What follows belongs to an exercise in optimizing a design on an open flow for small area; a production flow would make more cautious choices.
The RTL was checked by simulation tests, not by an equivalence proof against the original design.
The series may have gaps, and a smaller design here may also do less where the tests do not look.
Power and IR drop assume default switching activity. The flow treats the clock pin as an ideal source, which a real chip does not have.

Fig. 1: run 1, where the registers sit
Bar = 100 microns.
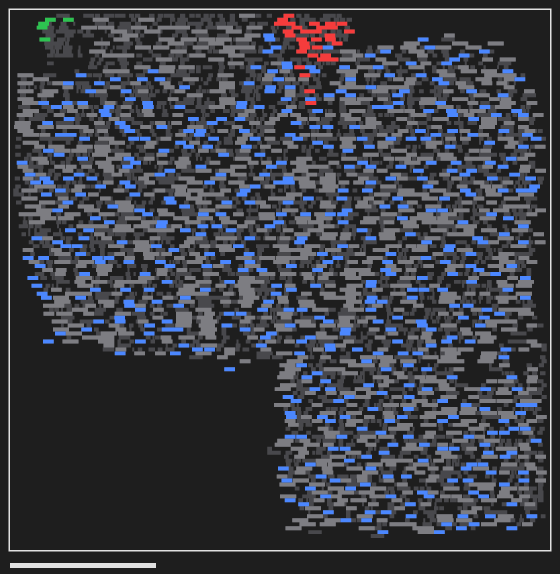
Fig. 2: run 1, wiring heat map
The die is cut into 37 by 37 equal tiles; black is low, pale yellow is high, scaled to the fullest tile. Values are wire area over tile area, all layers added.
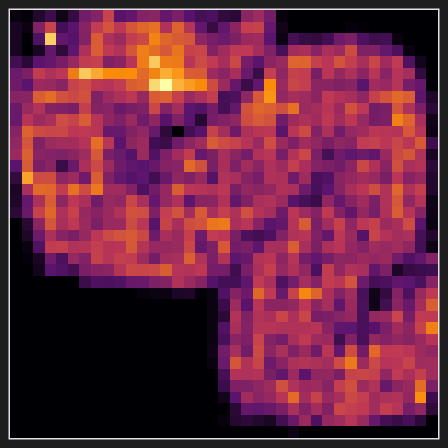
Fig. 3: run 1, routed clock nets over the placement
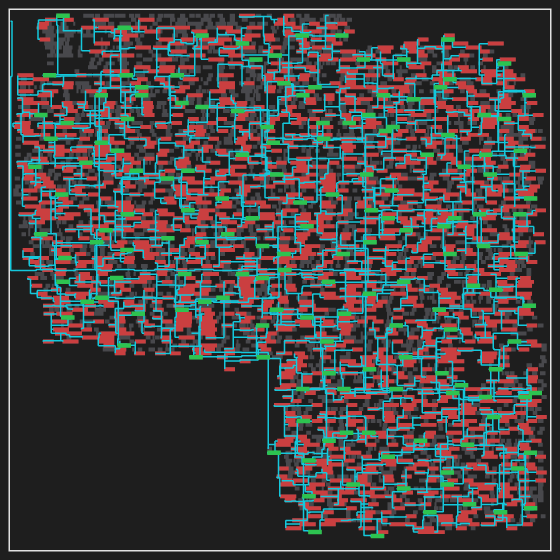
Fig. 4: run 1, layout detail
Region (160, 160) to (210, 210) microns. Cells in grey, sequential cells in the stronger grey; small squares are vias.
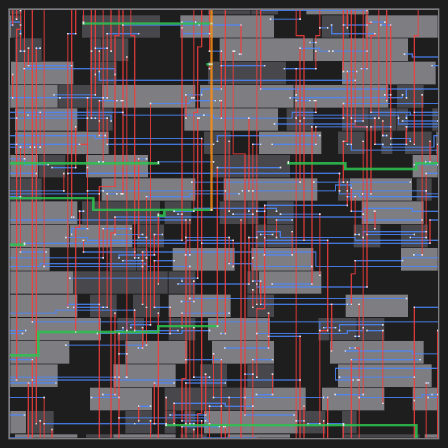
`design.v`:
```
module sigle_block(
    input  [15:0] in_low,
    input  [15:0] in_high,
    output [15:0] out_high
);
    assign out_high = in_low
                    ^ ({in_high[14:0],in_high[15]} & {in_high[7:0],in_high[15:8]})
                    ^ {in_high[13:0],in_high[15:14]};
endmodule
module simon_key(
    input  [63:0]  keytext,
    input          clk, rst,
    output [511:0] key_total
);
    localparam [61:0] Z = 62'b01100111000011010100100010111110110011100001101010010001011111;
    reg [15:0] k [0:31];
    reg [4:0]  cnt;    
    wire [15:0] t   = {k[31][2:0], k[31][15:3]} ^ k[29];
    wire [15:0] nk  = k[28] ^ t ^ {t[0], t[15:1]} ^ {15'h7ffe, Z[cnt - 5'd1]};
    wire load  = (cnt == 5'd0);
    wire shift = (cnt != 5'd0) && (cnt != 5'd29);
    always @(posedge clk) begin
        if (!rst)
            cnt <= 5'd0;
        else if (cnt != 5'd29)
            cnt <= cnt + 5'd1;
    end
    integer j;
    always @(posedge clk) begin
        if (rst && load) begin
            k[28] <= keytext[15:0];
            k[29] <= keytext[31:16];
            k[30] <= keytext[47:32];
            k[31] <= keytext[63:48];
        end else if (rst && shift) begin
            for (j = 0; j < 31; j = j + 1)
                k[j] <= k[j+1];
            k[31] <= nk;
        end
    end
    genvar g;
    generate
        for (g = 0; g < 32; g = g + 1) begin : out
            assign key_total[16*g+15:16*g] = k[g];
        end
    endgenerate
endmodule
module simon_pipeline(
    input  [31:0] plaintext,
    input  [63:0] keytext,
    input         clk, rst,
    output reg [31:0] ciphertext
);
    wire [511:0] key_total;
    simon_key key_generate(
        .keytext(keytext),
        .clk(clk),
        .rst(rst),
        .key_total(key_total)
    );
    reg  [15:0] x [0:31];
    reg  [15:0] w [0:31];
    wire [15:0] nx [0:31];
    genvar i;
    generate
        for (i = 0; i < 32; i = i + 1) begin : round
            sigle_block E(
                .in_low(w[i]),
                .in_high(x[i]),
                .out_high(nx[i])
            );
            if (i < 31) begin : st
                always @(posedge clk) begin
                    x[i+1] <= nx[i];
                    w[i+1] <= x[i] ^ key_total[16*(i+1)+15:16*(i+1)];
                end
            end
        end
    endgenerate
    always @(posedge clk) begin
        x[0] <= plaintext[31:16];
        w[0] <= plaintext[15:0] ^ key_total[15:0];
        ciphertext <= {nx[31], x[31]};
    end
endmodule
```
`run.sh`:
```
#!/bin/bash
# synth_recipe.tcl (not shown) runs the flow's synth.tcl, then flattens the netlist and writes it again
# the make line also repeats each setting of config.mk as NAME=value (left out here)
make -C /OpenROAD-flow-scripts/flow DESIGN_CONFIG=/design/flow/config.mk WORK_HOME=/design/flow/orfs CLKGATE_MAP_FILE= SYNTH_SCRIPT=/design/flow/synth_recipe.tcl finish
```
`config.mk`:
```
export PLATFORM = sky130hd
export DESIGN_NAME = simon_pipeline
export DESIGN_NICKNAME = simon_pipeline
export VERILOG_FILES = /design/flow/design.v
export SDC_FILE = /design/flow/constraint.sdc
export NUM_CORES = 4
export LEC_CHECK = 0
export CAP_MARGIN = 20
export CORE_MARGIN = 2
export CORE_UTILIZATION = 40
export PLACE_DENSITY = 0.6
export SLEW_MARGIN = 20
```
`constraint.sdc`:
```
create_clock -name core_clock -period 5.0 [get_ports {clk}]
set_input_delay 1.0000 -clock core_clock [delete_from_list [all_inputs] [get_ports {clk}]]
set_output_delay 1.0000 -clock core_clock [all_outputs]
set_load 0.01 [all_outputs]
```
==> metrics.md, run 1 <==
| Metric | Value |
|---|---|
| Pwr Total | ~50 mW |
| Pre-Repair DR Iteration Count | 5 |
| Largest net degree at the start of global routing | between 80 and 90 |
| Crit path capture type | flop |
| Remaining DRCs | 0 |
| Most Crowded Layer GR | met2 |
| Clock buffer depth | 3 |
| Clock Skew | 0.0445 ns |
| Synth cell count leaders | dfxtp_1 (1061), xor2_1 (1032), xnor2_1 (556) |
| CP max stage cell | dfxtp_1 |
| CP max stage delay | about 0.54 ns |
| Post-Route M1 WL | roughly 60000 microns |
| Fraction of area in multi-input gates | between 20% and 30% |
| HPWL Detailed | approximately 87000 microns |
| Post-synth EDFFs | approximately 510 |
| Top Ports | 130 |
| Count of final setup violators | 0 |
| Clk tree area frac | between 8 and 9% |
| Signal buffers | between 100 and 150 |
| Met3 wire len | approximately 4400 microns |
| FF+latch area | approximately 37000 sq um |
| Max layer used | met4 |
| Met2 WL | 56500 microns |
| Fin worst setup slack | slightly above 2 ns |
| Post-synthesis adder-cell area fraction | less than 1% |
| Setup Total Neg Slack | 0 ns |
| Sequential share of cell area | around three fifths |
| Critical path required time | 5.40 ns |
| Nonclk inv count | 3 |
| CTS Buf Count | about 160 |
| Yosys warnings | 7 |
| Syn Area/Cell | roughly 14 sq um |
| CTS resizes | 0 |
| Top flop regs | key_generate.k x512, w x512, x x512 |
| Synth area leader | dfxtp_1 |
| Max VDD drop | about 0.00043 V |
| Post-Route WL | 123000 microns |
| Total track usage | ~18% |
| CTS tree | yes |
| Status | timing/DRC/antenna clean |
| Slew headroom | between 30% and 40% |
| RSZ-0062 raised after global routing | false |
| Period utilization | between 50% and 60% |
| Starting Density | approximately 40% |
| Sequential area share after synthesis | 68.4% |
| Placed Instances | 5713 |
| Clk slew on worst S/H paths | ~0.06 ns |
| Hold Crit Start | x[31][7] |
| Clock Latency Late Sink | between 0.7 and 0.8 ns |
| Worst r2r dst | key_generate.k[8][15] |
| Seq cells | 1573 |
| Top cell by count, worst path | buf_12 |
| Max Cap Viol | 0 |
| Cell with the most instances after synthesis | dfxtp_1 |
| Non-clock buffer share | about 2.4% |
| Net switching power figure | 16.8 mW |
| Global route overflow | 0 |
| Post-CTS Hold Fix Bufs | 0 |
| Synth async-reset ratio | 0% |
| Sequential group power | about 25 mW |
| Post-Synth Simple-Gate Area | under 10% |
| Core Region | roughly 130000 sq um |
| Main synth FF type | dfxtp_1 |
| Power share of the sequential group | roughly 50% |
| Commonest non-fill, non-tap cells in the layout | dfxtp_1 (1061), xor2_1 (1032), xnor2_1 (556), nand2_1 (515), edfxtp_1 (512) |
| WHS Path Cells | 0 |
| Post-CTS setup buffers | 0 |
| Fin area | ~63000 sq um |
| Synth area leaders | dfxtp_1 (40%), edfxtp_1 (29%), xor2_1 (17%) |
| Buffer and inverter count on the worst path | 3 |
| Port bufs | roughly 130 |
| Mapped Nets | 3916 |
| R2r setup slk | slightly above 2 ns |
| Post-DR vias/cell | roughly 4.4 |
| First-pass GRT wire length | 182000 microns |
| Final Hold Slack | a little over 0.4 ns |
| Crit path time final | between 2 and 3 ns |
| Initial antenna violation count | 0 |
| # nets final | 4209 |
| Vias in the first global route | about 28000 |
| Fill count | around 12000 |
| Worst hold path type | reg2reg |
| R2R Path Start | key_generate.cnt[0] |
| CTS H-tree lvls | 4 |
| Crit path DAT | 3.39 ns |
| Leakage | 24.3 nW |
| Main combinational cell family by area after synthesis | XOR/XNOR gates |
| End point of the worst hold path | ciphertext[7] |
| Starting DRT DRC Count | 1677 |
| Finished Core Util | 47.0% |
| Post-synth cell types | 32 |
| Placed inst area | roughly 57000 sq um |
| Grt met2 use | between 20% and 30% |
| Vias post-DR | approximately 27000 |
| Worst path depth | 7 |
| Tap cells | roughly 1800 |
| Root buffer cell | clkbuf_16 |
| GPL Wtd Cong | between 0.7 and 0.8 |
| Slew @ Worst Pin | 0.965 ns |
| Critical path class | reg2reg |
| Synth Area in Compound Gates | 0.365% |
| Internal | about 33 mW |
| Gate power share | 26.2% |
| Worst path top cell family by delay | simple AND/OR/NAND/NOR gates |
| P_comb | 13.0 mW |
| Die footprint | ~140000 sq um |
| Commonest non-fill, non-tap cell in the layout | dfxtp_1 |
| Cells after Synth | ~3800 |
| Post-placement setup slack | approximately 1.4 ns |
| Critical-path cell list | inv_1 > ha_1 > nor3b_1 > and2b_1 > nor2b_4 > buf_12 > buf_12 |
| Synth Area in XOR/XNOR | between 20% and 30% |
| GRT met1 Usage | about a quarter |
| Share of cells above drive strength 1 | under 10% |
| Max power group | registers |
| Row count | ~130 |
| Die width | between 300 and 400 microns |
| # clock sinks | roughly 1600 |
| Multi-input comb cells | between 2000 and 2500 |
| M3 GR Usage | under 10% |
| Final count of pins violating max slew | 0 |
| Worst-path fanout max | 80 |
| Area taken by multi-input logic gates | 16800 sq um |
| Top-area cell type share of the netlist area | 39.7% |
| Clock buffers | approximately 220 |
| Power share of the clock group | 24.3% |
| Fmax achieved | 335 MHz |
| Switching share of power | 33.7% |
| FF-to-FF path depth | 7 |
| Area growth from synthesis to layout | 16.9% |
| Critical Path Start Type | flop |
| Synth Register Bits | between 1500 and 2000 |
| Die height | about 370 microns |
| Capture point of the critical path | key_generate.k[8][15] |
| Wirelength per Cell | about 21 microns |
| Dominant class by area | sequential cells |
| Multiplexer area fraction after synthesis | around 1.0% |
| Antenna Cells | 1 |
| Pwr/cell area | 795 nW/um^2 |
| Power Clock | between 10 and 15 mW |
| Detail Route Antenna Nets | 0 |
| Mapped Area | about 54000 sq um |
| Worst Setup SP | key_generate.cnt[0] |
| Count of final hold-check violations | 0 |
| Final Non-Filler Cells | ~6000 |
## Picture notes: Fig. 1
[red] ciphertext | placed flops: 32 | where: north
[green] key_generate.cnt | placed flops: 5 | where: north-west
[blue] w | placed flops: 512 | where: all over the die

## Picture notes: Fig. 2
mean over tiles: 0.14
emptiest ninth of the die: south-west
tiles over half the peak: 19%
fullest tile: 0.45
nearly empty tiles: 22%

## Picture notes: Fig. 3
[cyan] clock wires | length: 18300 microns
[green] clock-net drivers | count: 158
[red] flip-flops | count: 1573
routed clock nets: 159
flops lie: all over the die

## Picture notes: Fig. 4
[blue] M1
[green] M3
[red] M2
[orange] M4
sequential cells in the window: 43
most frequent: xor2_1 (24), edfxtp_1 (22), dfxtp_1 (21)
cells with their middle in the window: 98
netlist names of flops here include: key_generate.k (22), w (12), x (9)

Fig. 5: run 1, final layout
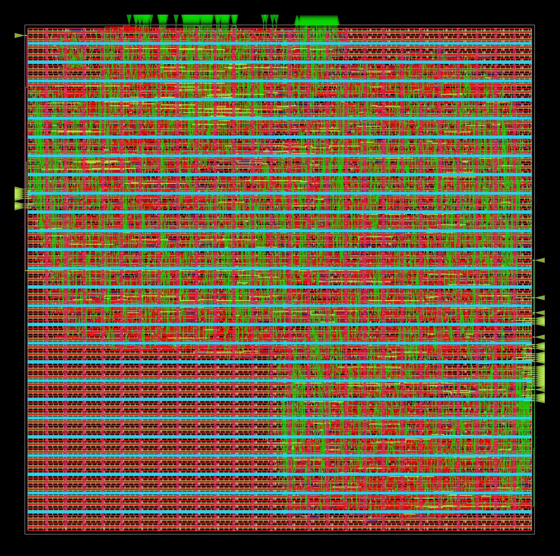

==> inputs of run 2 (changes only) <==
--- a/config.mk
+++ b/config.mk
@@ -6,4 +6,5 @@
 export NUM_CORES = 4
 export LEC_CHECK = 0
+export ABC_AREA = 1
 export CAP_MARGIN = 20
 export CORE_MARGIN = 2
Fig. 6: run 2, final layout
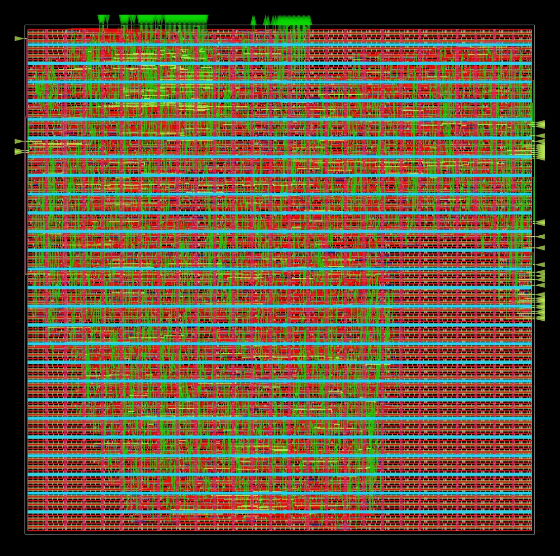
Final Non-Filler Cells: 6143
die width: 371 microns

Fig. 7: run 2, routed clock nets over the placement
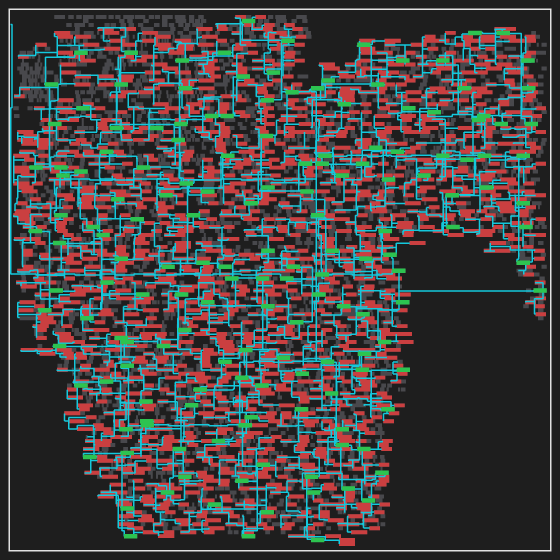
[red] flip-flops | count: 1573
[cyan] clock wires | length: 18100 microns
[green] clock-net drivers | count: 162
routed clock nets: 163
flops lie: all over the die

==> run 2 against run 1 <==
  * Hold slack lost 0.0023 ns
  * Clock-buffer cell count increased by 24
  * Synthesized area grew 0.50%
  * Via count rose by 2.0%
  * Critical path depth shrank 1
  * Sequential share of layout area hardly changed
  * Synthesized cell count increased by 3.6%
  * Register-to-register slack improved by 0.14 ns
==> metrics.md, run 2 <==
| Metric | Value |
|---|---|
| Post-placement setup slack | 1.26 ns (was 1.40 ns) |
| Finished Core Util | 46.9% (was 47.0%) |
| Status | timing/DRC/antenna clean (unchanged) |
| # nets final | 4342 (was 4209) |
| Fraction of area in multi-input gates | 27.1% (was 26.9%) |
| Synth Area in XOR/XNOR | 25.8% (was 26.0%) |
| Worst hold path type | reg2reg (unchanged) |
| Fin worst setup slack | 2.04 ns (was 2.01 ns) |
| Share of cells above drive strength 1 | 6.47% (was 7.54%) |
| Clock Latency Late Sink | 0.77 ns (was 0.78 ns) |
| RSZ-0062 raised after global routing | false (unchanged) |
| Worst Setup SP | rst (was key_generate.cnt[0]) |
| Count of final setup violators | 0 (unchanged) |
| Syn Area/Cell | 13.6 sq um (was 14.0 sq um) |
| Synth Area in Compound Gates | 0.389% (was 0.365%) |
| Row count | 134 (unchanged) |
| Setup Total Neg Slack | 0 ns (unchanged) |
| CTS resizes | 0 (unchanged) |
| Placed inst area | 57300 sq um (was 57100 sq um) |
| Placed Instances | 5843 (was 5713) |
| Synth Register Bits | 1573 (unchanged) |
| HPWL Detailed | 83600 microns (was 87100 microns) |
| Leakage | 23.9 nW (was 24.3 nW) |
| Crit path DAT | 3.46 ns (was 3.39 ns) |
| Vias in the first global route | 28438 (was 27664) |
| Slew headroom | 43.6% (was 35.7%) |
| Critical-path cell list | clkdlybuf4s50_1 > inv_1 > nor2_8 > inv_2 > nand3_1 > nand2_1 (was inv_1 > ha_1 > nor3b_1 > and2b_1 > nor2b_4 > buf_12 > buf_12) |
| Dominant class by area | sequential cells (unchanged) |
| Seq cells | 1573 (unchanged) |
| Sequential area share after synthesis | 68.1% (was 68.4%) |
| CTS tree | yes (unchanged) |
| Grt met2 use | 28.0% (was 28.2%) |
| Main synth FF type | dfxtp_1 (unchanged) |
| Commonest non-fill, non-tap cells in the layout | dfxtp_1 (1060), xor2_1 (1055), nand2_1 (697), xnor2_1 (527), edfxtp_1 (512) (was dfxtp_1 (1061), xor2_1 (1032), xnor2_1 (556), nand2_1 (515), edfxtp_1 (512)) |
| Max layer used | met4 (unchanged) |
| Power Clock | 11.9 mW (was 12.1 mW) |
| Pre-Repair DR Iteration Count | 5 (unchanged) |
| Total track usage | 17.5% (was 18.0%) |
| Clk tree area frac | 8.42% (was 8.62%) |
| CTS Buf Count | 162 (was 158) |
| Max power group | registers (unchanged) |
| Period utilization | 59.1% (was 59.8%) |
| Top-area cell type share of the netlist area | 39.5% (was 39.7%) |
| Post-DR vias/cell | 4.41 (was 4.42) |
| CTS H-tree lvls | 4 (unchanged) |
| Global route overflow | 0 (unchanged) |
| Slew @ Worst Pin | 0.845 ns (was 0.965 ns) |
| End point of the worst hold path | ciphertext[9] (was ciphertext[7]) |
| Clock buffer depth | 3 (unchanged) |
| Count of final hold-check violations | 0 (unchanged) |
| Starting Density | 40.3% (was 40.2%) |
| Top flop regs | key_generate.k x512, w x512, x x512 (unchanged) |
| Crit path time final | 2.96 ns (was 2.99 ns) |
| P_comb | 12.1 mW (was 13.0 mW) |
| Hold Crit Start | x[31][9] (was x[31][7]) |
| GPL Wtd Cong | 0.798 (was 0.789) |
| Final Hold Slack | 0.401 ns (was 0.403 ns) |
| Largest net degree at the start of global routing | 105 (was 81) |
| Worst-path fanout max | 52 (was 80) |
| First-pass GRT wire length | 181000 microns (was 182000 microns) |
| R2r setup slk | 2.15 ns (was 2.01 ns) |
| Antenna Cells | 0 (was 1) |
| Critical path class | in2reg (was reg2reg) |
| Non-clock buffer share | 2.26% (was 2.38%) |
| Clock Skew | 0.0226 ns (was 0.0445 ns) |
| M3 GR Usage | 2.96% (was 2.94%) |
| Cell with the most instances after synthesis | dfxtp_1 (unchanged) |
| Nonclk inv count | 21 (was 3) |
| Commonest non-fill, non-tap cell in the layout | dfxtp_1 (unchanged) |
| Max Cap Viol | 0 (unchanged) |
| Pwr Total | 48.5 mW (was 49.8 mW) |
| # clock sinks | 1573 (unchanged) |
| Net switching power figure | 16.4 mW (was 16.8 mW) |
| Main combinational cell family by area after synthesis | XOR/XNOR gates (unchanged) |
| FF+latch area | 36600 sq um (about the same) |
| GRT met1 Usage | 24.6% (was 25.7%) |
| Die footprint | 137000 sq um (about the same) |
| Tap cells | 1768 (unchanged) |
| Post-CTS Hold Fix Bufs | 0 (unchanged) |
| Capture point of the critical path | key_generate.k[31][0] (was key_generate.k[8][15]) |
| Multi-input comb cells | 2342 (was 2225) |
| Max VDD drop | 0.000408 V (was 0.000430 V) |
| Post-synth EDFFs | 512 (unchanged) |
| Pwr/cell area | 775 nW/um^2 (was 795 nW/um^2) |
| Area growth from synthesis to layout | 16.4% (was 16.9%) |
| Final count of pins violating max slew | 0 (unchanged) |
| Buffer and inverter count on the worst path | 3 (unchanged) |
| Gate power share | 24.9% (was 26.2%) |
| Fill count | 11875 (was 11768) |
| Critical path required time | 5.51 ns (was 5.40 ns) |
| Signal buffers | 139 (was 145) |
| Power share of the sequential group | 50.7% (was 49.5%) |
| Remaining DRCs | 0 (unchanged) |
| Met2 WL | 55800 microns (was 56500 microns) |
| Initial antenna violation count | 0 (unchanged) |
| Post-CTS setup buffers | 0 (unchanged) |
| R2R Path Start | key_generate.cnt[0] (unchanged) |
| CP max stage cell | nor2_8 (was dfxtp_1) |
| Port bufs | 129 (unchanged) |
| Area taken by multi-input logic gates | 17000 sq um (was 16800 sq um) |
| Wirelength per Cell | 19.5 microns (was 20.5 microns) |
| Clock buffers | 247 (was 223) |
| Most Crowded Layer GR | met2 (unchanged) |
| Post-synth cell types | 27 (was 32) |
| Fmax achieved | 338 MHz (was 335 MHz) |
| Post-synthesis adder-cell area fraction | 0.116% (was 0.117%) |
| Clk slew on worst S/H paths | 0.06 ns (about the same) |
| FF-to-FF path depth | 9 (was 7) |
| Post-Synth Simple-Gate Area | 5.23% (was 3.92%) |
| Detail Route Antenna Nets | 0 (unchanged) |
| Sequential group power | 24.6 mW (about the same) |
| Fin area | 62600 sq um (about the same) |
| Synth area leaders | dfxtp_1 (39%), edfxtp_1 (29%), xor2_1 (17%) (was dfxtp_1 (40%), edfxtp_1 (29%), xor2_1 (17%)) |
| Mapped Nets | 4053 (was 3916) |
| Root buffer cell | clkbuf_16 (unchanged) |
| Power share of the clock group | 24.4% (was 24.3%) |
| Synth async-reset ratio | 0% (unchanged) |
| Synth area leader | dfxtp_1 (unchanged) |
Fig. 8: run 2, wiring heat map
The die is cut into 37 by 37 equal tiles; black is low, pale yellow is high, scaled to the fullest tile. Values are wire area over tile area, all layers added.
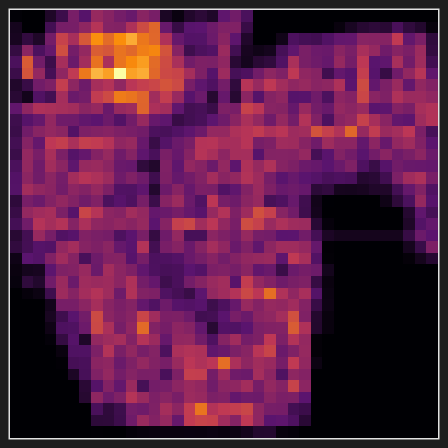
mean over tiles: 0.14
emptiest ninth of the die: south-east
tiles over half the peak: 7.2%
densest ninth of the die: north-west
fullest tile: 0.52

Fig. 9: run 2, layout detail
Region (160, 160) to (210, 210) microns. Cells in grey, sequential cells in the stronger grey; small squares are vias.
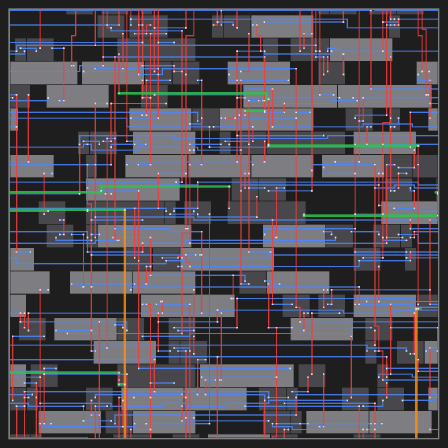
[orange] M4
[red] M2
[green] M3
[blue] M1
sequential cells in the window: 38
cells with their middle in the window: 107
netlist names of flops here include: w (15), x (14), key_generate.k (9)
most frequent: dfxtp_1 (29), xor2_1 (28)

Fig. 10: run 2, where the registers sit
Bar = 100 microns.
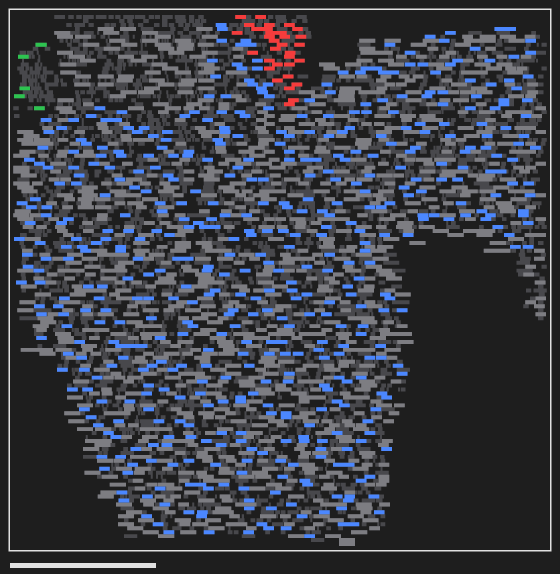

==> inputs of run 3 (changes only) <==
--- a/config.mk
+++ b/config.mk
@@ -6,8 +6,10 @@
 export NUM_CORES = 4
 export LEC_CHECK = 0
-export ABC_AREA = 1
 export CAP_MARGIN = 20
 export CORE_MARGIN = 2
 export CORE_UTILIZATION = 40
+export CTS_BUF_LIST = sky130_fd_sc_hd__clkbuf_16
+export CTS_CLUSTER_DIAMETER = 60
+export CTS_CLUSTER_SIZE = 30
 export PLACE_DENSITY = 0.6
 export SLEW_MARGIN = 20
Fig. 11: run 3, where the registers sit
Bar = 100 microns.
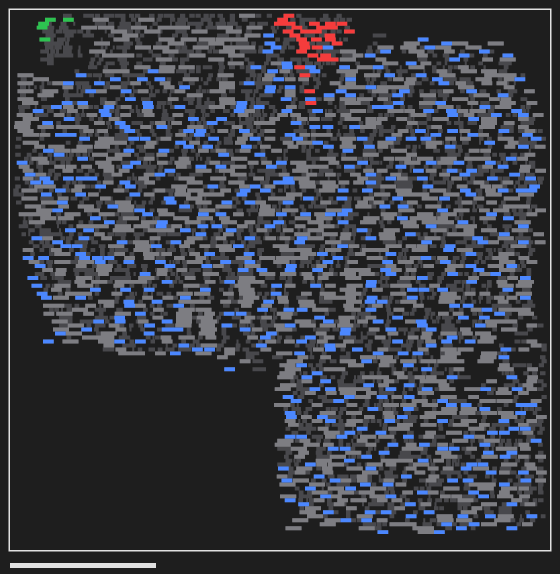
[blue] w | placed flops: 512 | where: all over the die
[green] key_generate.cnt | placed flops: 5 | where: north-west
[red] ciphertext | placed flops: 32 | where: north
not coloured: 1024

Fig. 12: run 3, wiring heat map
The die is cut into 37 by 37 equal tiles; black is low, pale yellow is high, scaled to the fullest tile. Values are wire area over tile area, all layers added.
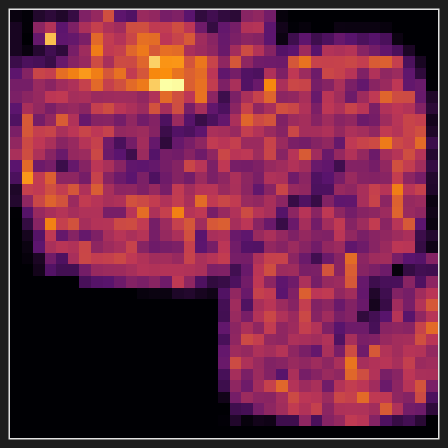
tiles over half the peak: 18%
fullest tile: 0.44
nearly empty tiles: 22%
mean over tiles: 0.14
emptiest ninth of the die: south-west

==> run 3 against run 2 <==
  * Critical path type is now reg2reg
  * Synthesized cell count down 3.5%
  * Critical path depth up 1
  * Utilization down 0.99 points
  * Critical endpoint is now key_generate.k[8][0]
  * Cell count down 3.5%
  * Still clean on timing, DRC and antenna
==> metrics.md, run 3 <==
| Metric | Value |
|---|---|
| Status | timing/DRC/antenna clean (unchanged) |
| Core Region | 133000 sq um (about the same) |
| Finished Core Util | 45.9% (was 46.9%) |
| FF+latch area | 36600 sq um (about the same) |
| Root buffer cell | clkbuf_16 (unchanged) |
| Multiplexer area fraction after synthesis | 1.05% (was 0%) |
| End point of the worst hold path | ciphertext[12] (was ciphertext[9]) |
| Clock Latency Late Sink | 0.75 ns (was 0.77 ns) |
| Synth cell count leaders | dfxtp_1 (1061), xor2_1 (1032), xnor2_1 (556) (was dfxtp_1 (1061), xor2_1 (1055), nand2_1 (698)) |
| GRT met1 Usage | 25.6% (was 24.6%) |
| Tap cells | 1768 (unchanged) |
| Power share of the sequential group | 52.0% (was 50.7%) |
| Met2 WL | 56500 microns (was 55800 microns) |
| M3 GR Usage | 2.55% (was 2.96%) |
| Hold Crit Start | x[31][12] (was x[31][9]) |
| Syn Area/Cell | 14.0 sq um (was 13.6 sq um) |
| Clock Skew | 0.0632 ns (was 0.0226 ns) |
| Pwr/cell area | 774 nW/um^2 (was 775 nW/um^2) |
| Commonest non-fill, non-tap cell in the layout | dfxtp_1 (unchanged) |
| Count of final setup violators | 0 (unchanged) |
| Placed Instances | 5713 (was 5843) |
| Grt met2 use | 28.3% (was 28.0%) |
| Worst path top cell family by delay | simple AND/OR/NAND/NOR gates (was buffers and inverters) |
| Placed inst area | 57100 sq um (was 57300 sq um) |
| RSZ-0062 raised after global routing | false (unchanged) |
| Worst Setup SP | key_generate.cnt[0] (was rst) |
| Setup Total Neg Slack | 0 ns (unchanged) |
| Synth async-reset ratio | 0% (unchanged) |
| Global route overflow | 0 (unchanged) |
| Final Hold Slack | 0.408 ns (was 0.401 ns) |
| Fill count | 11908 (was 11875) |
| Post-synth cell types | 32 (was 27) |
| Signal buffers | 145 (was 139) |
| FF-to-FF path depth | 7 (was 9) |
| Main combinational cell family by area after synthesis | XOR/XNOR gates (unchanged) |
| Net switching power figure | 16.6 mW (was 16.4 mW) |
| Top-area cell type share of the netlist area | 39.7% (was 39.5%) |
| Switching share of power | 35.2% (was 33.8%) |
| Detail Route Antenna Nets | 0 (unchanged) |
| Vias post-DR | 26216 (was 27093) |
| Largest net degree at the start of global routing | 81 (was 105) |
| GPL Wtd Cong | 0.789 (was 0.798) |
| R2R Path Start | key_generate.cnt[0] (unchanged) |
| Fin area | 61100 sq um (was 62600 sq um) |
| HPWL Detailed | 87100 microns (was 83600 microns) |
| Synth Register Bits | 1573 (unchanged) |
| Fin worst setup slack | 2.04 ns (about the same) |
| Met3 wire len | 4340 microns (was 4920 microns) |
| Critical Path Start Type | flop (was input pin) |
| Capture point of the critical path | key_generate.k[8][0] (was key_generate.k[31][0]) |
| Port bufs | 129 (unchanged) |
| Initial antenna violation count | 0 (unchanged) |
| Worst hold path type | reg2reg (unchanged) |
| Post-synthesis adder-cell area fraction | 0.117% (was 0.116%) |
| Critical path required time | 5.38 ns (was 5.51 ns) |
| Wirelength per Cell | 20.6 microns (was 19.5 microns) |
| Clk tree area frac | 6.44% (was 8.42%) |
| Dominant class by area | sequential cells (unchanged) |
| Starting DRT DRC Count | 1760 (was 1734) |
| Worst path depth | 7 (was 6) |
| Post-Route WL | 122000 microns (was 120000 microns) |
| Max Cap Viol | 0 (unchanged) |
| CTS H-tree lvls | 3 (was 4) |
| Seq cells | 1573 (unchanged) |
| Max layer used | met4 (unchanged) |
| Pre-Repair DR Iteration Count | 6 (was 5) |
| Remaining DRCs | 0 (unchanged) |
| Gate power share | 27.6% (was 24.9%) |
| Post-placement setup slack | 1.40 ns (was 1.26 ns) |
| Max power group | registers (unchanged) |
| Fraction of area in multi-input gates | 27.6% (was 27.1%) |
| Synth area leader | dfxtp_1 (unchanged) |
| First-pass GRT wire length | 180000 microns (was 181000 microns) |
| Sequential group power | 24.6 mW (about the same) |
| Sequential area share after synthesis | 68.4% (was 68.1%) |
| Most Crowded Layer GR | met2 (unchanged) |
| Period utilization | 59.2% (was 59.1%) |
| Total track usage | 17.8% (was 17.5%) |
| Antenna Cells | 0 (unchanged) |
| Mapped Nets | 3916 (was 4053) |
| Top flop regs | key_generate.k x512, w x512, x x512 (unchanged) |
| Share of cells above drive strength 1 | 6.30% (was 6.47%) |
| Leakage | 23.6 nW (was 23.9 nW) |
| Post-CTS setup buffers | 0 (unchanged) |
| CTS resizes | 0 (unchanged) |
| Area taken by multi-input logic gates | 16800 sq um (was 17000 sq um) |
| Commonest non-fill, non-tap cells in the layout | dfxtp_1 (1061), xor2_1 (1032), xnor2_1 (556), nand2_1 (515), edfxtp_1 (512) (was dfxtp_1 (1060), xor2_1 (1055), nand2_1 (697), xnor2_1 (527), edfxtp_1 (512)) |
| Cell with the most instances after synthesis | dfxtp_1 (unchanged) |
| Starting Density | 40.2% (was 40.3%) |
| Worst-path fanout max | 80 (was 52) |
| CTS tree | yes (unchanged) |
| Crit path time final | 2.96 ns (about the same) |
| Synth area leaders | dfxtp_1 (40%), edfxtp_1 (29%), xor2_1 (17%) (was dfxtp_1 (39%), edfxtp_1 (29%), xor2_1 (17%)) |
| CP max stage delay | 0.55 ns (was 0.68 ns) |
| Multi-input comb cells | 2225 (was 2342) |
| CTS Buf Count | 111 (was 162) |
| Post-CTS Hold Fix Bufs | 0 (unchanged) |
| P_comb | 13.0 mW (was 12.1 mW) |
| Critical-path cell list | inv_1 > ha_1 > nor3b_1 > and2b_1 > nor2b_4 > buf_12 > buf_12 (was clkdlybuf4s50_1 > inv_1 > nor2_8 > inv_2 > nand3_1 > nand2_1) |
| Post-Route M1 WL | 59100 microns (was 56800 microns) |
| Synth Area in Compound Gates | 0.365% (was 0.389%) |
| Synth Area in XOR/XNOR | 26.0% (was 25.8%) |
| Post-Synth Simple-Gate Area | 3.92% (was 5.23%) |
| Count of final hold-check violations | 0 (unchanged) |
| Power Clock | 9.67 mW (was 11.9 mW) |
| Crit path capture type | flop (unchanged) |
| Worst r2r dst | key_generate.k[8][0] (was key_generate.k[31][0]) |
| Nonclk inv count | 3 (was 21) |
| Slew @ Worst Pin | 0.963 ns (was 0.845 ns) |
| Post-DR vias/cell | 4.42 (was 4.41) |
| Die footprint | 137000 sq um (about the same) |
| Row count | 134 (unchanged) |
| Mapped Area | 53500 sq um (was 53800 sq um) |
| Buffer and inverter count on the worst path | 3 (unchanged) |
| Power share of the clock group | 20.5% (was 24.4%) |
| Vias in the first global route | 27123 (was 28438) |
| # clock sinks | 1573 (unchanged) |
| Main synth FF type | dfxtp_1 (unchanged) |
Fig. 13: run 3, final layout
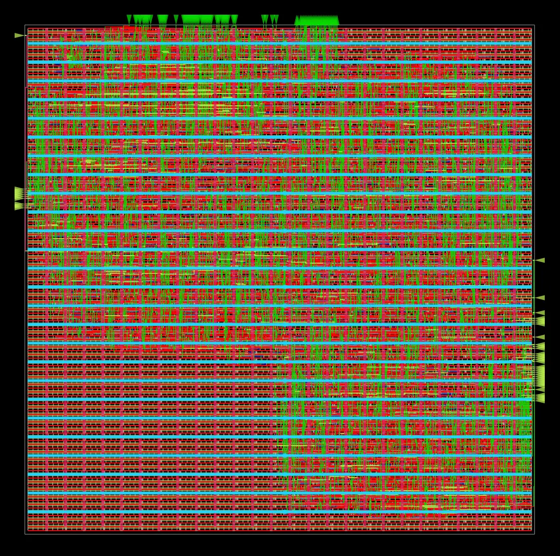
Final Non-Filler Cells: 5925
Top Ports: 130
die width: 370 microns

Fig. 14: run 3, routed clock nets over the placement
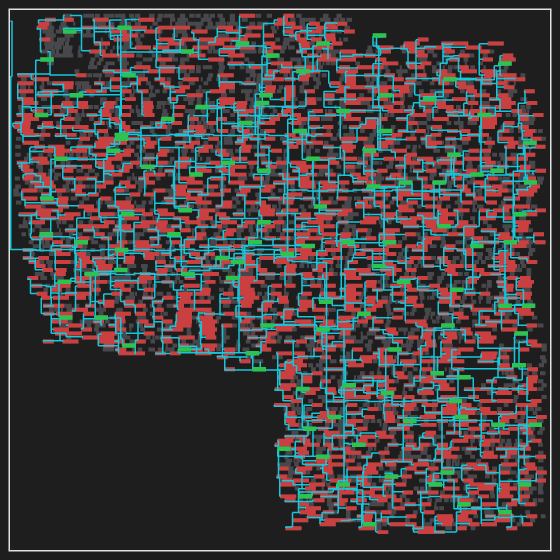
[red] flip-flops | count: 1573
[green] clock-net drivers | count: 111
[cyan] clock wires | length: 16900 microns
flops lie: all over the die

Fig. 15: run 3, layout detail
Region (160, 160) to (210, 210) microns. Cells in grey, sequential cells in the stronger grey; small squares are vias.
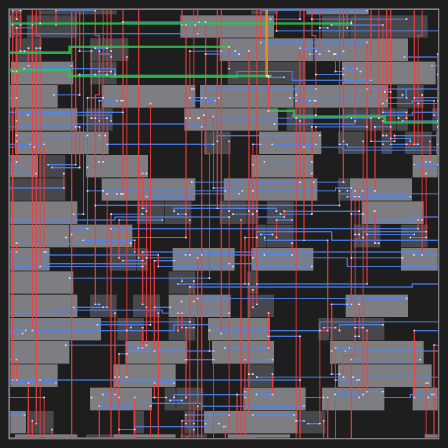

==> inputs of run 4 (changes only) <==
--- a/config.mk
+++ b/config.mk
@@ -9,7 +9,7 @@
 export CORE_MARGIN = 2
 export CORE_UTILIZATION = 40
-export CTS_BUF_LIST = sky130_fd_sc_hd__clkbuf_16
-export CTS_CLUSTER_DIAMETER = 60
-export CTS_CLUSTER_SIZE = 30
+export CTS_BUF_LIST = sky130_fd_sc_hd__clkbuf_8
+export CTS_CLUSTER_DIAMETER = 40
+export CTS_CLUSTER_SIZE = 14
 export PLACE_DENSITY = 0.6
 export SLEW_MARGIN = 20
Fig. 16: run 4, layout detail
Region (160, 160) to (210, 210) microns. Cells in grey, sequential cells in the stronger grey; small squares are vias.
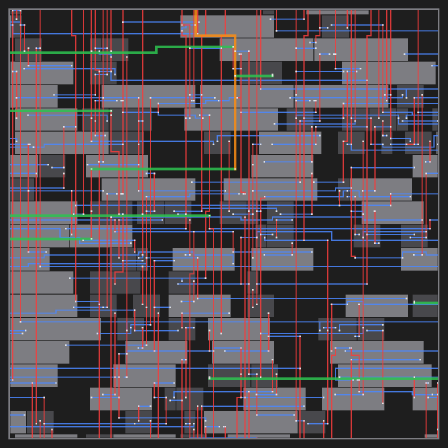
[orange] M4
[green] M3
[red] M2
[blue] M1
most frequent: xor2_1 (24), edfxtp_1 (21), dfxtp_1 (21)
netlist names of flops here include: key_generate.k (21), w (12), x (9)
sequential cells in the window: 42
cells with their middle in the window: 96

Fig. 17: run 4, wiring heat map
The die is cut into 37 by 37 equal tiles; black is low, pale yellow is high, scaled to the fullest tile. Values are wire area over tile area, all layers added.
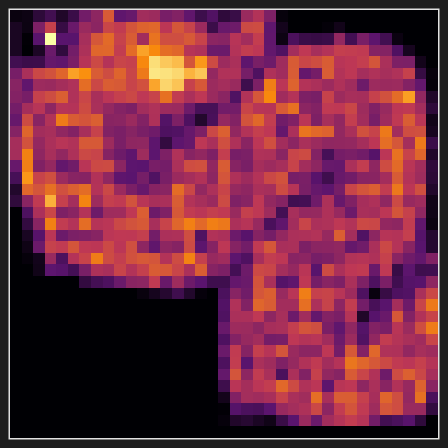
tiles over half the peak: 24%
emptiest ninth of the die: south-west
fullest tile: 0.42
nearly empty tiles: 22%

Fig. 18: run 4, final layout
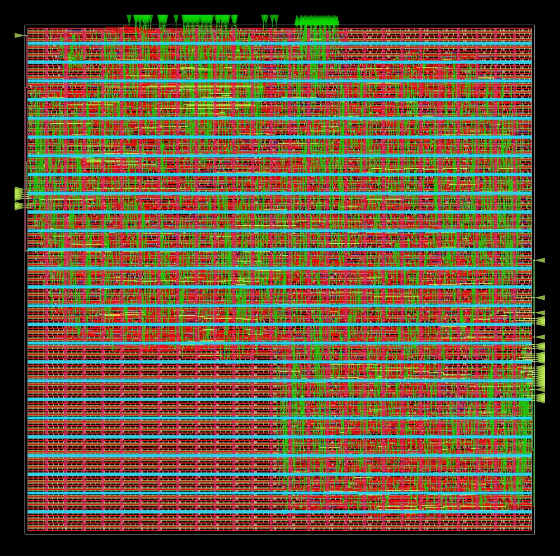
Finished Core Util: 46.3%
row count: 134
die height: 370 microns

Fig. 19: run 4, where the registers sit
Bar = 100 microns.
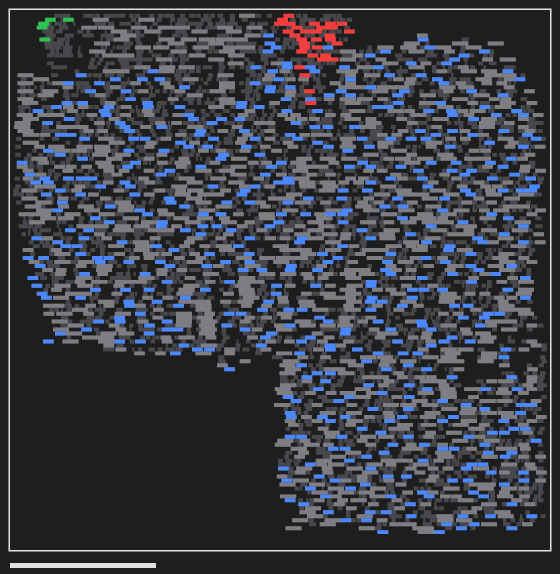
[blue] w | placed flops: 512 | where: all over the die
[green] key_generate.cnt | placed flops: 5 | where: north-west
[red] ciphertext | placed flops: 32 | where: north

==> run 4 against run 3 <==
  * Clock skew up 0.0033 ns
  * Hold slack improved by 0.0020 ns
  * Sequential power about the same
  * Clock-buffer cell count up 91
  * Sequential share of layout area decreased by 0.49 points
  * Die area did not move
  * Utilization is 0.38 points higher
  * Combinational power is essentially flat
  * Routed wire length up 0.91%
  * Synthesized cell count stayed put
  * Sequential cell count unchanged
  * Setup slack got worse by 0.028 ns
  * Largest power group unchanged
  * Highest routed layer unchanged
==> metrics.md, run 4 <==
| Metric | Value |
|---|---|
| Leakage | 24.0 nW (was 23.6 nW) |
| Final Hold Slack | 0.410 ns (was 0.408 ns) |
| Critical-path cell list | inv_1 > ha_1 > nor3b_1 > and2b_1 > nor2b_4 > buf_12 > buf_12 (unchanged) |
| Clock Latency Late Sink | 0.90 ns (was 0.75 ns) |
| Critical Path Start Type | flop (unchanged) |
| Final Non-Filler Cells | 6067 (was 5925) |
| Final count of pins violating max slew | 0 (unchanged) |
| Top Ports | 130 (unchanged) |
| Tap cells | 1768 (unchanged) |
| Mapped Nets | 3916 (unchanged) |
| Main synth FF type | dfxtp_1 (unchanged) |
| Die footprint | 137000 sq um (unchanged) |
| Post-synth EDFFs | 512 (unchanged) |
| Count of final hold-check violations | 0 (unchanged) |
| Cells after Synth | 3813 (unchanged) |
| Pre-Repair DR Iteration Count | 5 (was 6) |
| Multi-input comb cells | 2225 (unchanged) |
| Die width | 370 microns (unchanged) |
| Power share of the clock group | 21.5% (was 20.5%) |
| Top cell by count, worst path | buf_12 (unchanged) |
| Period utilization | 59.7% (was 59.2%) |
| Fmax achieved | 335 MHz (was 338 MHz) |
| Post-placement setup slack | 1.40 ns (unchanged) |
| Met3 wire len | 4630 microns (was 4340 microns) |
| Vias in the first global route | 27741 (was 27123) |
| Post-CTS Hold Fix Bufs | 0 (unchanged) |
| Nonclk inv count | 3 (unchanged) |
| Pwr/cell area | 778 nW/um^2 (was 774 nW/um^2) |
| Fraction of area in multi-input gates | 27.3% (was 27.6%) |
| Vias post-DR | 26575 (was 26216) |
| CP max stage delay | 0.53 ns (was 0.55 ns) |
| Largest net degree at the start of global routing | 81 (unchanged) |
| Internal | 31.2 mW (was 30.6 mW) |
| Synth Area in XOR/XNOR | 26.0% (unchanged) |
| Post-Route M1 WL | 59600 microns (was 59100 microns) |
| Synth area leader | dfxtp_1 (unchanged) |
| Net switching power figure | 16.8 mW (was 16.6 mW) |
| Yosys warnings | 7 (unchanged) |
| Synth async-reset ratio | 0% (unchanged) |
| Met2 WL | 56600 microns (was 56500 microns) |
| Multiplexer area fraction after synthesis | 1.05% (unchanged) |
| Fill count | 11909 (was 11908) |
| Clock Skew | 0.0665 ns (was 0.0632 ns) |
| Synth Register Bits | 1573 (unchanged) |
| Switching share of power | 35.0% (was 35.2%) |
| Post-Synth Simple-Gate Area | 3.92% (unchanged) |
| Worst path depth | 7 (unchanged) |
| P_comb | 13.0 mW (about the same) |
| CTS Buf Count | 185 (was 111) |
| Critical path class | reg2reg (unchanged) |
| Synth area leaders | dfxtp_1 (40%), edfxtp_1 (29%), xor2_1 (17%) (unchanged) |
| Worst r2r dst | key_generate.k[0][9] (was key_generate.k[8][0]) |
| Most Crowded Layer GR | met2 (unchanged) |
| Core Region | 133000 sq um (unchanged) |
| Sequential group power | 24.6 mW (about the same) |
| Slew headroom | 34.8% (was 35.8%) |
| Cell with the most instances after synthesis | dfxtp_1 (unchanged) |
| First-pass GRT wire length | 182000 microns (was 180000 microns) |
| Status | timing/DRC/antenna clean (unchanged) |
| Sequential share of cell area | 59.4% (was 59.9%) |
| Initial antenna violation count | 1 (was 0) |
| Global route overflow | 0 (unchanged) |
| Capture point of the critical path | key_generate.k[0][9] (was key_generate.k[8][0]) |
| Post-synth cell types | 32 (unchanged) |
| Dominant class by area | sequential cells (unchanged) |
| Root buffer cell | clkbuf_8 (was clkbuf_16) |
Fig. 20: run 4, routed clock nets over the placement
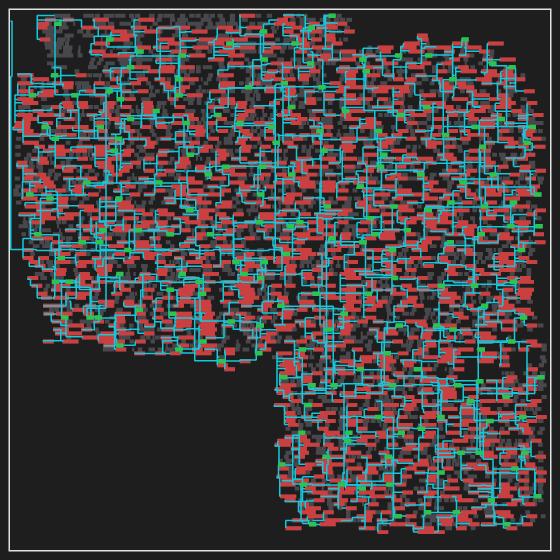

==> inputs of run 5 (changes only) <==
==> flow/run.sh (new file) <==
#!/bin/bash
# Standard ORFS layout with two changes: ports are buffered with buf_1, and
# CTS builds its tree without dummy balancing loads from clkbuf cells.
set -euo pipefail
export BUFFER_PORTS_ARGS="-buffer_cell sky130_fd_sc_hd__buf_1"
export CTS_ARGS="-sink_clustering_enable -repair_clock_nets -dont_use_dummy_load -buf_list sky130_fd_sc_hd__clkbuf_16 -sink_clustering_size 30 -sink_clustering_max_diameter 60"
bash standard.sh finish > standard_finish.log 2>&1
==> standard.sh (new file) <==
#!/bin/bash
# synth_recipe.tcl (not shown) runs the flow's synth.tcl, then flattens the netlist and writes it again
# the make line also repeats each setting of config.mk as NAME=value (left out here)
make -C /OpenROAD-flow-scripts/flow DESIGN_CONFIG=/design/flow/config.mk WORK_HOME=/design/flow/orfs CLKGATE_MAP_FILE= SYNTH_SCRIPT=/design/flow/synth_recipe.tcl "${@:-finish}"
--- a/config.mk
+++ b/config.mk
@@ -9,7 +9,4 @@
 export CORE_MARGIN = 2
 export CORE_UTILIZATION = 40
-export CTS_BUF_LIST = sky130_fd_sc_hd__clkbuf_8
-export CTS_CLUSTER_DIAMETER = 40
-export CTS_CLUSTER_SIZE = 14
 export PLACE_DENSITY = 0.6
 export SLEW_MARGIN = 20
removed: run.sh
Fig. 21: run 5, routed clock nets over the placement
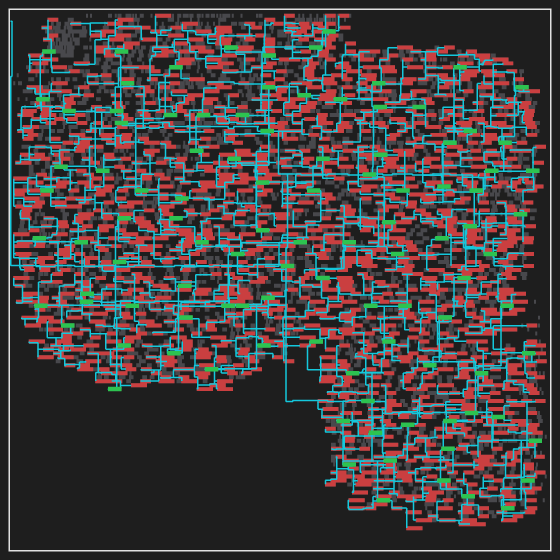
[cyan] clock wires | length: 16400 microns
[red] flip-flops | count: 1573
[green] clock-net drivers | count: 104
routed clock nets: 105

Fig. 22: run 5, final layout
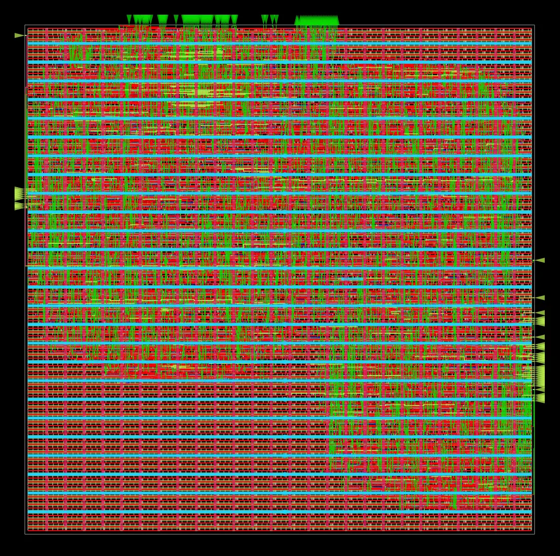
Finished Core Util: 44.2%
Post-Route WL: 120000 microns
fin area: 58900 sq um
die footprint: 137000 sq um
Final Non-Filler Cells: 5812

==> run 5 against run 4 <==
  * Clock power decreased by 26%
  * Hold slack got worse by 0.058 ns
  * Non-clock buffer count shrank 6
  * Clock skew grew 0.0081 ns
  * Critical path type unchanged
  * Largest cell class unchanged
  * Highest routed layer is now met5
==> metrics.md, run 5 <==
| Metric | Value |
|---|---|
| Remaining DRCs | 0 (unchanged) |
| Multi-input comb cells | 2225 (unchanged) |
| Met3 wire len | 4110 microns (was 4630 microns) |
| Fmax achieved | 321 MHz (was 335 MHz) |
| Leakage | 22.5 nW (was 24.0 nW) |
| Clock Skew | 0.0746 ns (was 0.0665 ns) |
| Worst Setup SP | key_generate.cnt[0] (unchanged) |
| Post-synthesis adder-cell area fraction | 0.117% (unchanged) |
| Power share of the clock group | 17.1% (was 21.5%) |
| RSZ-0062 raised after global routing | false (unchanged) |
| Post-synth cell types | 32 (unchanged) |
| Nonclk inv count | 3 (unchanged) |
| Non-clock buffer share | 1.06% (was 2.41%) |
| Worst hold path type | in2reg (was reg2reg) |
| Synth Area in XOR/XNOR | 26.0% (unchanged) |
| Synth area leaders | dfxtp_1 (40%), edfxtp_1 (29%), xor2_1 (17%) (unchanged) |
| Setup Total Neg Slack | 0 ns (unchanged) |
| Final Hold Slack | 0.352 ns (was 0.410 ns) |
| Clk slew on worst S/H paths | 0.10 ns (was 0.07 ns) |
| Hold Crit Start | plaintext[16] (was x[31][7]) |
| Status | timing/DRC/antenna clean (unchanged) |
| Pwr/cell area | 762 nW/um^2 (was 778 nW/um^2) |
| R2r setup slk | 1.89 ns (was 2.01 ns) |
| Post-Route M1 WL | 57700 microns (was 59600 microns) |
| Internal | 29.4 mW (was 31.2 mW) |
| Critical Path Start Type | flop (unchanged) |
| Crit path time final | 3.11 ns (was 2.99 ns) |
| WHS Path Cells | 1 (was 0) |
| Row count | 134 (unchanged) |
| Net switching power figure | 15.5 mW (was 16.8 mW) |
| Synth Area in Compound Gates | 0.365% (unchanged) |
| Sequential area share after synthesis | 68.4% (unchanged) |
| Syn Area/Cell | 14.0 sq um (unchanged) |
| Post-CTS setup buffers | 0 (unchanged) |
| Pre-Repair DR Iteration Count | 5 (unchanged) |
| Slew headroom | 42.6% (was 34.8%) |
| Post-synth EDFFs | 512 (unchanged) |
| Crit path DAT | 3.39 ns (was 3.50 ns) |
| Commonest non-fill, non-tap cells in the layout | dfxtp_1 (1061), xor2_1 (1032), xnor2_1 (556), nand2_1 (515), edfxtp_1 (512) (unchanged) |
| GRT met1 Usage | 25.1% (was 25.6%) |
| Area growth from synthesis to layout | 10.1% (was 15.1%) |
| Top Ports | 130 (unchanged) |
| Global route overflow | 0 (unchanged) |
| Starting DRT DRC Count | 1639 (was 1654) |
| # nets final | 4149 (was 4236) |
| Sequential group power | 24.6 mW (about the same) |
| Area taken by multi-input logic gates | 16800 sq um (unchanged) |
| Multiplexer area fraction after synthesis | 1.05% (unchanged) |
| Clock Latency Late Sink | 0.73 ns (was 0.90 ns) |
| Post-DR vias/cell | 4.47 (was 4.38) |
| Vias post-DR | 25972 (was 26575) |
| Vias in the first global route | 26994 (was 27741) |
| Worst r2r dst | key_generate.k[22][3] (was key_generate.k[0][9]) |
| Seq cells | 1573 (unchanged) |
| Core Region | 133000 sq um (unchanged) |
| Mapped Nets | 3916 (unchanged) |
| CTS H-tree lvls | 3 (was 4) |
| Worst path top cell family by delay | simple AND/OR/NAND/NOR gates (unchanged) |
| Signal buffers | 139 (was 145) |
| Share of cells above drive strength 1 | 4.13% (was 9.14%) |
| Max layer used | met5 (was met4) |
| Buffer and inverter count on the worst path | 2 (was 3) |
| Fill count | 12126 (was 11909) |
| P_comb | 12.6 mW (was 13.0 mW) |
| End point of the worst hold path | x[0][0] (was ciphertext[7]) |
| Clock buffers | 104 (was 207) |
| CP max stage cell | nor2b_4 (was dfxtp_1) |
| Synth async-reset ratio | 0% (unchanged) |
| Critical-path cell list | inv_1 > ha_1 > nor3b_1 > and2b_1 > nor2b_4 > buf_12 (was inv_1 > ha_1 > nor3b_1 > and2b_1 > nor2b_4 > buf_12 > buf_12) |
| Top flop regs | key_generate.k x512, w x512, x x512 (unchanged) |
| Die width | 370 microns (unchanged) |
| Worst-path fanout max | 106 (was 80) |
| Wirelength per Cell | 20.6 microns (was 20.3 microns) |
| Most Crowded Layer GR | met2 (unchanged) |
| Cell with the most instances after synthesis | dfxtp_1 (unchanged) |
| Met2 WL | 55500 microns (was 56600 microns) |
| Power Clock | 7.67 mW (was 10.3 mW) |
| Main synth FF type | dfxtp_1 (unchanged) |
| Initial antenna violation count | 1 (unchanged) |
| Clk tree area frac | 4.42% (was 7.20%) |
| Largest net degree at the start of global routing | 107 (was 81) |
| Cells after Synth | 3813 (unchanged) |
| Max Cap Viol | 0 (unchanged) |
| Top-area cell type share of the netlist area | 39.7% (unchanged) |
| Commonest non-fill, non-tap cell in the layout | dfxtp_1 (unchanged) |
| Antenna Cells | 0 (was 1) |
| Synth Register Bits | 1573 (unchanged) |
| Total track usage | 17.5% (was 18.0%) |
| R2R Path Start | key_generate.cnt[0] (unchanged) |
| Fraction of area in multi-input gates | 28.6% (was 27.3%) |
| Max VDD drop | 0.000352 V (was 0.000344 V) |
| Synth cell count leaders | dfxtp_1 (1061), xor2_1 (1032), xnor2_1 (556) (unchanged) |
| # clock sinks | 1573 (unchanged) |
| Placed Instances | 5708 (was 5713) |
| Port bufs | 129 (unchanged) |
| Post-CTS Hold Fix Bufs | 0 (unchanged) |
| Root buffer cell | clkbuf_16 (was clkbuf_8) |
Fig. 23: run 5, wiring heat map
The die is cut into 37 by 37 equal tiles; black is low, pale yellow is high, scaled to the fullest tile. Values are wire area over tile area, all layers added.
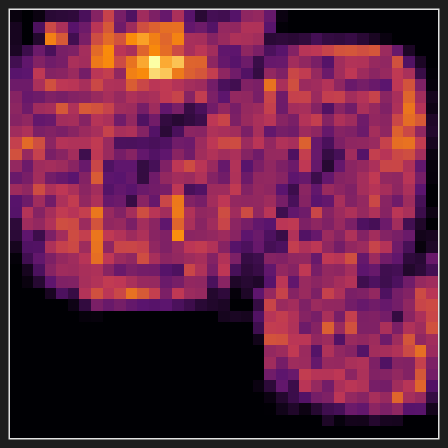
mean over tiles: 0.13
tiles over half the peak: 14%
nearly empty tiles: 23%
emptiest ninth of the die: south-west
fullest tile: 0.47

Fig. 24: run 5, layout detail
Region (160, 160) to (210, 210) microns. Cells in grey, sequential cells in the stronger grey; small squares are vias.
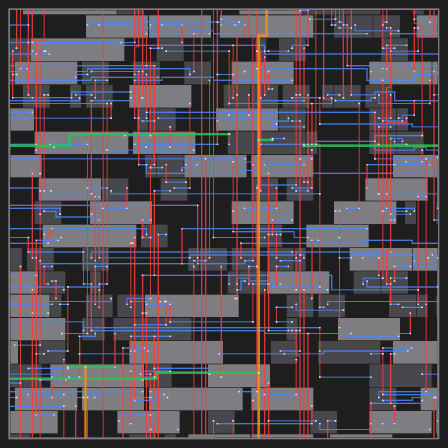
[green] M3
[blue] M1
[red] M2
[orange] M4
cells with their middle in the window: 108
sequential cells in the window: 38
netlist names of flops here include: w (14), x (14), key_generate.k (10)
most frequent: xor2_1 (33), dfxtp_1 (28)

Fig. 25: run 5, where the registers sit
Bar = 100 microns.
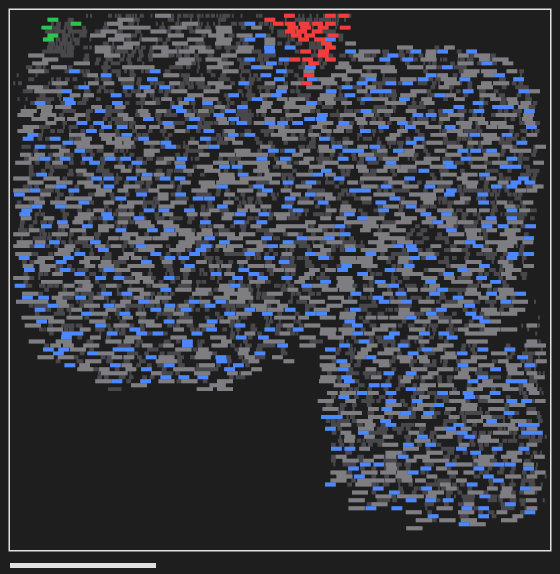

==> inputs of run 6 (changes only) <==
==> flow/run.sh (replaced) <==
#!/bin/bash
# Standard ORFS layout with two changes: ports are buffered with buf_1, and
# CTS builds its tree without dummy balancing loads from clkbuf cells.
set -euo pipefail
export BUFFER_PORTS_ARGS="-buffer_cell sky130_fd_sc_hd__buf_1"
export CTS_ARGS="-sink_clustering_enable -repair_clock_nets -dont_use_dummy_load -buf_list sky130_fd_sc_hd__clkbuf_16 -sink_clustering_size 30 -sink_clustering_max_diameter 80"
bash standard.sh finish > standard_finish.log 2>&1
Fig. 26: run 6, where the registers sit
Bar = 100 microns.
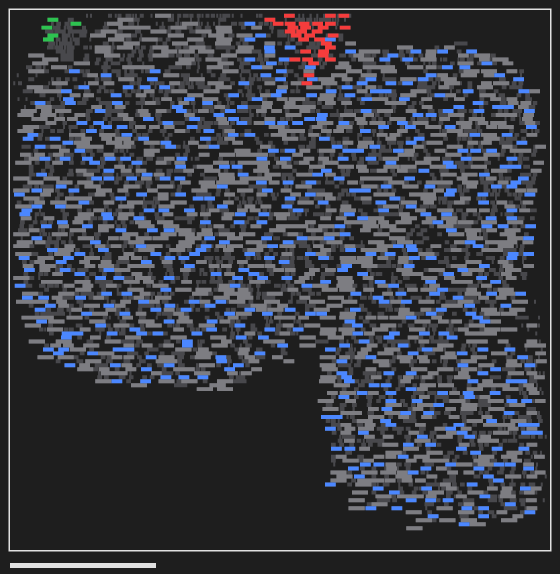
[blue] w | placed flops: 512 | where: all over the die
[green] key_generate.cnt | placed flops: 5 | where: north-west
[red] ciphertext | placed flops: 32 | where: north
not coloured: 1024

Fig. 27: run 6, final layout
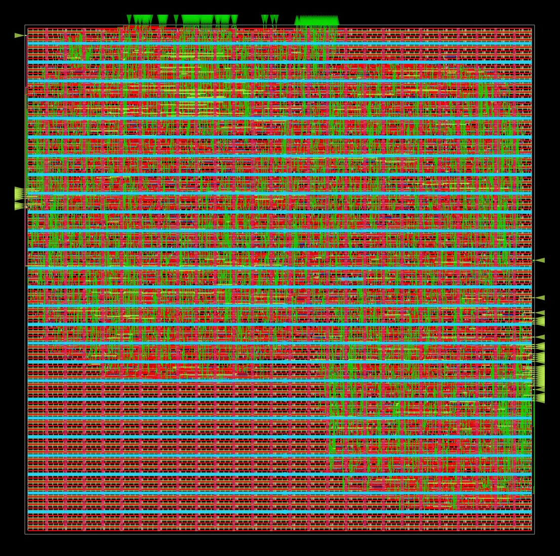
Post-Route WL: 119000 microns
Finished Core Util: 43.6%

Fig. 28: run 6, layout detail
Region (160, 160) to (210, 210) microns. Cells in grey, sequential cells in the stronger grey; small squares are vias.
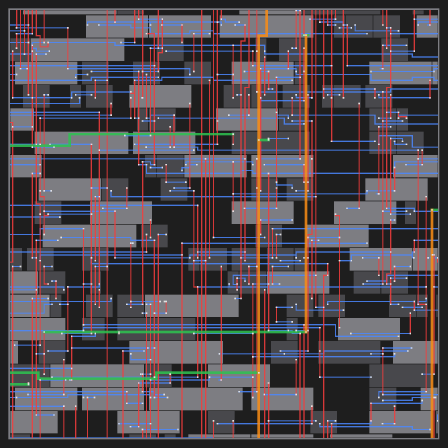
[orange] M4
[green] M3
[red] M2
[blue] M1
sequential cells in the window: 38
most frequent: xor2_1 (33), dfxtp_1 (28)
cells with their middle in the window: 109
netlist names of flops here include: w (14), x (14), key_generate.k (10)

Fig. 29: run 6, wiring heat map
The die is cut into 37 by 37 equal tiles; black is low, pale yellow is high, scaled to the fullest tile. Values are wire area over tile area, all layers added.
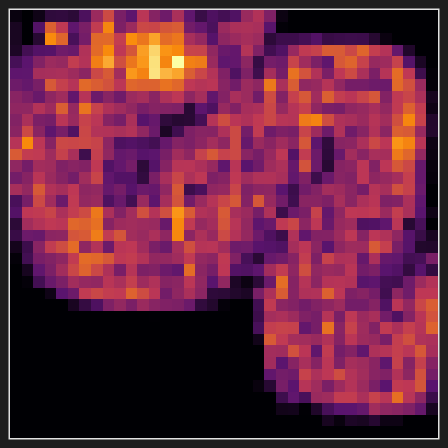
emptiest ninth of the die: south-west
mean over tiles: 0.13
tiles over half the peak: 18%
nearly empty tiles: 24%

==> run 6 against run 5 <==
  * First-iteration DRC count rose by 8.5%
  * Cell count fell by 0.57%
  * Via count down 0.78%
  * Synthesized area unchanged
  * Power shrank 3.1%
  * Clock-buffer cell count down 34
  * Synthesized cell count stayed put
  * Sequential cell count did not move
  * Register-to-register slack better by 0.03 ns
  * Die area unchanged
  * Largest cell class unchanged
  * Highest routed layer unchanged
==> metrics.md, run 6 <==
| Metric | Value |
|---|---|
| Critical-path cell list | inv_1 > ha_1 > nor3b_1 > and2b_1 > nor2b_4 > buf_12 (unchanged) |
| Row count | 134 (unchanged) |
| Final count of pins violating max slew | 0 (unchanged) |
| Synth Area in XOR/XNOR | 26.0% (unchanged) |
| Starting DRT DRC Count | 1778 (was 1639) |
| Grt met2 use | 27.9% (about the same) |
| Commonest non-fill, non-tap cells in the layout | dfxtp_1 (1061), xor2_1 (1032), xnor2_1 (556), nand2_1 (515), edfxtp_1 (512) (unchanged) |
| Share of cells above drive strength 1 | 3.32% (was 4.13%) |
| End point of the worst hold path | x[0][9] (was x[0][0]) |
| Top flop regs | key_generate.k x512, w x512, x x512 (unchanged) |
| Status | timing/DRC/antenna clean (unchanged) |
| Pre-Repair DR Iteration Count | 5 (unchanged) |
| FF-to-FF path depth | 6 (unchanged) |
| Mapped Nets | 3916 (unchanged) |
| Worst path depth | 6 (unchanged) |
| CTS H-tree lvls | 3 (unchanged) |
| Switching share of power | 35.1% (was 34.5%) |
| WHS Path Cells | 1 (unchanged) |
| Hold Crit Start | plaintext[25] (was plaintext[16]) |
| Post-synth EDFFs | 512 (unchanged) |
| Commonest non-fill, non-tap cell in the layout | dfxtp_1 (unchanged) |
| Placed inst area | 56300 sq um (unchanged) |
| Synth Area in Compound Gates | 0.365% (unchanged) |
| Post-Synth Simple-Gate Area | 3.92% (unchanged) |
| Sequential group power | 24.6 mW (about the same) |
| Gate power share | 28.9% (was 28.0%) |
| Worst hold path type | in2reg (unchanged) |
| Die footprint | 137000 sq um (unchanged) |
| CP max stage delay | 0.57 ns (about the same) |
| Clock Latency Late Sink | 0.70 ns (was 0.73 ns) |
| Global route overflow | 0 (unchanged) |
| Slew @ Worst Pin | 0.853 ns (was 0.861 ns) |
| Detail Route Antenna Nets | 0 (unchanged) |
| Cells after Synth | 3813 (unchanged) |
| Clk slew on worst S/H paths | 0.11 ns (was 0.10 ns) |
| Pwr/cell area | 749 nW/um^2 (was 762 nW/um^2) |
| Synth Register Bits | 1573 (unchanged) |
| Area taken by multi-input logic gates | 16800 sq um (unchanged) |
| Largest net degree at the start of global routing | 107 (unchanged) |
| Most Crowded Layer GR | met2 (unchanged) |
| Fmax achieved | 325 MHz (was 321 MHz) |
| Vias in the first global route | 26637 (was 26994) |
| Count of final setup violators | 0 (unchanged) |
| Internal | 28.2 mW (was 29.4 mW) |
| Syn Area/Cell | 14.0 sq um (unchanged) |
| Crit path capture type | flop (unchanged) |
| First-pass GRT wire length | 177000 microns (was 178000 microns) |
| Power share of the sequential group | 56.6% (was 54.9%) |
| Count of final hold-check violations | 0 (unchanged) |
| RSZ-0062 raised after global routing | false (unchanged) |
| R2R Path Start | key_generate.cnt[0] (unchanged) |
| Synth area leader | dfxtp_1 (unchanged) |
| Area growth from synthesis to layout | 8.49% (was 10.1%) |
| Core Region | 133000 sq um (unchanged) |
| Yosys warnings | 7 (unchanged) |
| Initial antenna violation count | 1 (unchanged) |
| Synth async-reset ratio | 0% (unchanged) |
| Root buffer cell | clkbuf_16 (unchanged) |
| Met3 wire len | 3500 microns (was 4110 microns) |
| Top Ports | 130 (unchanged) |
| Remaining DRCs | 0 (unchanged) |
| Post-Route M1 WL | 58100 microns (was 57700 microns) |
| Leakage | 22.1 nW (was 22.5 nW) |
| Slew headroom | 43.1% (was 42.6%) |
| Die width | 370 microns (unchanged) |
| Post-CTS Hold Fix Bufs | 0 (unchanged) |
| Clock buffer depth | 3 (unchanged) |
| Fraction of area in multi-input gates | 29.0% (was 28.6%) |
| Cell with the most instances after synthesis | dfxtp_1 (unchanged) |
| Buffer and inverter count on the worst path | 2 (unchanged) |
| Total track usage | 17.4% (was 17.5%) |
| Crit path time final | 3.08 ns (was 3.11 ns) |
| Seq cells | 1573 (unchanged) |
Fig. 30: run 6, routed clock nets over the placement
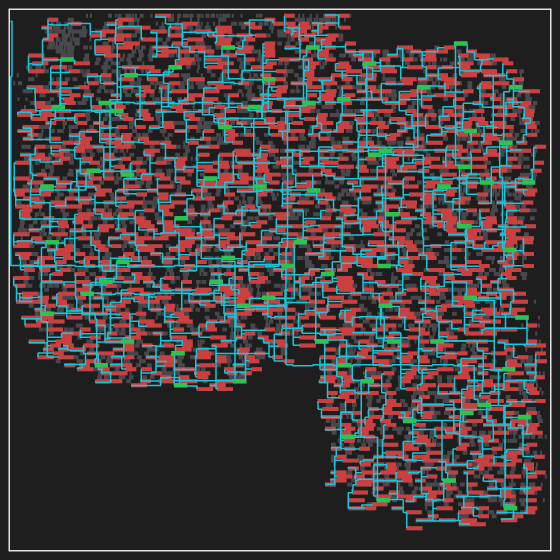

==> inputs of run 7 (changes only) <==
--- a/design.v
+++ b/design.v
@@ -14,35 +14,34 @@
 );
     localparam [61:0] Z = 62'b01100111000011010100100010111110110011100001101010010001011111;
-    reg [15:0] k [0:31];
+    reg [15:0] c [0:30];
     reg [4:0]  cnt;    
-    wire [15:0] t   = {k[31][2:0], k[31][15:3]} ^ k[29];
-    wire [15:0] nk  = k[28] ^ t ^ {t[0], t[15:1]} ^ {15'h7ffe, Z[cnt - 5'd1]};
-    wire load  = (cnt == 5'd0);
-    wire shift = (cnt != 5'd0) && (cnt != 5'd29);
+    wire [15:0] t   = {c[30][2:0], c[30][15:3]} ^ c[28];
+    wire [15:0] gen = c[27] ^ t ^ {t[0], t[15:1]} ^ {15'h7ffe, Z[cnt - 5'd1]};
     always @(posedge clk) begin
         if (!rst)
             cnt <= 5'd0;
-        else if (cnt != 5'd29)
+        else if (cnt != 5'd28)
             cnt <= cnt + 5'd1;
     end
     integer j;
     always @(posedge clk) begin
-        if (rst && load) begin
-            k[28] <= keytext[15:0];
-            k[29] <= keytext[31:16];
-            k[30] <= keytext[47:32];
-            k[31] <= keytext[63:48];
-        end else if (rst && shift) begin
-            for (j = 0; j < 31; j = j + 1)
-                k[j] <= k[j+1];
-            k[31] <= nk;
+        if (rst && cnt == 5'd0) begin
+            c[27] <= keytext[15:0];
+            c[28] <= keytext[31:16];
+            c[29] <= keytext[47:32];
+            c[30] <= keytext[63:48];
+        end else if (rst && cnt != 5'd28) begin
+            for (j = 0; j < 30; j = j + 1)
+                c[j] <= c[j+1];
+            c[30] <= gen;
         end
     end
     genvar g;
     generate
-        for (g = 0; g < 32; g = g + 1) begin : out
-            assign key_total[16*g+15:16*g] = k[g];
+        for (g = 0; g < 31; g = g + 1) begin : out
+            assign key_total[16*g+15:16*g] = c[g];
         end
     endgenerate
+    assign key_total[511:496] = gen;
 endmodule
 module simon_pipeline(
--- a/flow/run.sh
+++ b/flow/run.sh
@@ -1,5 +1,5 @@
 #!/bin/bash
 # Standard ORFS layout with two changes: ports are buffered with buf_1, and
-# CTS builds its tree without dummy balancing loads from clkbuf cells.
+# CTS builds its tree from clkbuf_16 without dummy balancing loads.
 set -euo pipefail
 export BUFFER_PORTS_ARGS="-buffer_cell sky130_fd_sc_hd__buf_1"
Fig. 31: run 7, routed clock nets over the placement
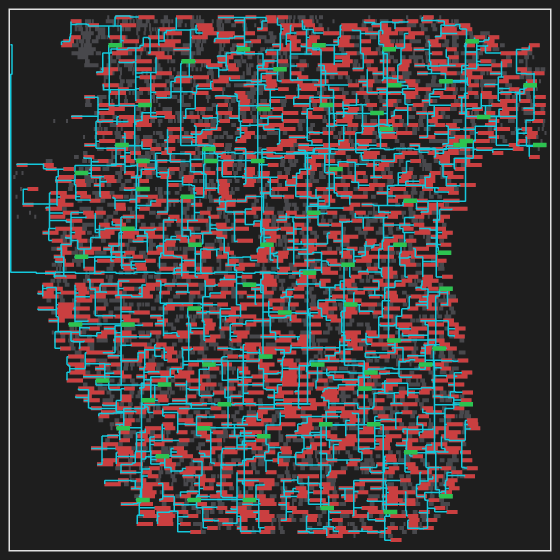
[cyan] clock wires | length: 15900 microns
[red] flip-flops | count: 1557
[green] clock-net drivers | count: 71
routed clock nets: 72

Fig. 32: run 7, layout detail
Region (159, 159) to (209, 209) microns. Cells in grey, sequential cells in the stronger grey; small squares are vias.
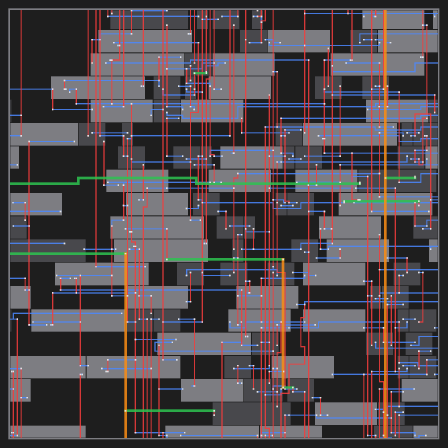
[blue] M1
[red] M2
[orange] M4
[green] M3
sequential cells in the window: 42
most frequent: dfxtp_1 (26), xor2_1 (24), edfxtp_1 (16)
cells with their middle in the window: 99
netlist names of flops here include: key_generate.c (16), w (13), x (13)

Fig. 33: run 7, where the registers sit
Bar = 100 microns.
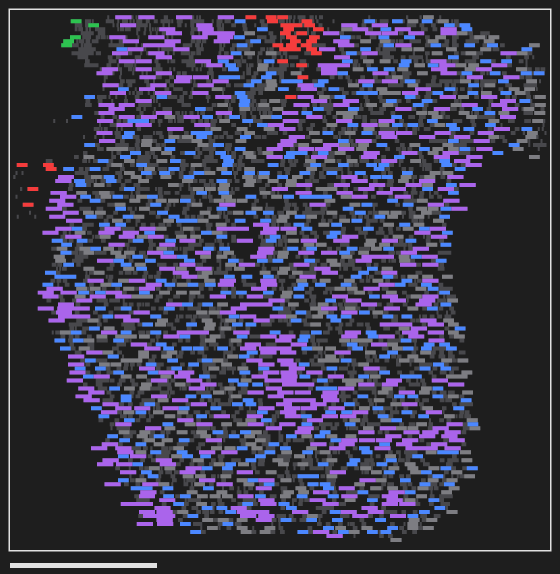
[green] key_generate.cnt | placed flops: 5 | where: north-west
[blue] w | placed flops: 512
[red] ciphertext | placed flops: 32
[purple] key_generate.c | placed flops: 496 | where: all over the die
not coloured: 512

Fig. 34: run 7, final layout
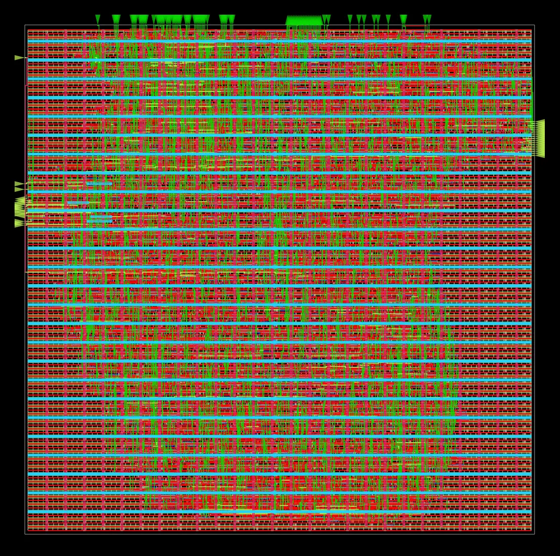
row count: 133
die height: 368 microns
Post-Route WL: 116000 microns
Final Non-Filler Cells: 5845

==> run 7 against run 6 <==
  * Routed wire length fell by 3.0%
  * Power about the same
  * Via count rose by 0.36%
  * Clock-buffer cell count rose by 1
  * Global-route usage is 0.47 points lower
  * Sequential cell count shrank 16
  * Critical path type unchanged
  * Largest power group unchanged
==> metrics.md, run 7 <==
| Metric | Value |
|---|---|
| Main synth FF type | dfxtp_1 (unchanged) |
| M3 GR Usage | 2.37% (was 2.39%) |
| Die footprint | 135000 sq um (was 137000 sq um) |
| Power share of the sequential group | 56.1% (was 56.6%) |
| Seq cells | 1557 (was 1573) |
| Synth Area in Compound Gates | 0.260% (was 0.365%) |
| R2r setup slk | 2.05 ns (was 1.92 ns) |
| Initial antenna violation count | 6 (was 1) |
| Fmax achieved | 339 MHz (was 325 MHz) |
| Total track usage | 16.9% (was 17.4%) |
| Critical path class | reg2reg (unchanged) |
| Commonest non-fill, non-tap cells in the layout | dfxtp_1 (1061), xor2_1 (1014), nand2_1 (658), xnor2_1 (578), edfxtp_1 (496) (was dfxtp_1 (1061), xor2_1 (1032), xnor2_1 (556), nand2_1 (515), edfxtp_1 (512)) |
| Core Region | 131000 sq um (was 133000 sq um) |
| Slew @ Worst Pin | 0.864 ns (was 0.853 ns) |
| Multiplexer area fraction after synthesis | 0.0897% (was 1.05%) |
| Die width | 368 microns (was 370 microns) |
| Clock buffer depth | 3 (unchanged) |
| Synth async-reset ratio | 0% (unchanged) |
| Worst hold path type | reg2reg (was in2reg) |
| Grt met2 use | 26.9% (was 27.9%) |
| Synth cell count leaders | dfxtp_1 (1061), xor2_1 (1014), nand2_1 (658) (was dfxtp_1 (1061), xor2_1 (1032), xnor2_1 (556)) |
| Count of final setup violators | 0 (unchanged) |
| Fin worst setup slack | 2.05 ns (was 1.92 ns) |
| Worst Setup SP | key_generate.cnt[0] (unchanged) |
| Setup Total Neg Slack | 0 ns (unchanged) |
| Worst r2r dst | key_generate.c[18][3] (was key_generate.k[21][11]) |
| Top Ports | 130 (unchanged) |
| Multi-input comb cells | 2313 (was 2225) |
| Placed inst area | 55800 sq um (was 56300 sq um) |
| Vias in the first global route | 26496 (was 26637) |
| Power share of the clock group | 14.5% (about the same) |
| Mapped Nets | 3994 (was 3916) |
| Mapped Area | 53000 sq um (was 53500 sq um) |
| Sequential area share after synthesis | 68.1% (was 68.4%) |
| Synth Area in XOR/XNOR | 26.3% (was 26.0%) |
| Slew headroom | 42.4% (was 43.1%) |
| Status | timing/DRC/antenna clean (unchanged) |
| Top flop regs | w x512, x x512, key_generate.c x496 (was key_generate.k x512, w x512, x x512) |
| WHS Path Cells | 0 (was 1) |
| Worst path depth | 7 (was 6) |
| Starting DRT DRC Count | 1650 (was 1778) |
| First-pass GRT wire length | 172000 microns (was 177000 microns) |
| R2R Path Start | key_generate.cnt[0] (unchanged) |
| Critical Path Start Type | flop (unchanged) |
| Signal buffers | 142 (was 139) |
| Starting Density | 40.3% (was 40.2%) |
| Leakage | 22.3 nW (was 22.1 nW) |
| Synth area leader | dfxtp_1 (unchanged) |
| Post-placement setup slack | 2.01 ns (was 1.87 ns) |
| Root buffer cell | clkbuf_16 (unchanged) |
| Nonclk inv count | 5 (was 3) |
| CTS tree | yes (unchanged) |
| Max VDD drop | 0.000270 V (was 0.000276 V) |
| Pwr/cell area | 755 nW/um^2 (was 749 nW/um^2) |
| GPL Wtd Cong | 0.807 (was 0.815) |
| Crit path capture type | flop (unchanged) |
| Clock Skew | 0.0671 ns (was 0.0774 ns) |
| Share of cells above drive strength 1 | 2.23% (was 3.32%) |
| Worst path top cell family by delay | simple AND/OR/NAND/NOR gates (unchanged) |
| Top-area cell type share of the netlist area | 40.1% (was 39.7%) |
| Final count of pins violating max slew | 0 (unchanged) |
| Detail Route Antenna Nets | 0 (unchanged) |
| Synth Register Bits | 1557 (was 1573) |
| End point of the worst hold path | ciphertext[11] (was x[0][9]) |
| Period utilization | 58.9% (was 61.6%) |
| Most Crowded Layer GR | met2 (unchanged) |
| Synth area leaders | dfxtp_1 (40%), edfxtp_1 (28%), xor2_1 (17%) (was dfxtp_1 (40%), edfxtp_1 (29%), xor2_1 (17%)) |
| Met3 wire len | 3540 microns (was 3500 microns) |
| # nets final | 4192 (was 4115) |
| Net switching power figure | 15.3 mW (about the same) |
| Post-synth EDFFs | 496 (was 512) |
| Worst-path fanout max | 35 (was 106) |
| Area growth from synthesis to layout | 8.69% (was 8.49%) |
| Post-CTS setup buffers | 0 (unchanged) |
| Tap cells | 1755 (was 1768) |
| Pre-Repair DR Iteration Count | 5 (unchanged) |
| CTS Buf Count | 71 (was 70) |
| Critical-path cell list | inv_1 > ha_1 > nand4_1 > and2_4 > and2_4 > buf_12 > buf_12 (was inv_1 > ha_1 > nor3b_1 > and2b_1 > nor2b_4 > buf_12) |
| FF+latch area | 36100 sq um (was 36600 sq um) |
| HPWL Detailed | 84200 microns (was 86000 microns) |
| Main combinational cell family by area after synthesis | XOR/XNOR gates (unchanged) |
| Sequential share of cell area | 62.7% (was 63.1%) |
| Count of final hold-check violations | 0 (unchanged) |
| GRT met1 Usage | 24.5% (was 25.1%) |
| Buffer and inverter count on the worst path | 3 (was 2) |
| Crit path time final | 2.95 ns (was 3.08 ns) |
| Largest net degree at the start of global routing | 78 (was 107) |
| CP max stage cell | and2_4 (was nor2b_4) |
| Max power group | registers (unchanged) |
| Critical path required time | 5.31 ns (was 5.27 ns) |
| CP max stage delay | 0.56 ns (was 0.57 ns) |
| P_comb | 12.8 mW (was 12.6 mW) |
| Capture point of the critical path | key_generate.c[18][3] (was key_generate.k[21][11]) |
| Gate power share | 29.4% (was 28.9%) |
| Post-synthesis adder-cell area fraction | 0.0944% (was 0.117%) |
| CTS H-tree lvls | 3 (unchanged) |
| Placed Instances | 5771 (was 5708) |
| Finished Core Util | 43.8% (was 43.6%) |
| Hold Crit Start | x[31][11] (was plaintext[25]) |
| Global route overflow | 0 (unchanged) |
| RSZ-0062 raised after global routing | false (unchanged) |
| Fill count | 12058 (was 12209) |
| Commonest non-fill, non-tap cell in the layout | dfxtp_1 (unchanged) |
| Max Cap Viol | 0 (unchanged) |
| Dominant class by area | sequential cells (unchanged) |
| Internal | 28.2 mW (about the same) |
| Final Hold Slack | 0.397 ns (was 0.378 ns) |
| Cells after Synth | 3892 (was 3813) |
| Met2 WL | 52600 microns (was 55300 microns) |
| # clock sinks | 1557 (was 1573) |
| FF-to-FF path depth | 7 (was 6) |
| Area taken by multi-input logic gates | 16800 sq um (about the same) |
| Clk slew on worst S/H paths | 0.08 ns (was 0.11 ns) |
| Pwr Total | 43.5 mW (about the same) |
| Sequential group power | 24.4 mW (was 24.6 mW) |
| Max layer used | met5 (unchanged) |
| Antenna Cells | 2 (was 1) |
| Post-Synth Simple-Gate Area | 4.93% (was 3.92%) |
| Wirelength per Cell | 19.8 microns (was 20.6 microns) |
| Remaining DRCs | 0 (unchanged) |
| Fraction of area in multi-input gates | 29.2% (was 29.0%) |
| Yosys warnings | 7 (unchanged) |
| Port bufs | 129 (unchanged) |
| Fin area | 57600 sq um (was 58100 sq um) |
| Crit path DAT | 3.26 ns (was 3.34 ns) |
| Vias post-DR | 25864 (was 25770) |
| Cell with the most instances after synthesis | dfxtp_1 (unchanged) |
| Clock buffers | 71 (was 70) |
| CTS resizes | 0 (unchanged) |
| Power Clock | 6.31 mW (was 6.32 mW) |
| Post-DR vias/cell | 4.42 (was 4.46) |
| Post-Route M1 WL | 56900 microns (was 58100 microns) |
| Clk tree area frac | 3.08% (was 3.02%) |
| Clock Latency Late Sink | 0.69 ns (was 0.70 ns) |
| Post-CTS Hold Fix Bufs | 0 (unchanged) |
| Non-clock buffer share | 1.20% (was 1.07%) |
| Syn Area/Cell | 13.6 sq um (was 14.0 sq um) |
| Post-synth cell types | 28 (was 32) |
| Switching share of power | 35.1% (about the same) |
Fig. 35: run 7, wiring heat map
The die is cut into 37 by 37 equal tiles; black is low, pale yellow is high, scaled to the fullest tile. Values are wire area over tile area, all layers added.
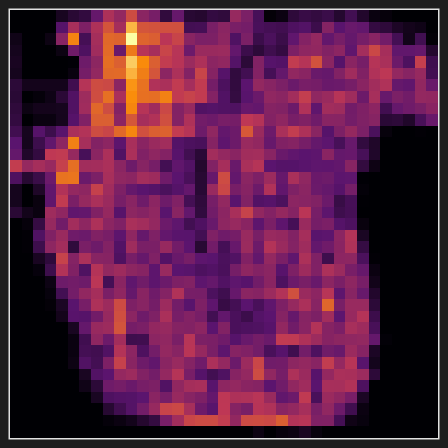

==> inputs of run 8 (changes only) <==
==> flow/run.sh (replaced) <==
#!/bin/bash
# Standard ORFS layout with two changes: ports are buffered with buf_1, and
# CTS builds its tree from clkbuf_16 without dummy balancing loads.
set -euo pipefail
export BUFFER_PORTS_ARGS="-buffer_cell sky130_fd_sc_hd__buf_1"
export CTS_ARGS="-sink_clustering_enable -repair_clock_nets -dont_use_dummy_load -buf_list sky130_fd_sc_hd__clkbuf_16 -sink_clustering_size 35 -sink_clustering_max_diameter 80"
bash standard.sh finish > standard_finish.log 2>&1
--- a/config.mk
+++ b/config.mk
@@ -8,5 +8,5 @@
 export CAP_MARGIN = 20
 export CORE_MARGIN = 2
-export CORE_UTILIZATION = 40
-export PLACE_DENSITY = 0.6
+export CORE_UTILIZATION = 60
+export PLACE_DENSITY = 0.75
 export SLEW_MARGIN = 20
Fig. 36: run 8, wiring heat map
The die is cut into 30 by 30 equal tiles; black is low, pale yellow is high, scaled to the fullest tile. Values are wire area over tile area, all layers added.
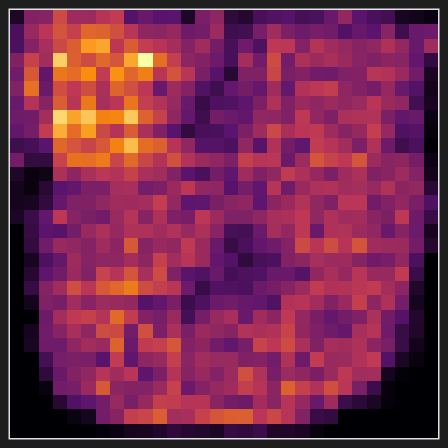
tiles over half the peak: 16%
densest ninth of the die: north-west
emptiest ninth of the die: south-east
fullest tile: 0.53

Fig. 37: run 8, layout detail
Region (126, 126) to (176, 176) microns. Cells in grey, sequential cells in the stronger grey; small squares are vias.
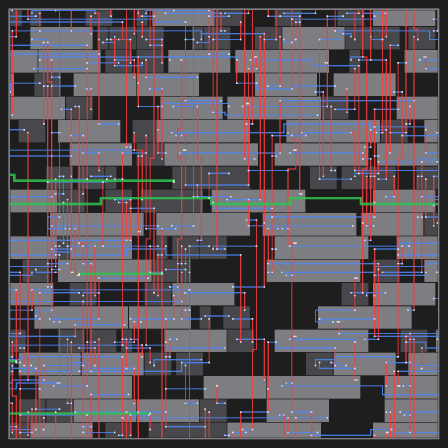
[red] M2
[green] M3
[blue] M1
sequential cells in the window: 57
netlist names of flops here include: key_generate.c (23), w (20), x (14)
cells with their middle in the window: 122
most frequent: xor2_1 (34), dfxtp_1 (34), edfxtp_1 (23)

Fig. 38: run 8, routed clock nets over the placement
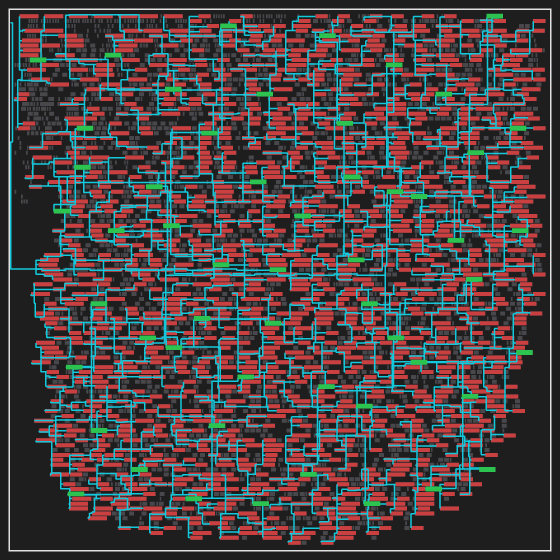
[red] flip-flops | count: 1557
[cyan] clock wires | length: 14000 microns
[green] clock-net drivers | count: 54
routed clock nets: 55
flops lie: all over the die

Fig. 39: run 8, final layout
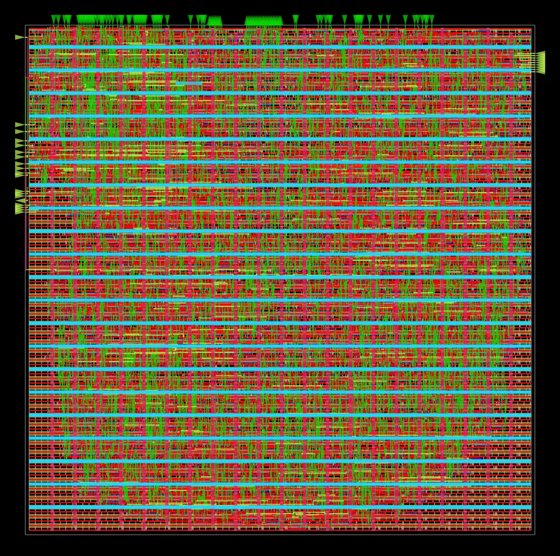
row count: 109
Final Non-Filler Cells: 5232
Finished Core Util: 64.1%

==> run 8 against run 7 <==
  * Maximum frequency rose by 0.58%
  * Critical endpoint is now key_generate.c[8][10]
  * Routed wire length decreased by 7.7%
  * First-iteration DRC count increased by 31%
  * Highest routed layer unchanged
  * Cell count shrank 10%
  * Register-to-register slack better by 0.02 ns
  * Synthesized cell count unchanged
  * Combinational power barely moved
  * Sequential power about the same
  * Final area decreased by 2.2%
  * Still clean
==> metrics.md, run 8 <==
| Metric | Value |
|---|---|
| Status | timing/DRC/antenna clean (unchanged) |
| Total track usage | 23.4% (was 16.9%) |
| Max power group | registers (unchanged) |
| GPL Wtd Cong | 0.859 (was 0.807) |
| Most Crowded Layer GR | met1 (was met2) |
| Slew headroom | 32.3% (was 42.4%) |
| Count of final setup violators | 0 (unchanged) |
| Clock buffers | 54 (was 71) |
| HPWL Detailed | 77500 microns (was 84200 microns) |
| Die footprint | 90800 sq um (was 135000 sq um) |
| Post-placement setup slack | 2.10 ns (was 2.01 ns) |
| Count of final hold-check violations | 0 (unchanged) |
| Post-synth cell types | 28 (unchanged) |
| Leakage | 22.0 nW (was 22.3 nW) |
| Switching share of power | 35.1% (about the same) |
| Pwr Total | 42.5 mW (was 43.5 mW) |
| CTS tree | yes (unchanged) |
| Power share of the clock group | 12.9% (was 14.5%) |
| Commonest non-fill, non-tap cell in the layout | dfxtp_1 (unchanged) |
| First-pass GRT wire length | 160000 microns (was 172000 microns) |
| Max layer used | met5 (unchanged) |
| End point of the worst hold path | ciphertext[14] (was ciphertext[11]) |
| Grt met2 use | 35.4% (was 26.9%) |
| Worst Setup SP | key_generate.cnt[0] (unchanged) |
| Synth Area in XOR/XNOR | 26.3% (unchanged) |
| Fill count | 6683 (was 12058) |
| Post-Synth Simple-Gate Area | 4.93% (unchanged) |
| Clk slew on worst S/H paths | 0.12 ns (was 0.08 ns) |
| Sequential area share after synthesis | 68.1% (unchanged) |
| Gate power share | 29.8% (was 29.4%) |
| Fin area | 56400 sq um (was 57600 sq um) |
| Met3 wire len | 4700 microns (was 3540 microns) |
| Sequential share of cell area | 64.1% (was 62.7%) |
| Post-DR vias/cell | 5.05 (was 4.42) |
| Nonclk inv count | 5 (unchanged) |
| Post-synth EDFFs | 496 (unchanged) |
| Mapped Area | 53000 sq um (unchanged) |
| Commonest non-fill, non-tap cells in the layout | dfxtp_1 (1061), xor2_1 (1014), nand2_1 (658), xnor2_1 (578), edfxtp_1 (496) (unchanged) |
| Tap cells | 1165 (was 1755) |
| Signal buffers | 138 (was 142) |
| Buffer and inverter count on the worst path | 2 (was 3) |
| R2r setup slk | 2.07 ns (was 2.05 ns) |
| Synth area leader | dfxtp_1 (unchanged) |
| Clock Latency Late Sink | 0.68 ns (was 0.69 ns) |
| Remaining DRCs | 0 (unchanged) |
| RSZ-0062 raised after global routing | false (unchanged) |
| Power share of the sequential group | 57.3% (was 56.1%) |
| Max VDD drop | 0.000545 V (was 0.000270 V) |
| Antenna Cells | 0 (was 2) |
| Internal | 27.6 mW (was 28.2 mW) |
| CP max stage cell | dfxtp_1 (was and2_4) |
| Critical path required time | 5.30 ns (was 5.31 ns) |
| Met2 WL | 47500 microns (was 52600 microns) |
| Vias in the first global route | 25869 (was 26496) |
| Port bufs | 129 (unchanged) |
| Starting DRT DRC Count | 2155 (was 1650) |
| M3 GR Usage | 2.90% (was 2.37%) |
| Synth cell count leaders | dfxtp_1 (1061), xor2_1 (1014), nand2_1 (658) (unchanged) |
| Worst r2r dst | key_generate.c[8][10] (was key_generate.c[18][3]) |
| Worst hold path type | reg2reg (unchanged) |
| Cell with the most instances after synthesis | dfxtp_1 (unchanged) |
| Die height | 301 microns (was 368 microns) |
| Clk tree area frac | 2.40% (was 3.08%) |
| Fin worst setup slack | 2.07 ns (was 2.05 ns) |
| CTS resizes | 0 (unchanged) |
| Top cell by count, worst path | and2_4 |
| Mapped Nets | 3994 (unchanged) |
| Crit path DAT | 3.23 ns (was 3.26 ns) |
| Synth async-reset ratio | 0% (unchanged) |
| Capture point of the critical path | key_generate.c[8][10] (was key_generate.c[18][3]) |
| Yosys warnings | 7 (unchanged) |
| Synth Register Bits | 1557 (unchanged) |
| Net switching power figure | 14.9 mW (was 15.3 mW) |
| Crit path capture type | flop (unchanged) |
| Setup Total Neg Slack | 0 ns (unchanged) |
| Share of cells above drive strength 1 | 1.72% (was 2.23%) |
| Final Hold Slack | 0.399 ns (was 0.397 ns) |
| Post-Route WL | 107000 microns (was 116000 microns) |
| Main combinational cell family by area after synthesis | XOR/XNOR gates (unchanged) |
| Placed Instances | 5177 (was 5771) |
| Multi-input comb cells | 2313 (unchanged) |
| Area taken by multi-input logic gates | 16800 sq um (unchanged) |
| Top Ports | 130 (unchanged) |
| FF-to-FF path depth | 6 (was 7) |
| Power Clock | 5.47 mW (was 6.31 mW) |
| Pre-Repair DR Iteration Count | 4 (was 5) |
| # nets final | 4171 (was 4192) |
| P_comb | 12.7 mW (was 12.8 mW) |
| R2R Path Start | key_generate.cnt[0] (unchanged) |
| Fmax achieved | 341 MHz (was 339 MHz) |
| Sequential group power | 24.4 mW (about the same) |
| Cells after Synth | 3892 (unchanged) |
| Core Region | 88000 sq um (was 131000 sq um) |
| Dominant class by area | sequential cells (unchanged) |
| Clock buffer depth | 3 (unchanged) |
| Critical path class | reg2reg (unchanged) |
| CP max stage delay | 0.51 ns (was 0.56 ns) |
| Area growth from synthesis to layout | 6.31% (was 8.69%) |
| Global route overflow | 0 (unchanged) |
| Detail Route Antenna Nets | 0 (unchanged) |
| WHS Path Cells | 0 (unchanged) |
| Placed inst area | 55000 sq um (was 55800 sq um) |
| Post-Route M1 WL | 52400 microns (was 56900 microns) |
| Clock Skew | 0.0591 ns (was 0.0671 ns) |
| Worst path top cell family by delay | simple AND/OR/NAND/NOR gates (unchanged) |
| Initial antenna violation count | 2 (was 6) |
| Period utilization | 58.6% (was 58.9%) |
| Worst path depth | 6 (was 7) |
| Syn Area/Cell | 13.6 sq um (unchanged) |
| Starting Density | 60.3% (was 40.3%) |
| Root buffer cell | clkbuf_16 (unchanged) |
| Pwr/cell area | 754 nW/um^2 (was 755 nW/um^2) |
| Worst-path fanout max | 135 (was 35) |
| FF+latch area | 36100 sq um (unchanged) |
| Largest net degree at the start of global routing | 136 (was 78) |
| Critical-path cell list | inv_1 > ha_1 > nand4_1 > and2_4 > and2_4 > buf_12 (was inv_1 > ha_1 > nand4_1 > and2_4 > and2_4 > buf_12 > buf_12) |
| GRT met1 Usage | 36.3% (was 24.5%) |
| Seq cells | 1557 (unchanged) |
Fig. 40: run 8, where the registers sit
Bar = 100 microns.
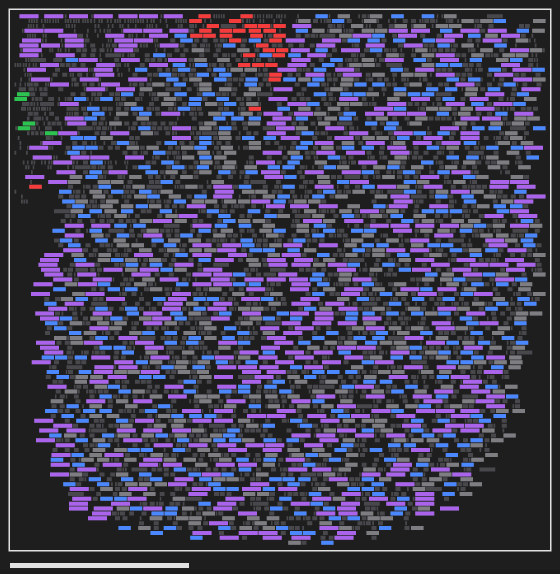

==> inputs of run 9 (changes only) <==
==> flow/run.sh (replaced) <==
#!/bin/bash
# Standard ORFS layout with two changes: ports are buffered with buf_1, and
# CTS builds its tree from clkbuf_16 without dummy balancing loads.
set -euo pipefail
export BUFFER_PORTS_ARGS="-buffer_cell sky130_fd_sc_hd__buf_1"
export CTS_ARGS="-sink_clustering_enable -repair_clock_nets -dont_use_dummy_load -buf_list sky130_fd_sc_hd__clkbuf_16 -sink_clustering_size 28 -sink_clustering_max_diameter 80"
bash standard.sh finish > standard_finish.log 2>&1
Fig. 41: run 9, where the registers sit
Bar = 100 microns.
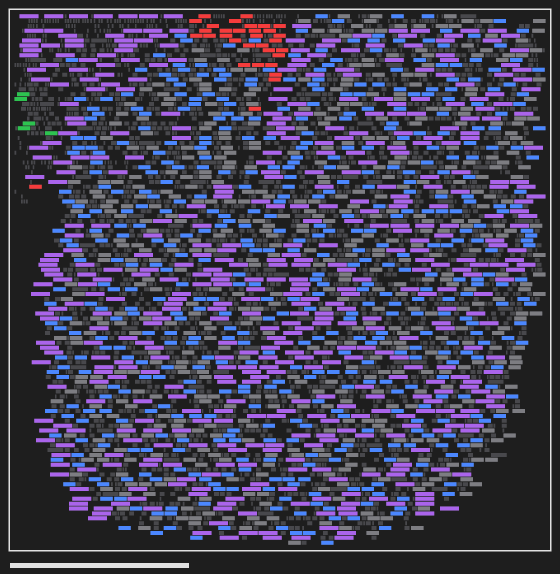
[red] ciphertext | placed flops: 32 | where: north
[blue] w | placed flops: 512 | where: all over the die
[purple] key_generate.c | placed flops: 496 | where: all over the die
[green] key_generate.cnt | placed flops: 5 | where: north-west
not coloured: 512

Fig. 42: run 9, final layout
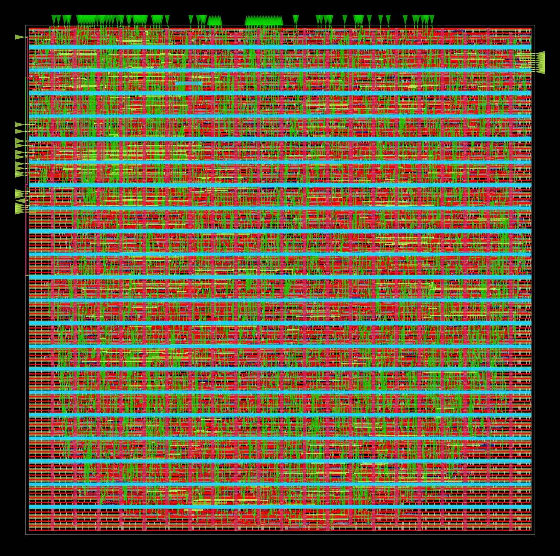
die width: 301 microns
die footprint: 90800 sq um
Final Non-Filler Cells: 5245
Post-Route WL: 107000 microns
fin area: 56700 sq um

Fig. 43: run 9, layout detail
Region (126, 126) to (176, 176) microns. Cells in grey, sequential cells in the stronger grey; small squares are vias.
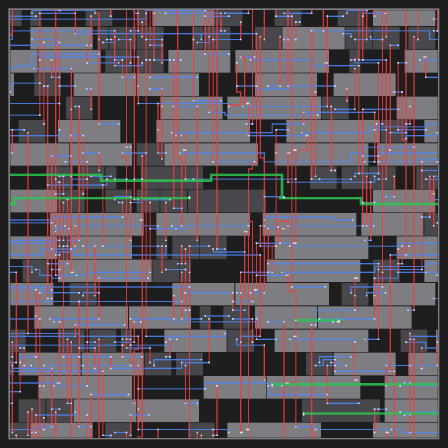
[green] M3
[red] M2
[blue] M1
netlist names of flops here include: key_generate.c (23), w (20), x (14)
cells with their middle in the window: 122
sequential cells in the window: 57
most frequent: xor2_1 (34), dfxtp_1 (34), edfxtp_1 (23)

Fig. 44: run 9, routed clock nets over the placement
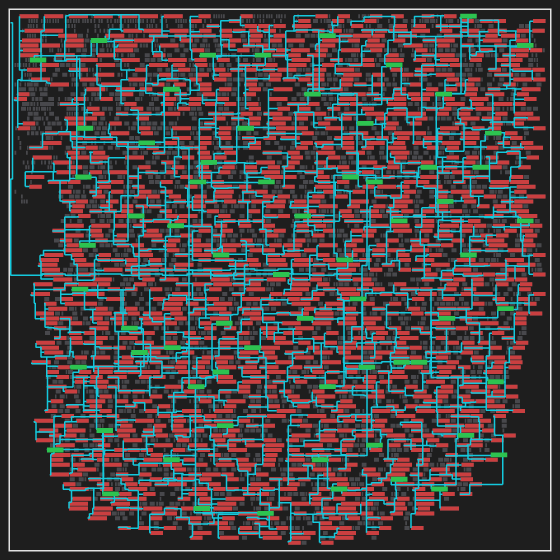
[cyan] clock wires | length: 14200 microns
[red] flip-flops | count: 1557
[green] clock-net drivers | count: 67
flops lie: all over the die

==> run 9 against run 8 <==
  * Via count grew 0.76%
  * Maximum frequency up 0.80%
  * Combinational power barely moved
  * Still clean on timing, DRC and antenna
  * Setup slack improved by 0.023 ns
  * Routed wire length up 0.53%
  * Power grew 1.4%
  * Sequential share of layout area shrank 0.37 points
  * Utilization is 0.37 points higher
  * First-iteration DRC count shrank 9.3%
  * Cell count is 0.25% higher
  * Synthesized cell count did not move
==> metrics.md, run 9 <==
| Metric | Value |
|---|---|
| Status | timing/DRC/antenna clean (unchanged) |
| Row count | 109 (unchanged) |
| Cell with the most instances after synthesis | dfxtp_1 (unchanged) |
| Met2 WL | 47700 microns (was 47500 microns) |
| R2r setup slk | 2.09 ns (was 2.07 ns) |
| FF+latch area | 36100 sq um (unchanged) |
| Initial antenna violation count | 2 (unchanged) |
| Commonest non-fill, non-tap cell in the layout | dfxtp_1 (unchanged) |
| Synth area leaders | dfxtp_1 (40%), edfxtp_1 (28%), xor2_1 (17%) (unchanged) |
| Sequential share of cell area | 63.7% (was 64.1%) |
| Mapped Area | 53000 sq um (unchanged) |
| Share of cells above drive strength 1 | 2.03% (was 1.72%) |
| Post-Synth Simple-Gate Area | 4.93% (unchanged) |
| # nets final | 4184 (was 4171) |
| Count of final setup violators | 0 (unchanged) |
| Pre-Repair DR Iteration Count | 5 (was 4) |
| GPL Wtd Cong | 0.859 (unchanged) |
| CTS tree | yes (unchanged) |
| Synth Area in XOR/XNOR | 26.3% (unchanged) |
| Max Cap Viol | 0 (unchanged) |
| Finished Core Util | 64.5% (was 64.1%) |
| Area taken by multi-input logic gates | 16800 sq um (unchanged) |
| Slew headroom | 38.5% (was 32.3%) |
| Mapped Nets | 3994 (unchanged) |
| Count of final hold-check violations | 0 (unchanged) |
| Starting Density | 60.3% (unchanged) |
| Starting DRT DRC Count | 1955 (was 2155) |
| Post-CTS setup buffers | 0 (unchanged) |
| Tap cells | 1165 (unchanged) |
| Switching share of power | 34.9% (was 35.1%) |
| CP max stage cell | dfxtp_1 (unchanged) |
| Crit path time final | 2.91 ns (was 2.93 ns) |
| Clock Skew | 0.0548 ns (was 0.0591 ns) |
| Buffer and inverter count on the worst path | 2 (unchanged) |
| Wirelength per Cell | 20.4 microns (about the same) |
| Post-CTS Hold Fix Bufs | 0 (unchanged) |
| Top-area cell type share of the netlist area | 40.1% (unchanged) |
| Capture point of the critical path | key_generate.c[5][0] (was key_generate.c[8][10]) |
| Synth Area in Compound Gates | 0.260% (unchanged) |
| Yosys warnings | 7 (unchanged) |
| Met3 wire len | 5510 microns (was 4700 microns) |
| GRT met1 Usage | 36.2% (was 36.3%) |
| Clk slew on worst S/H paths | 0.10 ns (was 0.12 ns) |
| Remaining DRCs | 0 (unchanged) |
| Final Hold Slack | 0.404 ns (was 0.399 ns) |
| Max power group | registers (unchanged) |
| Max layer used | met5 (unchanged) |
| Slew @ Worst Pin | 0.923 ns (was 1.02 ns) |
| M3 GR Usage | 3.37% (was 2.90%) |
| Clk tree area frac | 2.96% (was 2.40%) |
| Syn Area/Cell | 13.6 sq um (unchanged) |
| WHS Path Cells | 0 (unchanged) |
| Gate power share | 29.4% (was 29.8%) |
| Signal buffers | 138 (unchanged) |
| Sequential group power | 24.4 mW (about the same) |
| Fin worst setup slack | 2.09 ns (was 2.07 ns) |
| R2R Path Start | key_generate.cnt[0] (unchanged) |
| CTS H-tree lvls | 3 (was 2) |
| Multiplexer area fraction after synthesis | 0.0897% (unchanged) |
| Net switching power figure | 15.0 mW (was 14.9 mW) |
| Fmax achieved | 344 MHz (was 341 MHz) |
| Nonclk inv count | 5 (unchanged) |
| Setup Total Neg Slack | 0 ns (unchanged) |
| Synth async-reset ratio | 0% (unchanged) |
| Cells after Synth | 3892 (unchanged) |
| Leakage | 22.2 nW (was 22.0 nW) |
| Pwr/cell area | 760 nW/um^2 (was 754 nW/um^2) |
| Main synth FF type | dfxtp_1 (unchanged) |
| # clock sinks | 1557 (unchanged) |
| Max VDD drop | 0.000419 V (was 0.000545 V) |
| Synth Register Bits | 1557 (unchanged) |
| Top flop regs | w x512, x x512, key_generate.c x496 (unchanged) |
| Critical Path Start Type | flop (unchanged) |
| Critical path class | reg2reg (unchanged) |
| Worst path top cell family by delay | simple AND/OR/NAND/NOR gates (unchanged) |
| Post-synthesis adder-cell area fraction | 0.0944% (unchanged) |
| Post-DR vias/cell | 5.08 (was 5.05) |
| Placed Instances | 5177 (unchanged) |
| HPWL Detailed | 77500 microns (unchanged) |
| Worst r2r dst | key_generate.c[5][0] (was key_generate.c[8][10]) |
| Power share of the sequential group | 56.6% (was 57.3%) |
| Hold Crit Start | x[31][11] (was x[31][14]) |
| Global route overflow | 0 (unchanged) |
| Power share of the clock group | 14.0% (was 12.9%) |
| Top Ports | 130 (unchanged) |
| Placed inst area | 55000 sq um (unchanged) |
| Synth area leader | dfxtp_1 (unchanged) |
| Main combinational cell family by area after synthesis | XOR/XNOR gates (unchanged) |
| Power Clock | 6.03 mW (was 5.47 mW) |
| CTS Buf Count | 67 (was 54) |
| Antenna Cells | 0 (unchanged) |
| Final count of pins violating max slew | 0 (unchanged) |
| End point of the worst hold path | ciphertext[11] (was ciphertext[14]) |
| Vias post-DR | 26622 (was 26421) |
| Critical path required time | 5.26 ns (was 5.30 ns) |
| FF-to-FF path depth | 6 (unchanged) |
| Worst hold path type | reg2reg (unchanged) |
| Pwr Total | 43.1 mW (was 42.5 mW) |
| Fill count | 6653 (was 6683) |
| CP max stage delay | 0.51 ns (about the same) |
| Detail Route Antenna Nets | 0 (unchanged) |
| Vias in the first global route | 26088 (was 25869) |
| Core Region | 88000 sq um (unchanged) |
| Internal | 28.1 mW (was 27.6 mW) |
| Post-Route M1 WL | 52000 microns (was 52400 microns) |
| Sequential area share after synthesis | 68.1% (unchanged) |
| Period utilization | 58.1% (was 58.6%) |
| First-pass GRT wire length | 160000 microns (about the same) |
| Worst path depth | 6 (unchanged) |
| Grt met2 use | 35.6% (was 35.4%) |
| Seq cells | 1557 (unchanged) |
| Synth cell count leaders | dfxtp_1 (1061), xor2_1 (1014), nand2_1 (658) (unchanged) |
| Clock Latency Late Sink | 0.64 ns (was 0.68 ns) |
| Top cell by count, worst path | and2_4 (unchanged) |
| Crit path DAT | 3.16 ns (was 3.23 ns) |
| Clock buffer depth | 3 (unchanged) |
| Post-synth cell types | 28 (unchanged) |
| Crit path capture type | flop (unchanged) |
| Critical-path cell list | inv_1 > ha_1 > nand4_1 > and2_4 > and2_4 > buf_12 (unchanged) |
| Non-clock buffer share | 1.06% (was 1.07%) |
| Worst Setup SP | key_generate.cnt[0] (unchanged) |
| P_comb | 12.7 mW (about the same) |
| RSZ-0062 raised after global routing | false (unchanged) |
| Total track usage | 23.6% (was 23.4%) |
| Post-placement setup slack | 2.10 ns (unchanged) |
| Commonest non-fill, non-tap cells in the layout | dfxtp_1 (1061), xor2_1 (1014), nand2_1 (658), xnor2_1 (578), edfxtp_1 (496) (unchanged) |
| Fraction of area in multi-input gates | 29.6% (was 29.8%) |
| Area growth from synthesis to layout | 6.92% (was 6.31%) |
| Worst-path fanout max | 135 (unchanged) |
| Port bufs | 129 (unchanged) |
| Largest net degree at the start of global routing | 136 (unchanged) |
| Post-synth EDFFs | 496 (unchanged) |
| Most Crowded Layer GR | met1 (unchanged) |
| Dominant class by area | sequential cells (unchanged) |
| Root buffer cell | clkbuf_16 (unchanged) |
| Multi-input comb cells | 2313 (unchanged) |
| CTS resizes | 0 (unchanged) |
| Clock buffers | 67 (was 54) |
Fig. 45: run 9, wiring heat map
The die is cut into 30 by 30 equal tiles; black is low, pale yellow is high, scaled to the fullest tile. Values are wire area over tile area, all layers added.
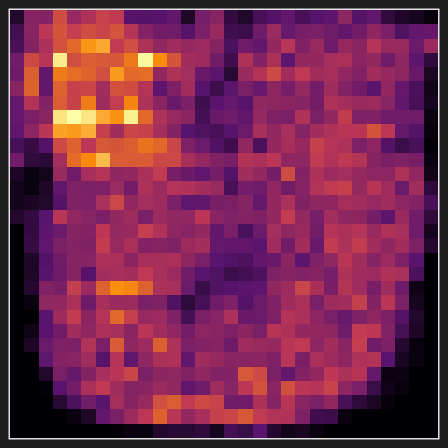

==> inputs of run 10 (changes only) <==
--- a/config.mk
+++ b/config.mk
@@ -8,5 +8,5 @@
 export CAP_MARGIN = 20
 export CORE_MARGIN = 2
-export CORE_UTILIZATION = 60
-export PLACE_DENSITY = 0.75
+export CORE_UTILIZATION = 70
+export PLACE_DENSITY = 0.85
 export SLEW_MARGIN = 20
Fig. 46: run 10, wiring heat map
The die is cut into 28 by 28 equal tiles; black is low, pale yellow is high, scaled to the fullest tile. Values are wire area over tile area, all layers added.
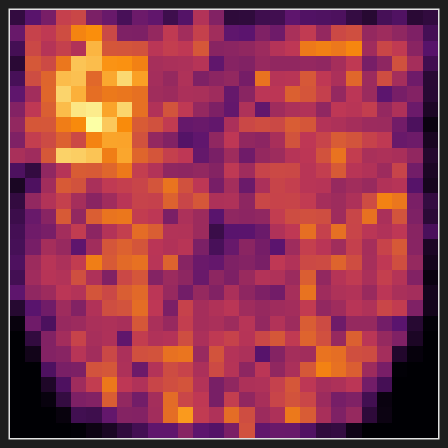
densest ninth of the die: north-west
mean over tiles: 0.22
fullest tile: 0.51
tiles over half the peak: 35%
nearly empty tiles: 4.7%

Fig. 47: run 10, layout detail
Region (115, 115) to (165, 165) microns. Cells in grey, sequential cells in the stronger grey; small squares are vias.
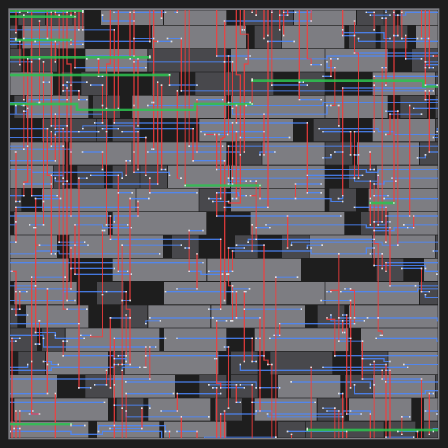
[green] M3
[blue] M1
[red] M2
netlist names of flops here include: key_generate.c (30), w (21), x (16)
most frequent: dfxtp_1 (37), xor2_1 (34), edfxtp_1 (30)
sequential cells in the window: 67
cells with their middle in the window: 130

==> run 10 against run 9 <==
  * Sequential power is essentially flat
  * Sequential cell count did not move
  * Largest cell class unchanged
  * Critical path depth is the same
  * Hold slack better by 0.0058 ns
  * Via count grew 1.5%
  * Utilization increased by 11 points
  * Clock skew down 0.0058 ns
  * First-iteration DRC count grew 21%
  * Clock-buffer cell count is 1 lower
  * Critical endpoint is now key_generate.c[6][13]
  * Sequential share of layout area up 0.25 points
  * Combinational power barely moved
  * Maximum frequency is 3.4% higher
==> metrics.md, run 10 <==
| Metric | Value |
|---|---|
| Area taken by multi-input logic gates | 16800 sq um (unchanged) |
| FF-to-FF path depth | 6 (unchanged) |
| Fin worst setup slack | 2.19 ns (was 2.09 ns) |
| Clock Latency Late Sink | 0.65 ns (was 0.64 ns) |
| Remaining DRCs | 0 (unchanged) |
| Commonest non-fill, non-tap cell in the layout | dfxtp_1 (unchanged) |
| Clock buffer depth | 3 (unchanged) |
| Gate power share | 29.8% (was 29.4%) |
| Top Ports | 130 (unchanged) |
| R2r setup slk | 2.19 ns (was 2.09 ns) |
| Post-Synth Simple-Gate Area | 4.93% (unchanged) |
| Clock buffers | 66 (was 67) |
| Share of cells above drive strength 1 | 2.08% (was 2.03%) |
| Final Non-Filler Cells | 5051 (was 5245) |
| Cell with the most instances after synthesis | dfxtp_1 (unchanged) |
| Critical-path cell list | inv_1 > ha_1 > nand4_1 > and2_4 > and2_4 > buf_4 (was inv_1 > ha_1 > nand4_1 > and2_4 > and2_4 > buf_12) |
| Detail Route Antenna Nets | 0 (unchanged) |
| Crit path capture type | flop (unchanged) |
| Critical path required time | 5.26 ns (about the same) |
| Fin area | 56500 sq um (was 56700 sq um) |
| Starting DRT DRC Count | 2369 (was 1955) |
| Max VDD drop | 0.000412 V (was 0.000419 V) |
| R2R Path Start | key_generate.cnt[0] (unchanged) |
| Capture point of the critical path | key_generate.c[6][13] (was key_generate.c[5][0]) |
| GPL Wtd Cong | 0.869 (was 0.859) |
| Post-DR vias/cell | 5.35 (was 5.08) |
| Worst hold path type | reg2reg (unchanged) |
| Post-CTS Hold Fix Bufs | 0 (unchanged) |
| Switching share of power | 35.1% (was 34.9%) |
| Clk slew on worst S/H paths | 0.10 ns (about the same) |
| Tap cells | 969 (was 1165) |
| Core Region | 74700 sq um (was 88000 sq um) |
| Hold Crit Start | x[31][4] (was x[31][11]) |
| Synth async-reset ratio | 0% (unchanged) |
| Global route overflow | 0 (unchanged) |
| Top cell by count, worst path | and2_4 (unchanged) |
| Internal | 28.0 mW (was 28.1 mW) |
| # clock sinks | 1557 (unchanged) |
| Sequential group power | 24.4 mW (about the same) |
| Main combinational cell family by area after synthesis | XOR/XNOR gates (unchanged) |
| Top-area cell type share of the netlist area | 40.1% (unchanged) |
| M3 GR Usage | 3.32% (was 3.37%) |
| Worst path top cell family by delay | simple AND/OR/NAND/NOR gates (unchanged) |
| Status | timing/DRC/antenna clean (unchanged) |
| Max Cap Viol | 0 (unchanged) |
| Post-synth EDFFs | 496 (unchanged) |
| Clock Skew | 0.0489 ns (was 0.0548 ns) |
| Dominant class by area | sequential cells (unchanged) |
| First-pass GRT wire length | 161000 microns (was 160000 microns) |
| Sequential share of cell area | 64.0% (was 63.7%) |
| Pre-Repair DR Iteration Count | 5 (unchanged) |
| Seq cells | 1557 (unchanged) |
| Vias in the first global route | 27324 (was 26088) |
| Met2 WL | 50100 microns (was 47700 microns) |
| Placed inst area | 54800 sq um (was 55000 sq um) |
| Max power group | registers (unchanged) |
| Post-placement setup slack | 2.13 ns (was 2.10 ns) |
| Yosys warnings | 7 (unchanged) |
| Fill count | 4740 (was 6653) |
| Period utilization | 56.2% (was 58.1%) |
| Most Crowded Layer GR | met2 (was met1) |
| Die width | 279 microns (was 301 microns) |
| CP max stage delay | 0.55 ns (was 0.51 ns) |
| Synth area leader | dfxtp_1 (unchanged) |
| Row count | 100 (was 109) |
| GRT met1 Usage | 40.5% (was 36.2%) |
| Fraction of area in multi-input gates | 29.8% (was 29.6%) |
| Worst path depth | 6 (unchanged) |
| Signal buffers | 141 (was 138) |
| Worst r2r dst | key_generate.c[6][13] (was key_generate.c[5][0]) |
| Post-synth cell types | 28 (unchanged) |
| Nonclk inv count | 5 (unchanged) |
| Power Clock | 5.94 mW (was 6.03 mW) |
| Synth area leaders | dfxtp_1 (40%), edfxtp_1 (28%), xor2_1 (17%) (unchanged) |
| Met3 wire len | 6120 microns (was 5510 microns) |
| Port bufs | 129 (unchanged) |
| Leakage | 22.2 nW (about the same) |
| Post-synthesis adder-cell area fraction | 0.0944% (unchanged) |
| P_comb | 12.9 mW (was 12.7 mW) |
| Largest net degree at the start of global routing | 82 (was 136) |
| Antenna Cells | 0 (unchanged) |
| Buffer and inverter count on the worst path | 2 (unchanged) |
| Main synth FF type | dfxtp_1 (unchanged) |
| Die height | 279 microns (was 301 microns) |
| Slew @ Worst Pin | 0.860 ns (was 0.923 ns) |
| CTS Buf Count | 66 (was 67) |
| CTS H-tree lvls | 3 (unchanged) |
| Pwr/cell area | 766 nW/um^2 (was 760 nW/um^2) |
| Synth Area in Compound Gates | 0.260% (unchanged) |
| Count of final hold-check violations | 0 (unchanged) |
| Slew headroom | 42.7% (was 38.5%) |
| Clk tree area frac | 2.92% (was 2.96%) |
| Root buffer cell | clkbuf_16 (unchanged) |
| Fmax achieved | 356 MHz (was 344 MHz) |
| Placed Instances | 4984 (was 5177) |
| Syn Area/Cell | 13.6 sq um (unchanged) |
| Finished Core Util | 75.6% (was 64.5%) |
| Crit path time final | 2.81 ns (was 2.91 ns) |
| Post-Route M1 WL | 48300 microns (was 52000 microns) |
| Synth Area in XOR/XNOR | 26.3% (unchanged) |
| Wirelength per Cell | 21.1 microns (was 20.4 microns) |
| Post-Route WL | 107000 microns (about the same) |
| Commonest non-fill, non-tap cells in the layout | dfxtp_1 (1061), xor2_1 (1014), nand2_1 (658), xnor2_1 (578), edfxtp_1 (496) (unchanged) |
| Power share of the sequential group | 56.4% (was 56.6%) |
| Grt met2 use | 43.8% (was 35.6%) |
| CTS resizes | 0 (unchanged) |
| WHS Path Cells | 0 (unchanged) |
| Critical path class | reg2reg (unchanged) |
| Power share of the clock group | 13.7% (was 14.0%) |
| Initial antenna violation count | 0 (was 2) |
| CP max stage cell | buf_4 (was dfxtp_1) |
| Net switching power figure | 15.2 mW (was 15.0 mW) |
| Vias post-DR | 27020 (was 26622) |
| Top flop regs | w x512, x x512, key_generate.c x496 (unchanged) |
| RSZ-0062 raised after global routing | false (unchanged) |
| Sequential area share after synthesis | 68.1% (unchanged) |
Fig. 48: run 10, where the registers sit
Bar = 100 microns.
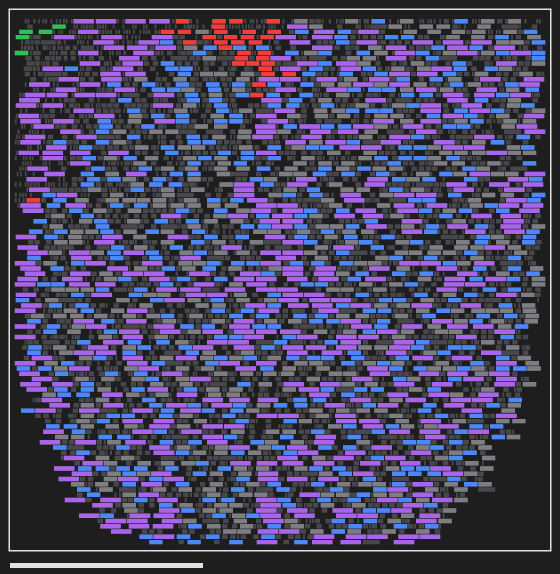
[red] ciphertext | placed flops: 32 | where: north
[blue] w | placed flops: 512 | where: all over the die
[purple] key_generate.c | placed flops: 496 | where: all over the die
[green] key_generate.cnt | placed flops: 5 | where: north-west
not coloured: 512

Fig. 49: run 10, routed clock nets over the placement
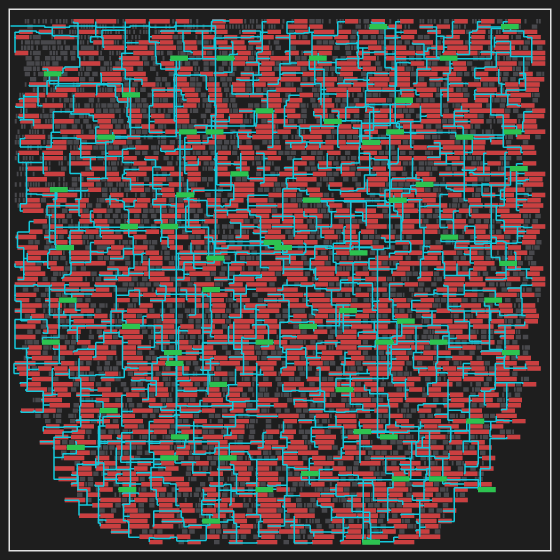
[cyan] clock wires | length: 13200 microns
[red] flip-flops | count: 1557
[green] clock-net drivers | count: 66
flops lie: all over the die
routed clock nets: 67

-- port drivers added, routing unchanged --
How much do the figures lean on ideal ports? The routed layouts below were timed once more, with nothing changed but the port constraints. Step 1 assumes that a clkbuf_16 drives the clock port and a buf_2 every other input. Step 2 adds t to the input delays and takes it off the output delays; t is the mean of the earliest and latest rising clock arrival at the registers after step 1. Input paths then give back, and output paths get back, about the clock's delay inside the block. Slacks: ideal ports / drivers / drivers and shift; pairs: ideal ports / drivers.
run | t (ns) | setup WS [ns] | worst hold slack (ns)
run 1 | 0.834 | 2.011 / 2.011 / 1.700 | 0.403 / 0.403 / 0.403
run 2 | 0.828 | 2.044 / 2.058 / 1.231 | 0.401 / 0.401 / 0.401
run 3 | 0.803 | 2.042 / 2.042 / 1.734 | 0.408 / 0.408 / 0.408
run 4 | 0.939 | 2.014 / 2.014 / 1.681 | 0.410 / 0.410 / 0.410
run 5 | 0.766 | 1.889 / 1.889 / 1.889 | 0.352 / 0.307 / 0.403
run 6 | 0.739 | 1.921 / 1.921 / 1.921 | 0.378 / 0.329 / 0.409
run 7 | 0.717 | 2.054 / 2.054 / 2.007 | 0.397 / 0.381 / 0.397
run 8 | 0.706 | 2.071 / 2.071 / 1.993 | 0.399 / 0.364 / 0.399
run 9 | 0.676 | 2.094 / 2.094 / 2.023 | 0.404 / 0.393 / 0.404
run 10 | 0.677 | 2.190 / 2.190 / 2.125 | 0.410 / 0.393 / 0.410
After both steps setup and hold are still met in every run listed. For run 2, which loses most, drivers alone change the setup slack by +0.014 ns; drivers and shift together by -0.813 ns.
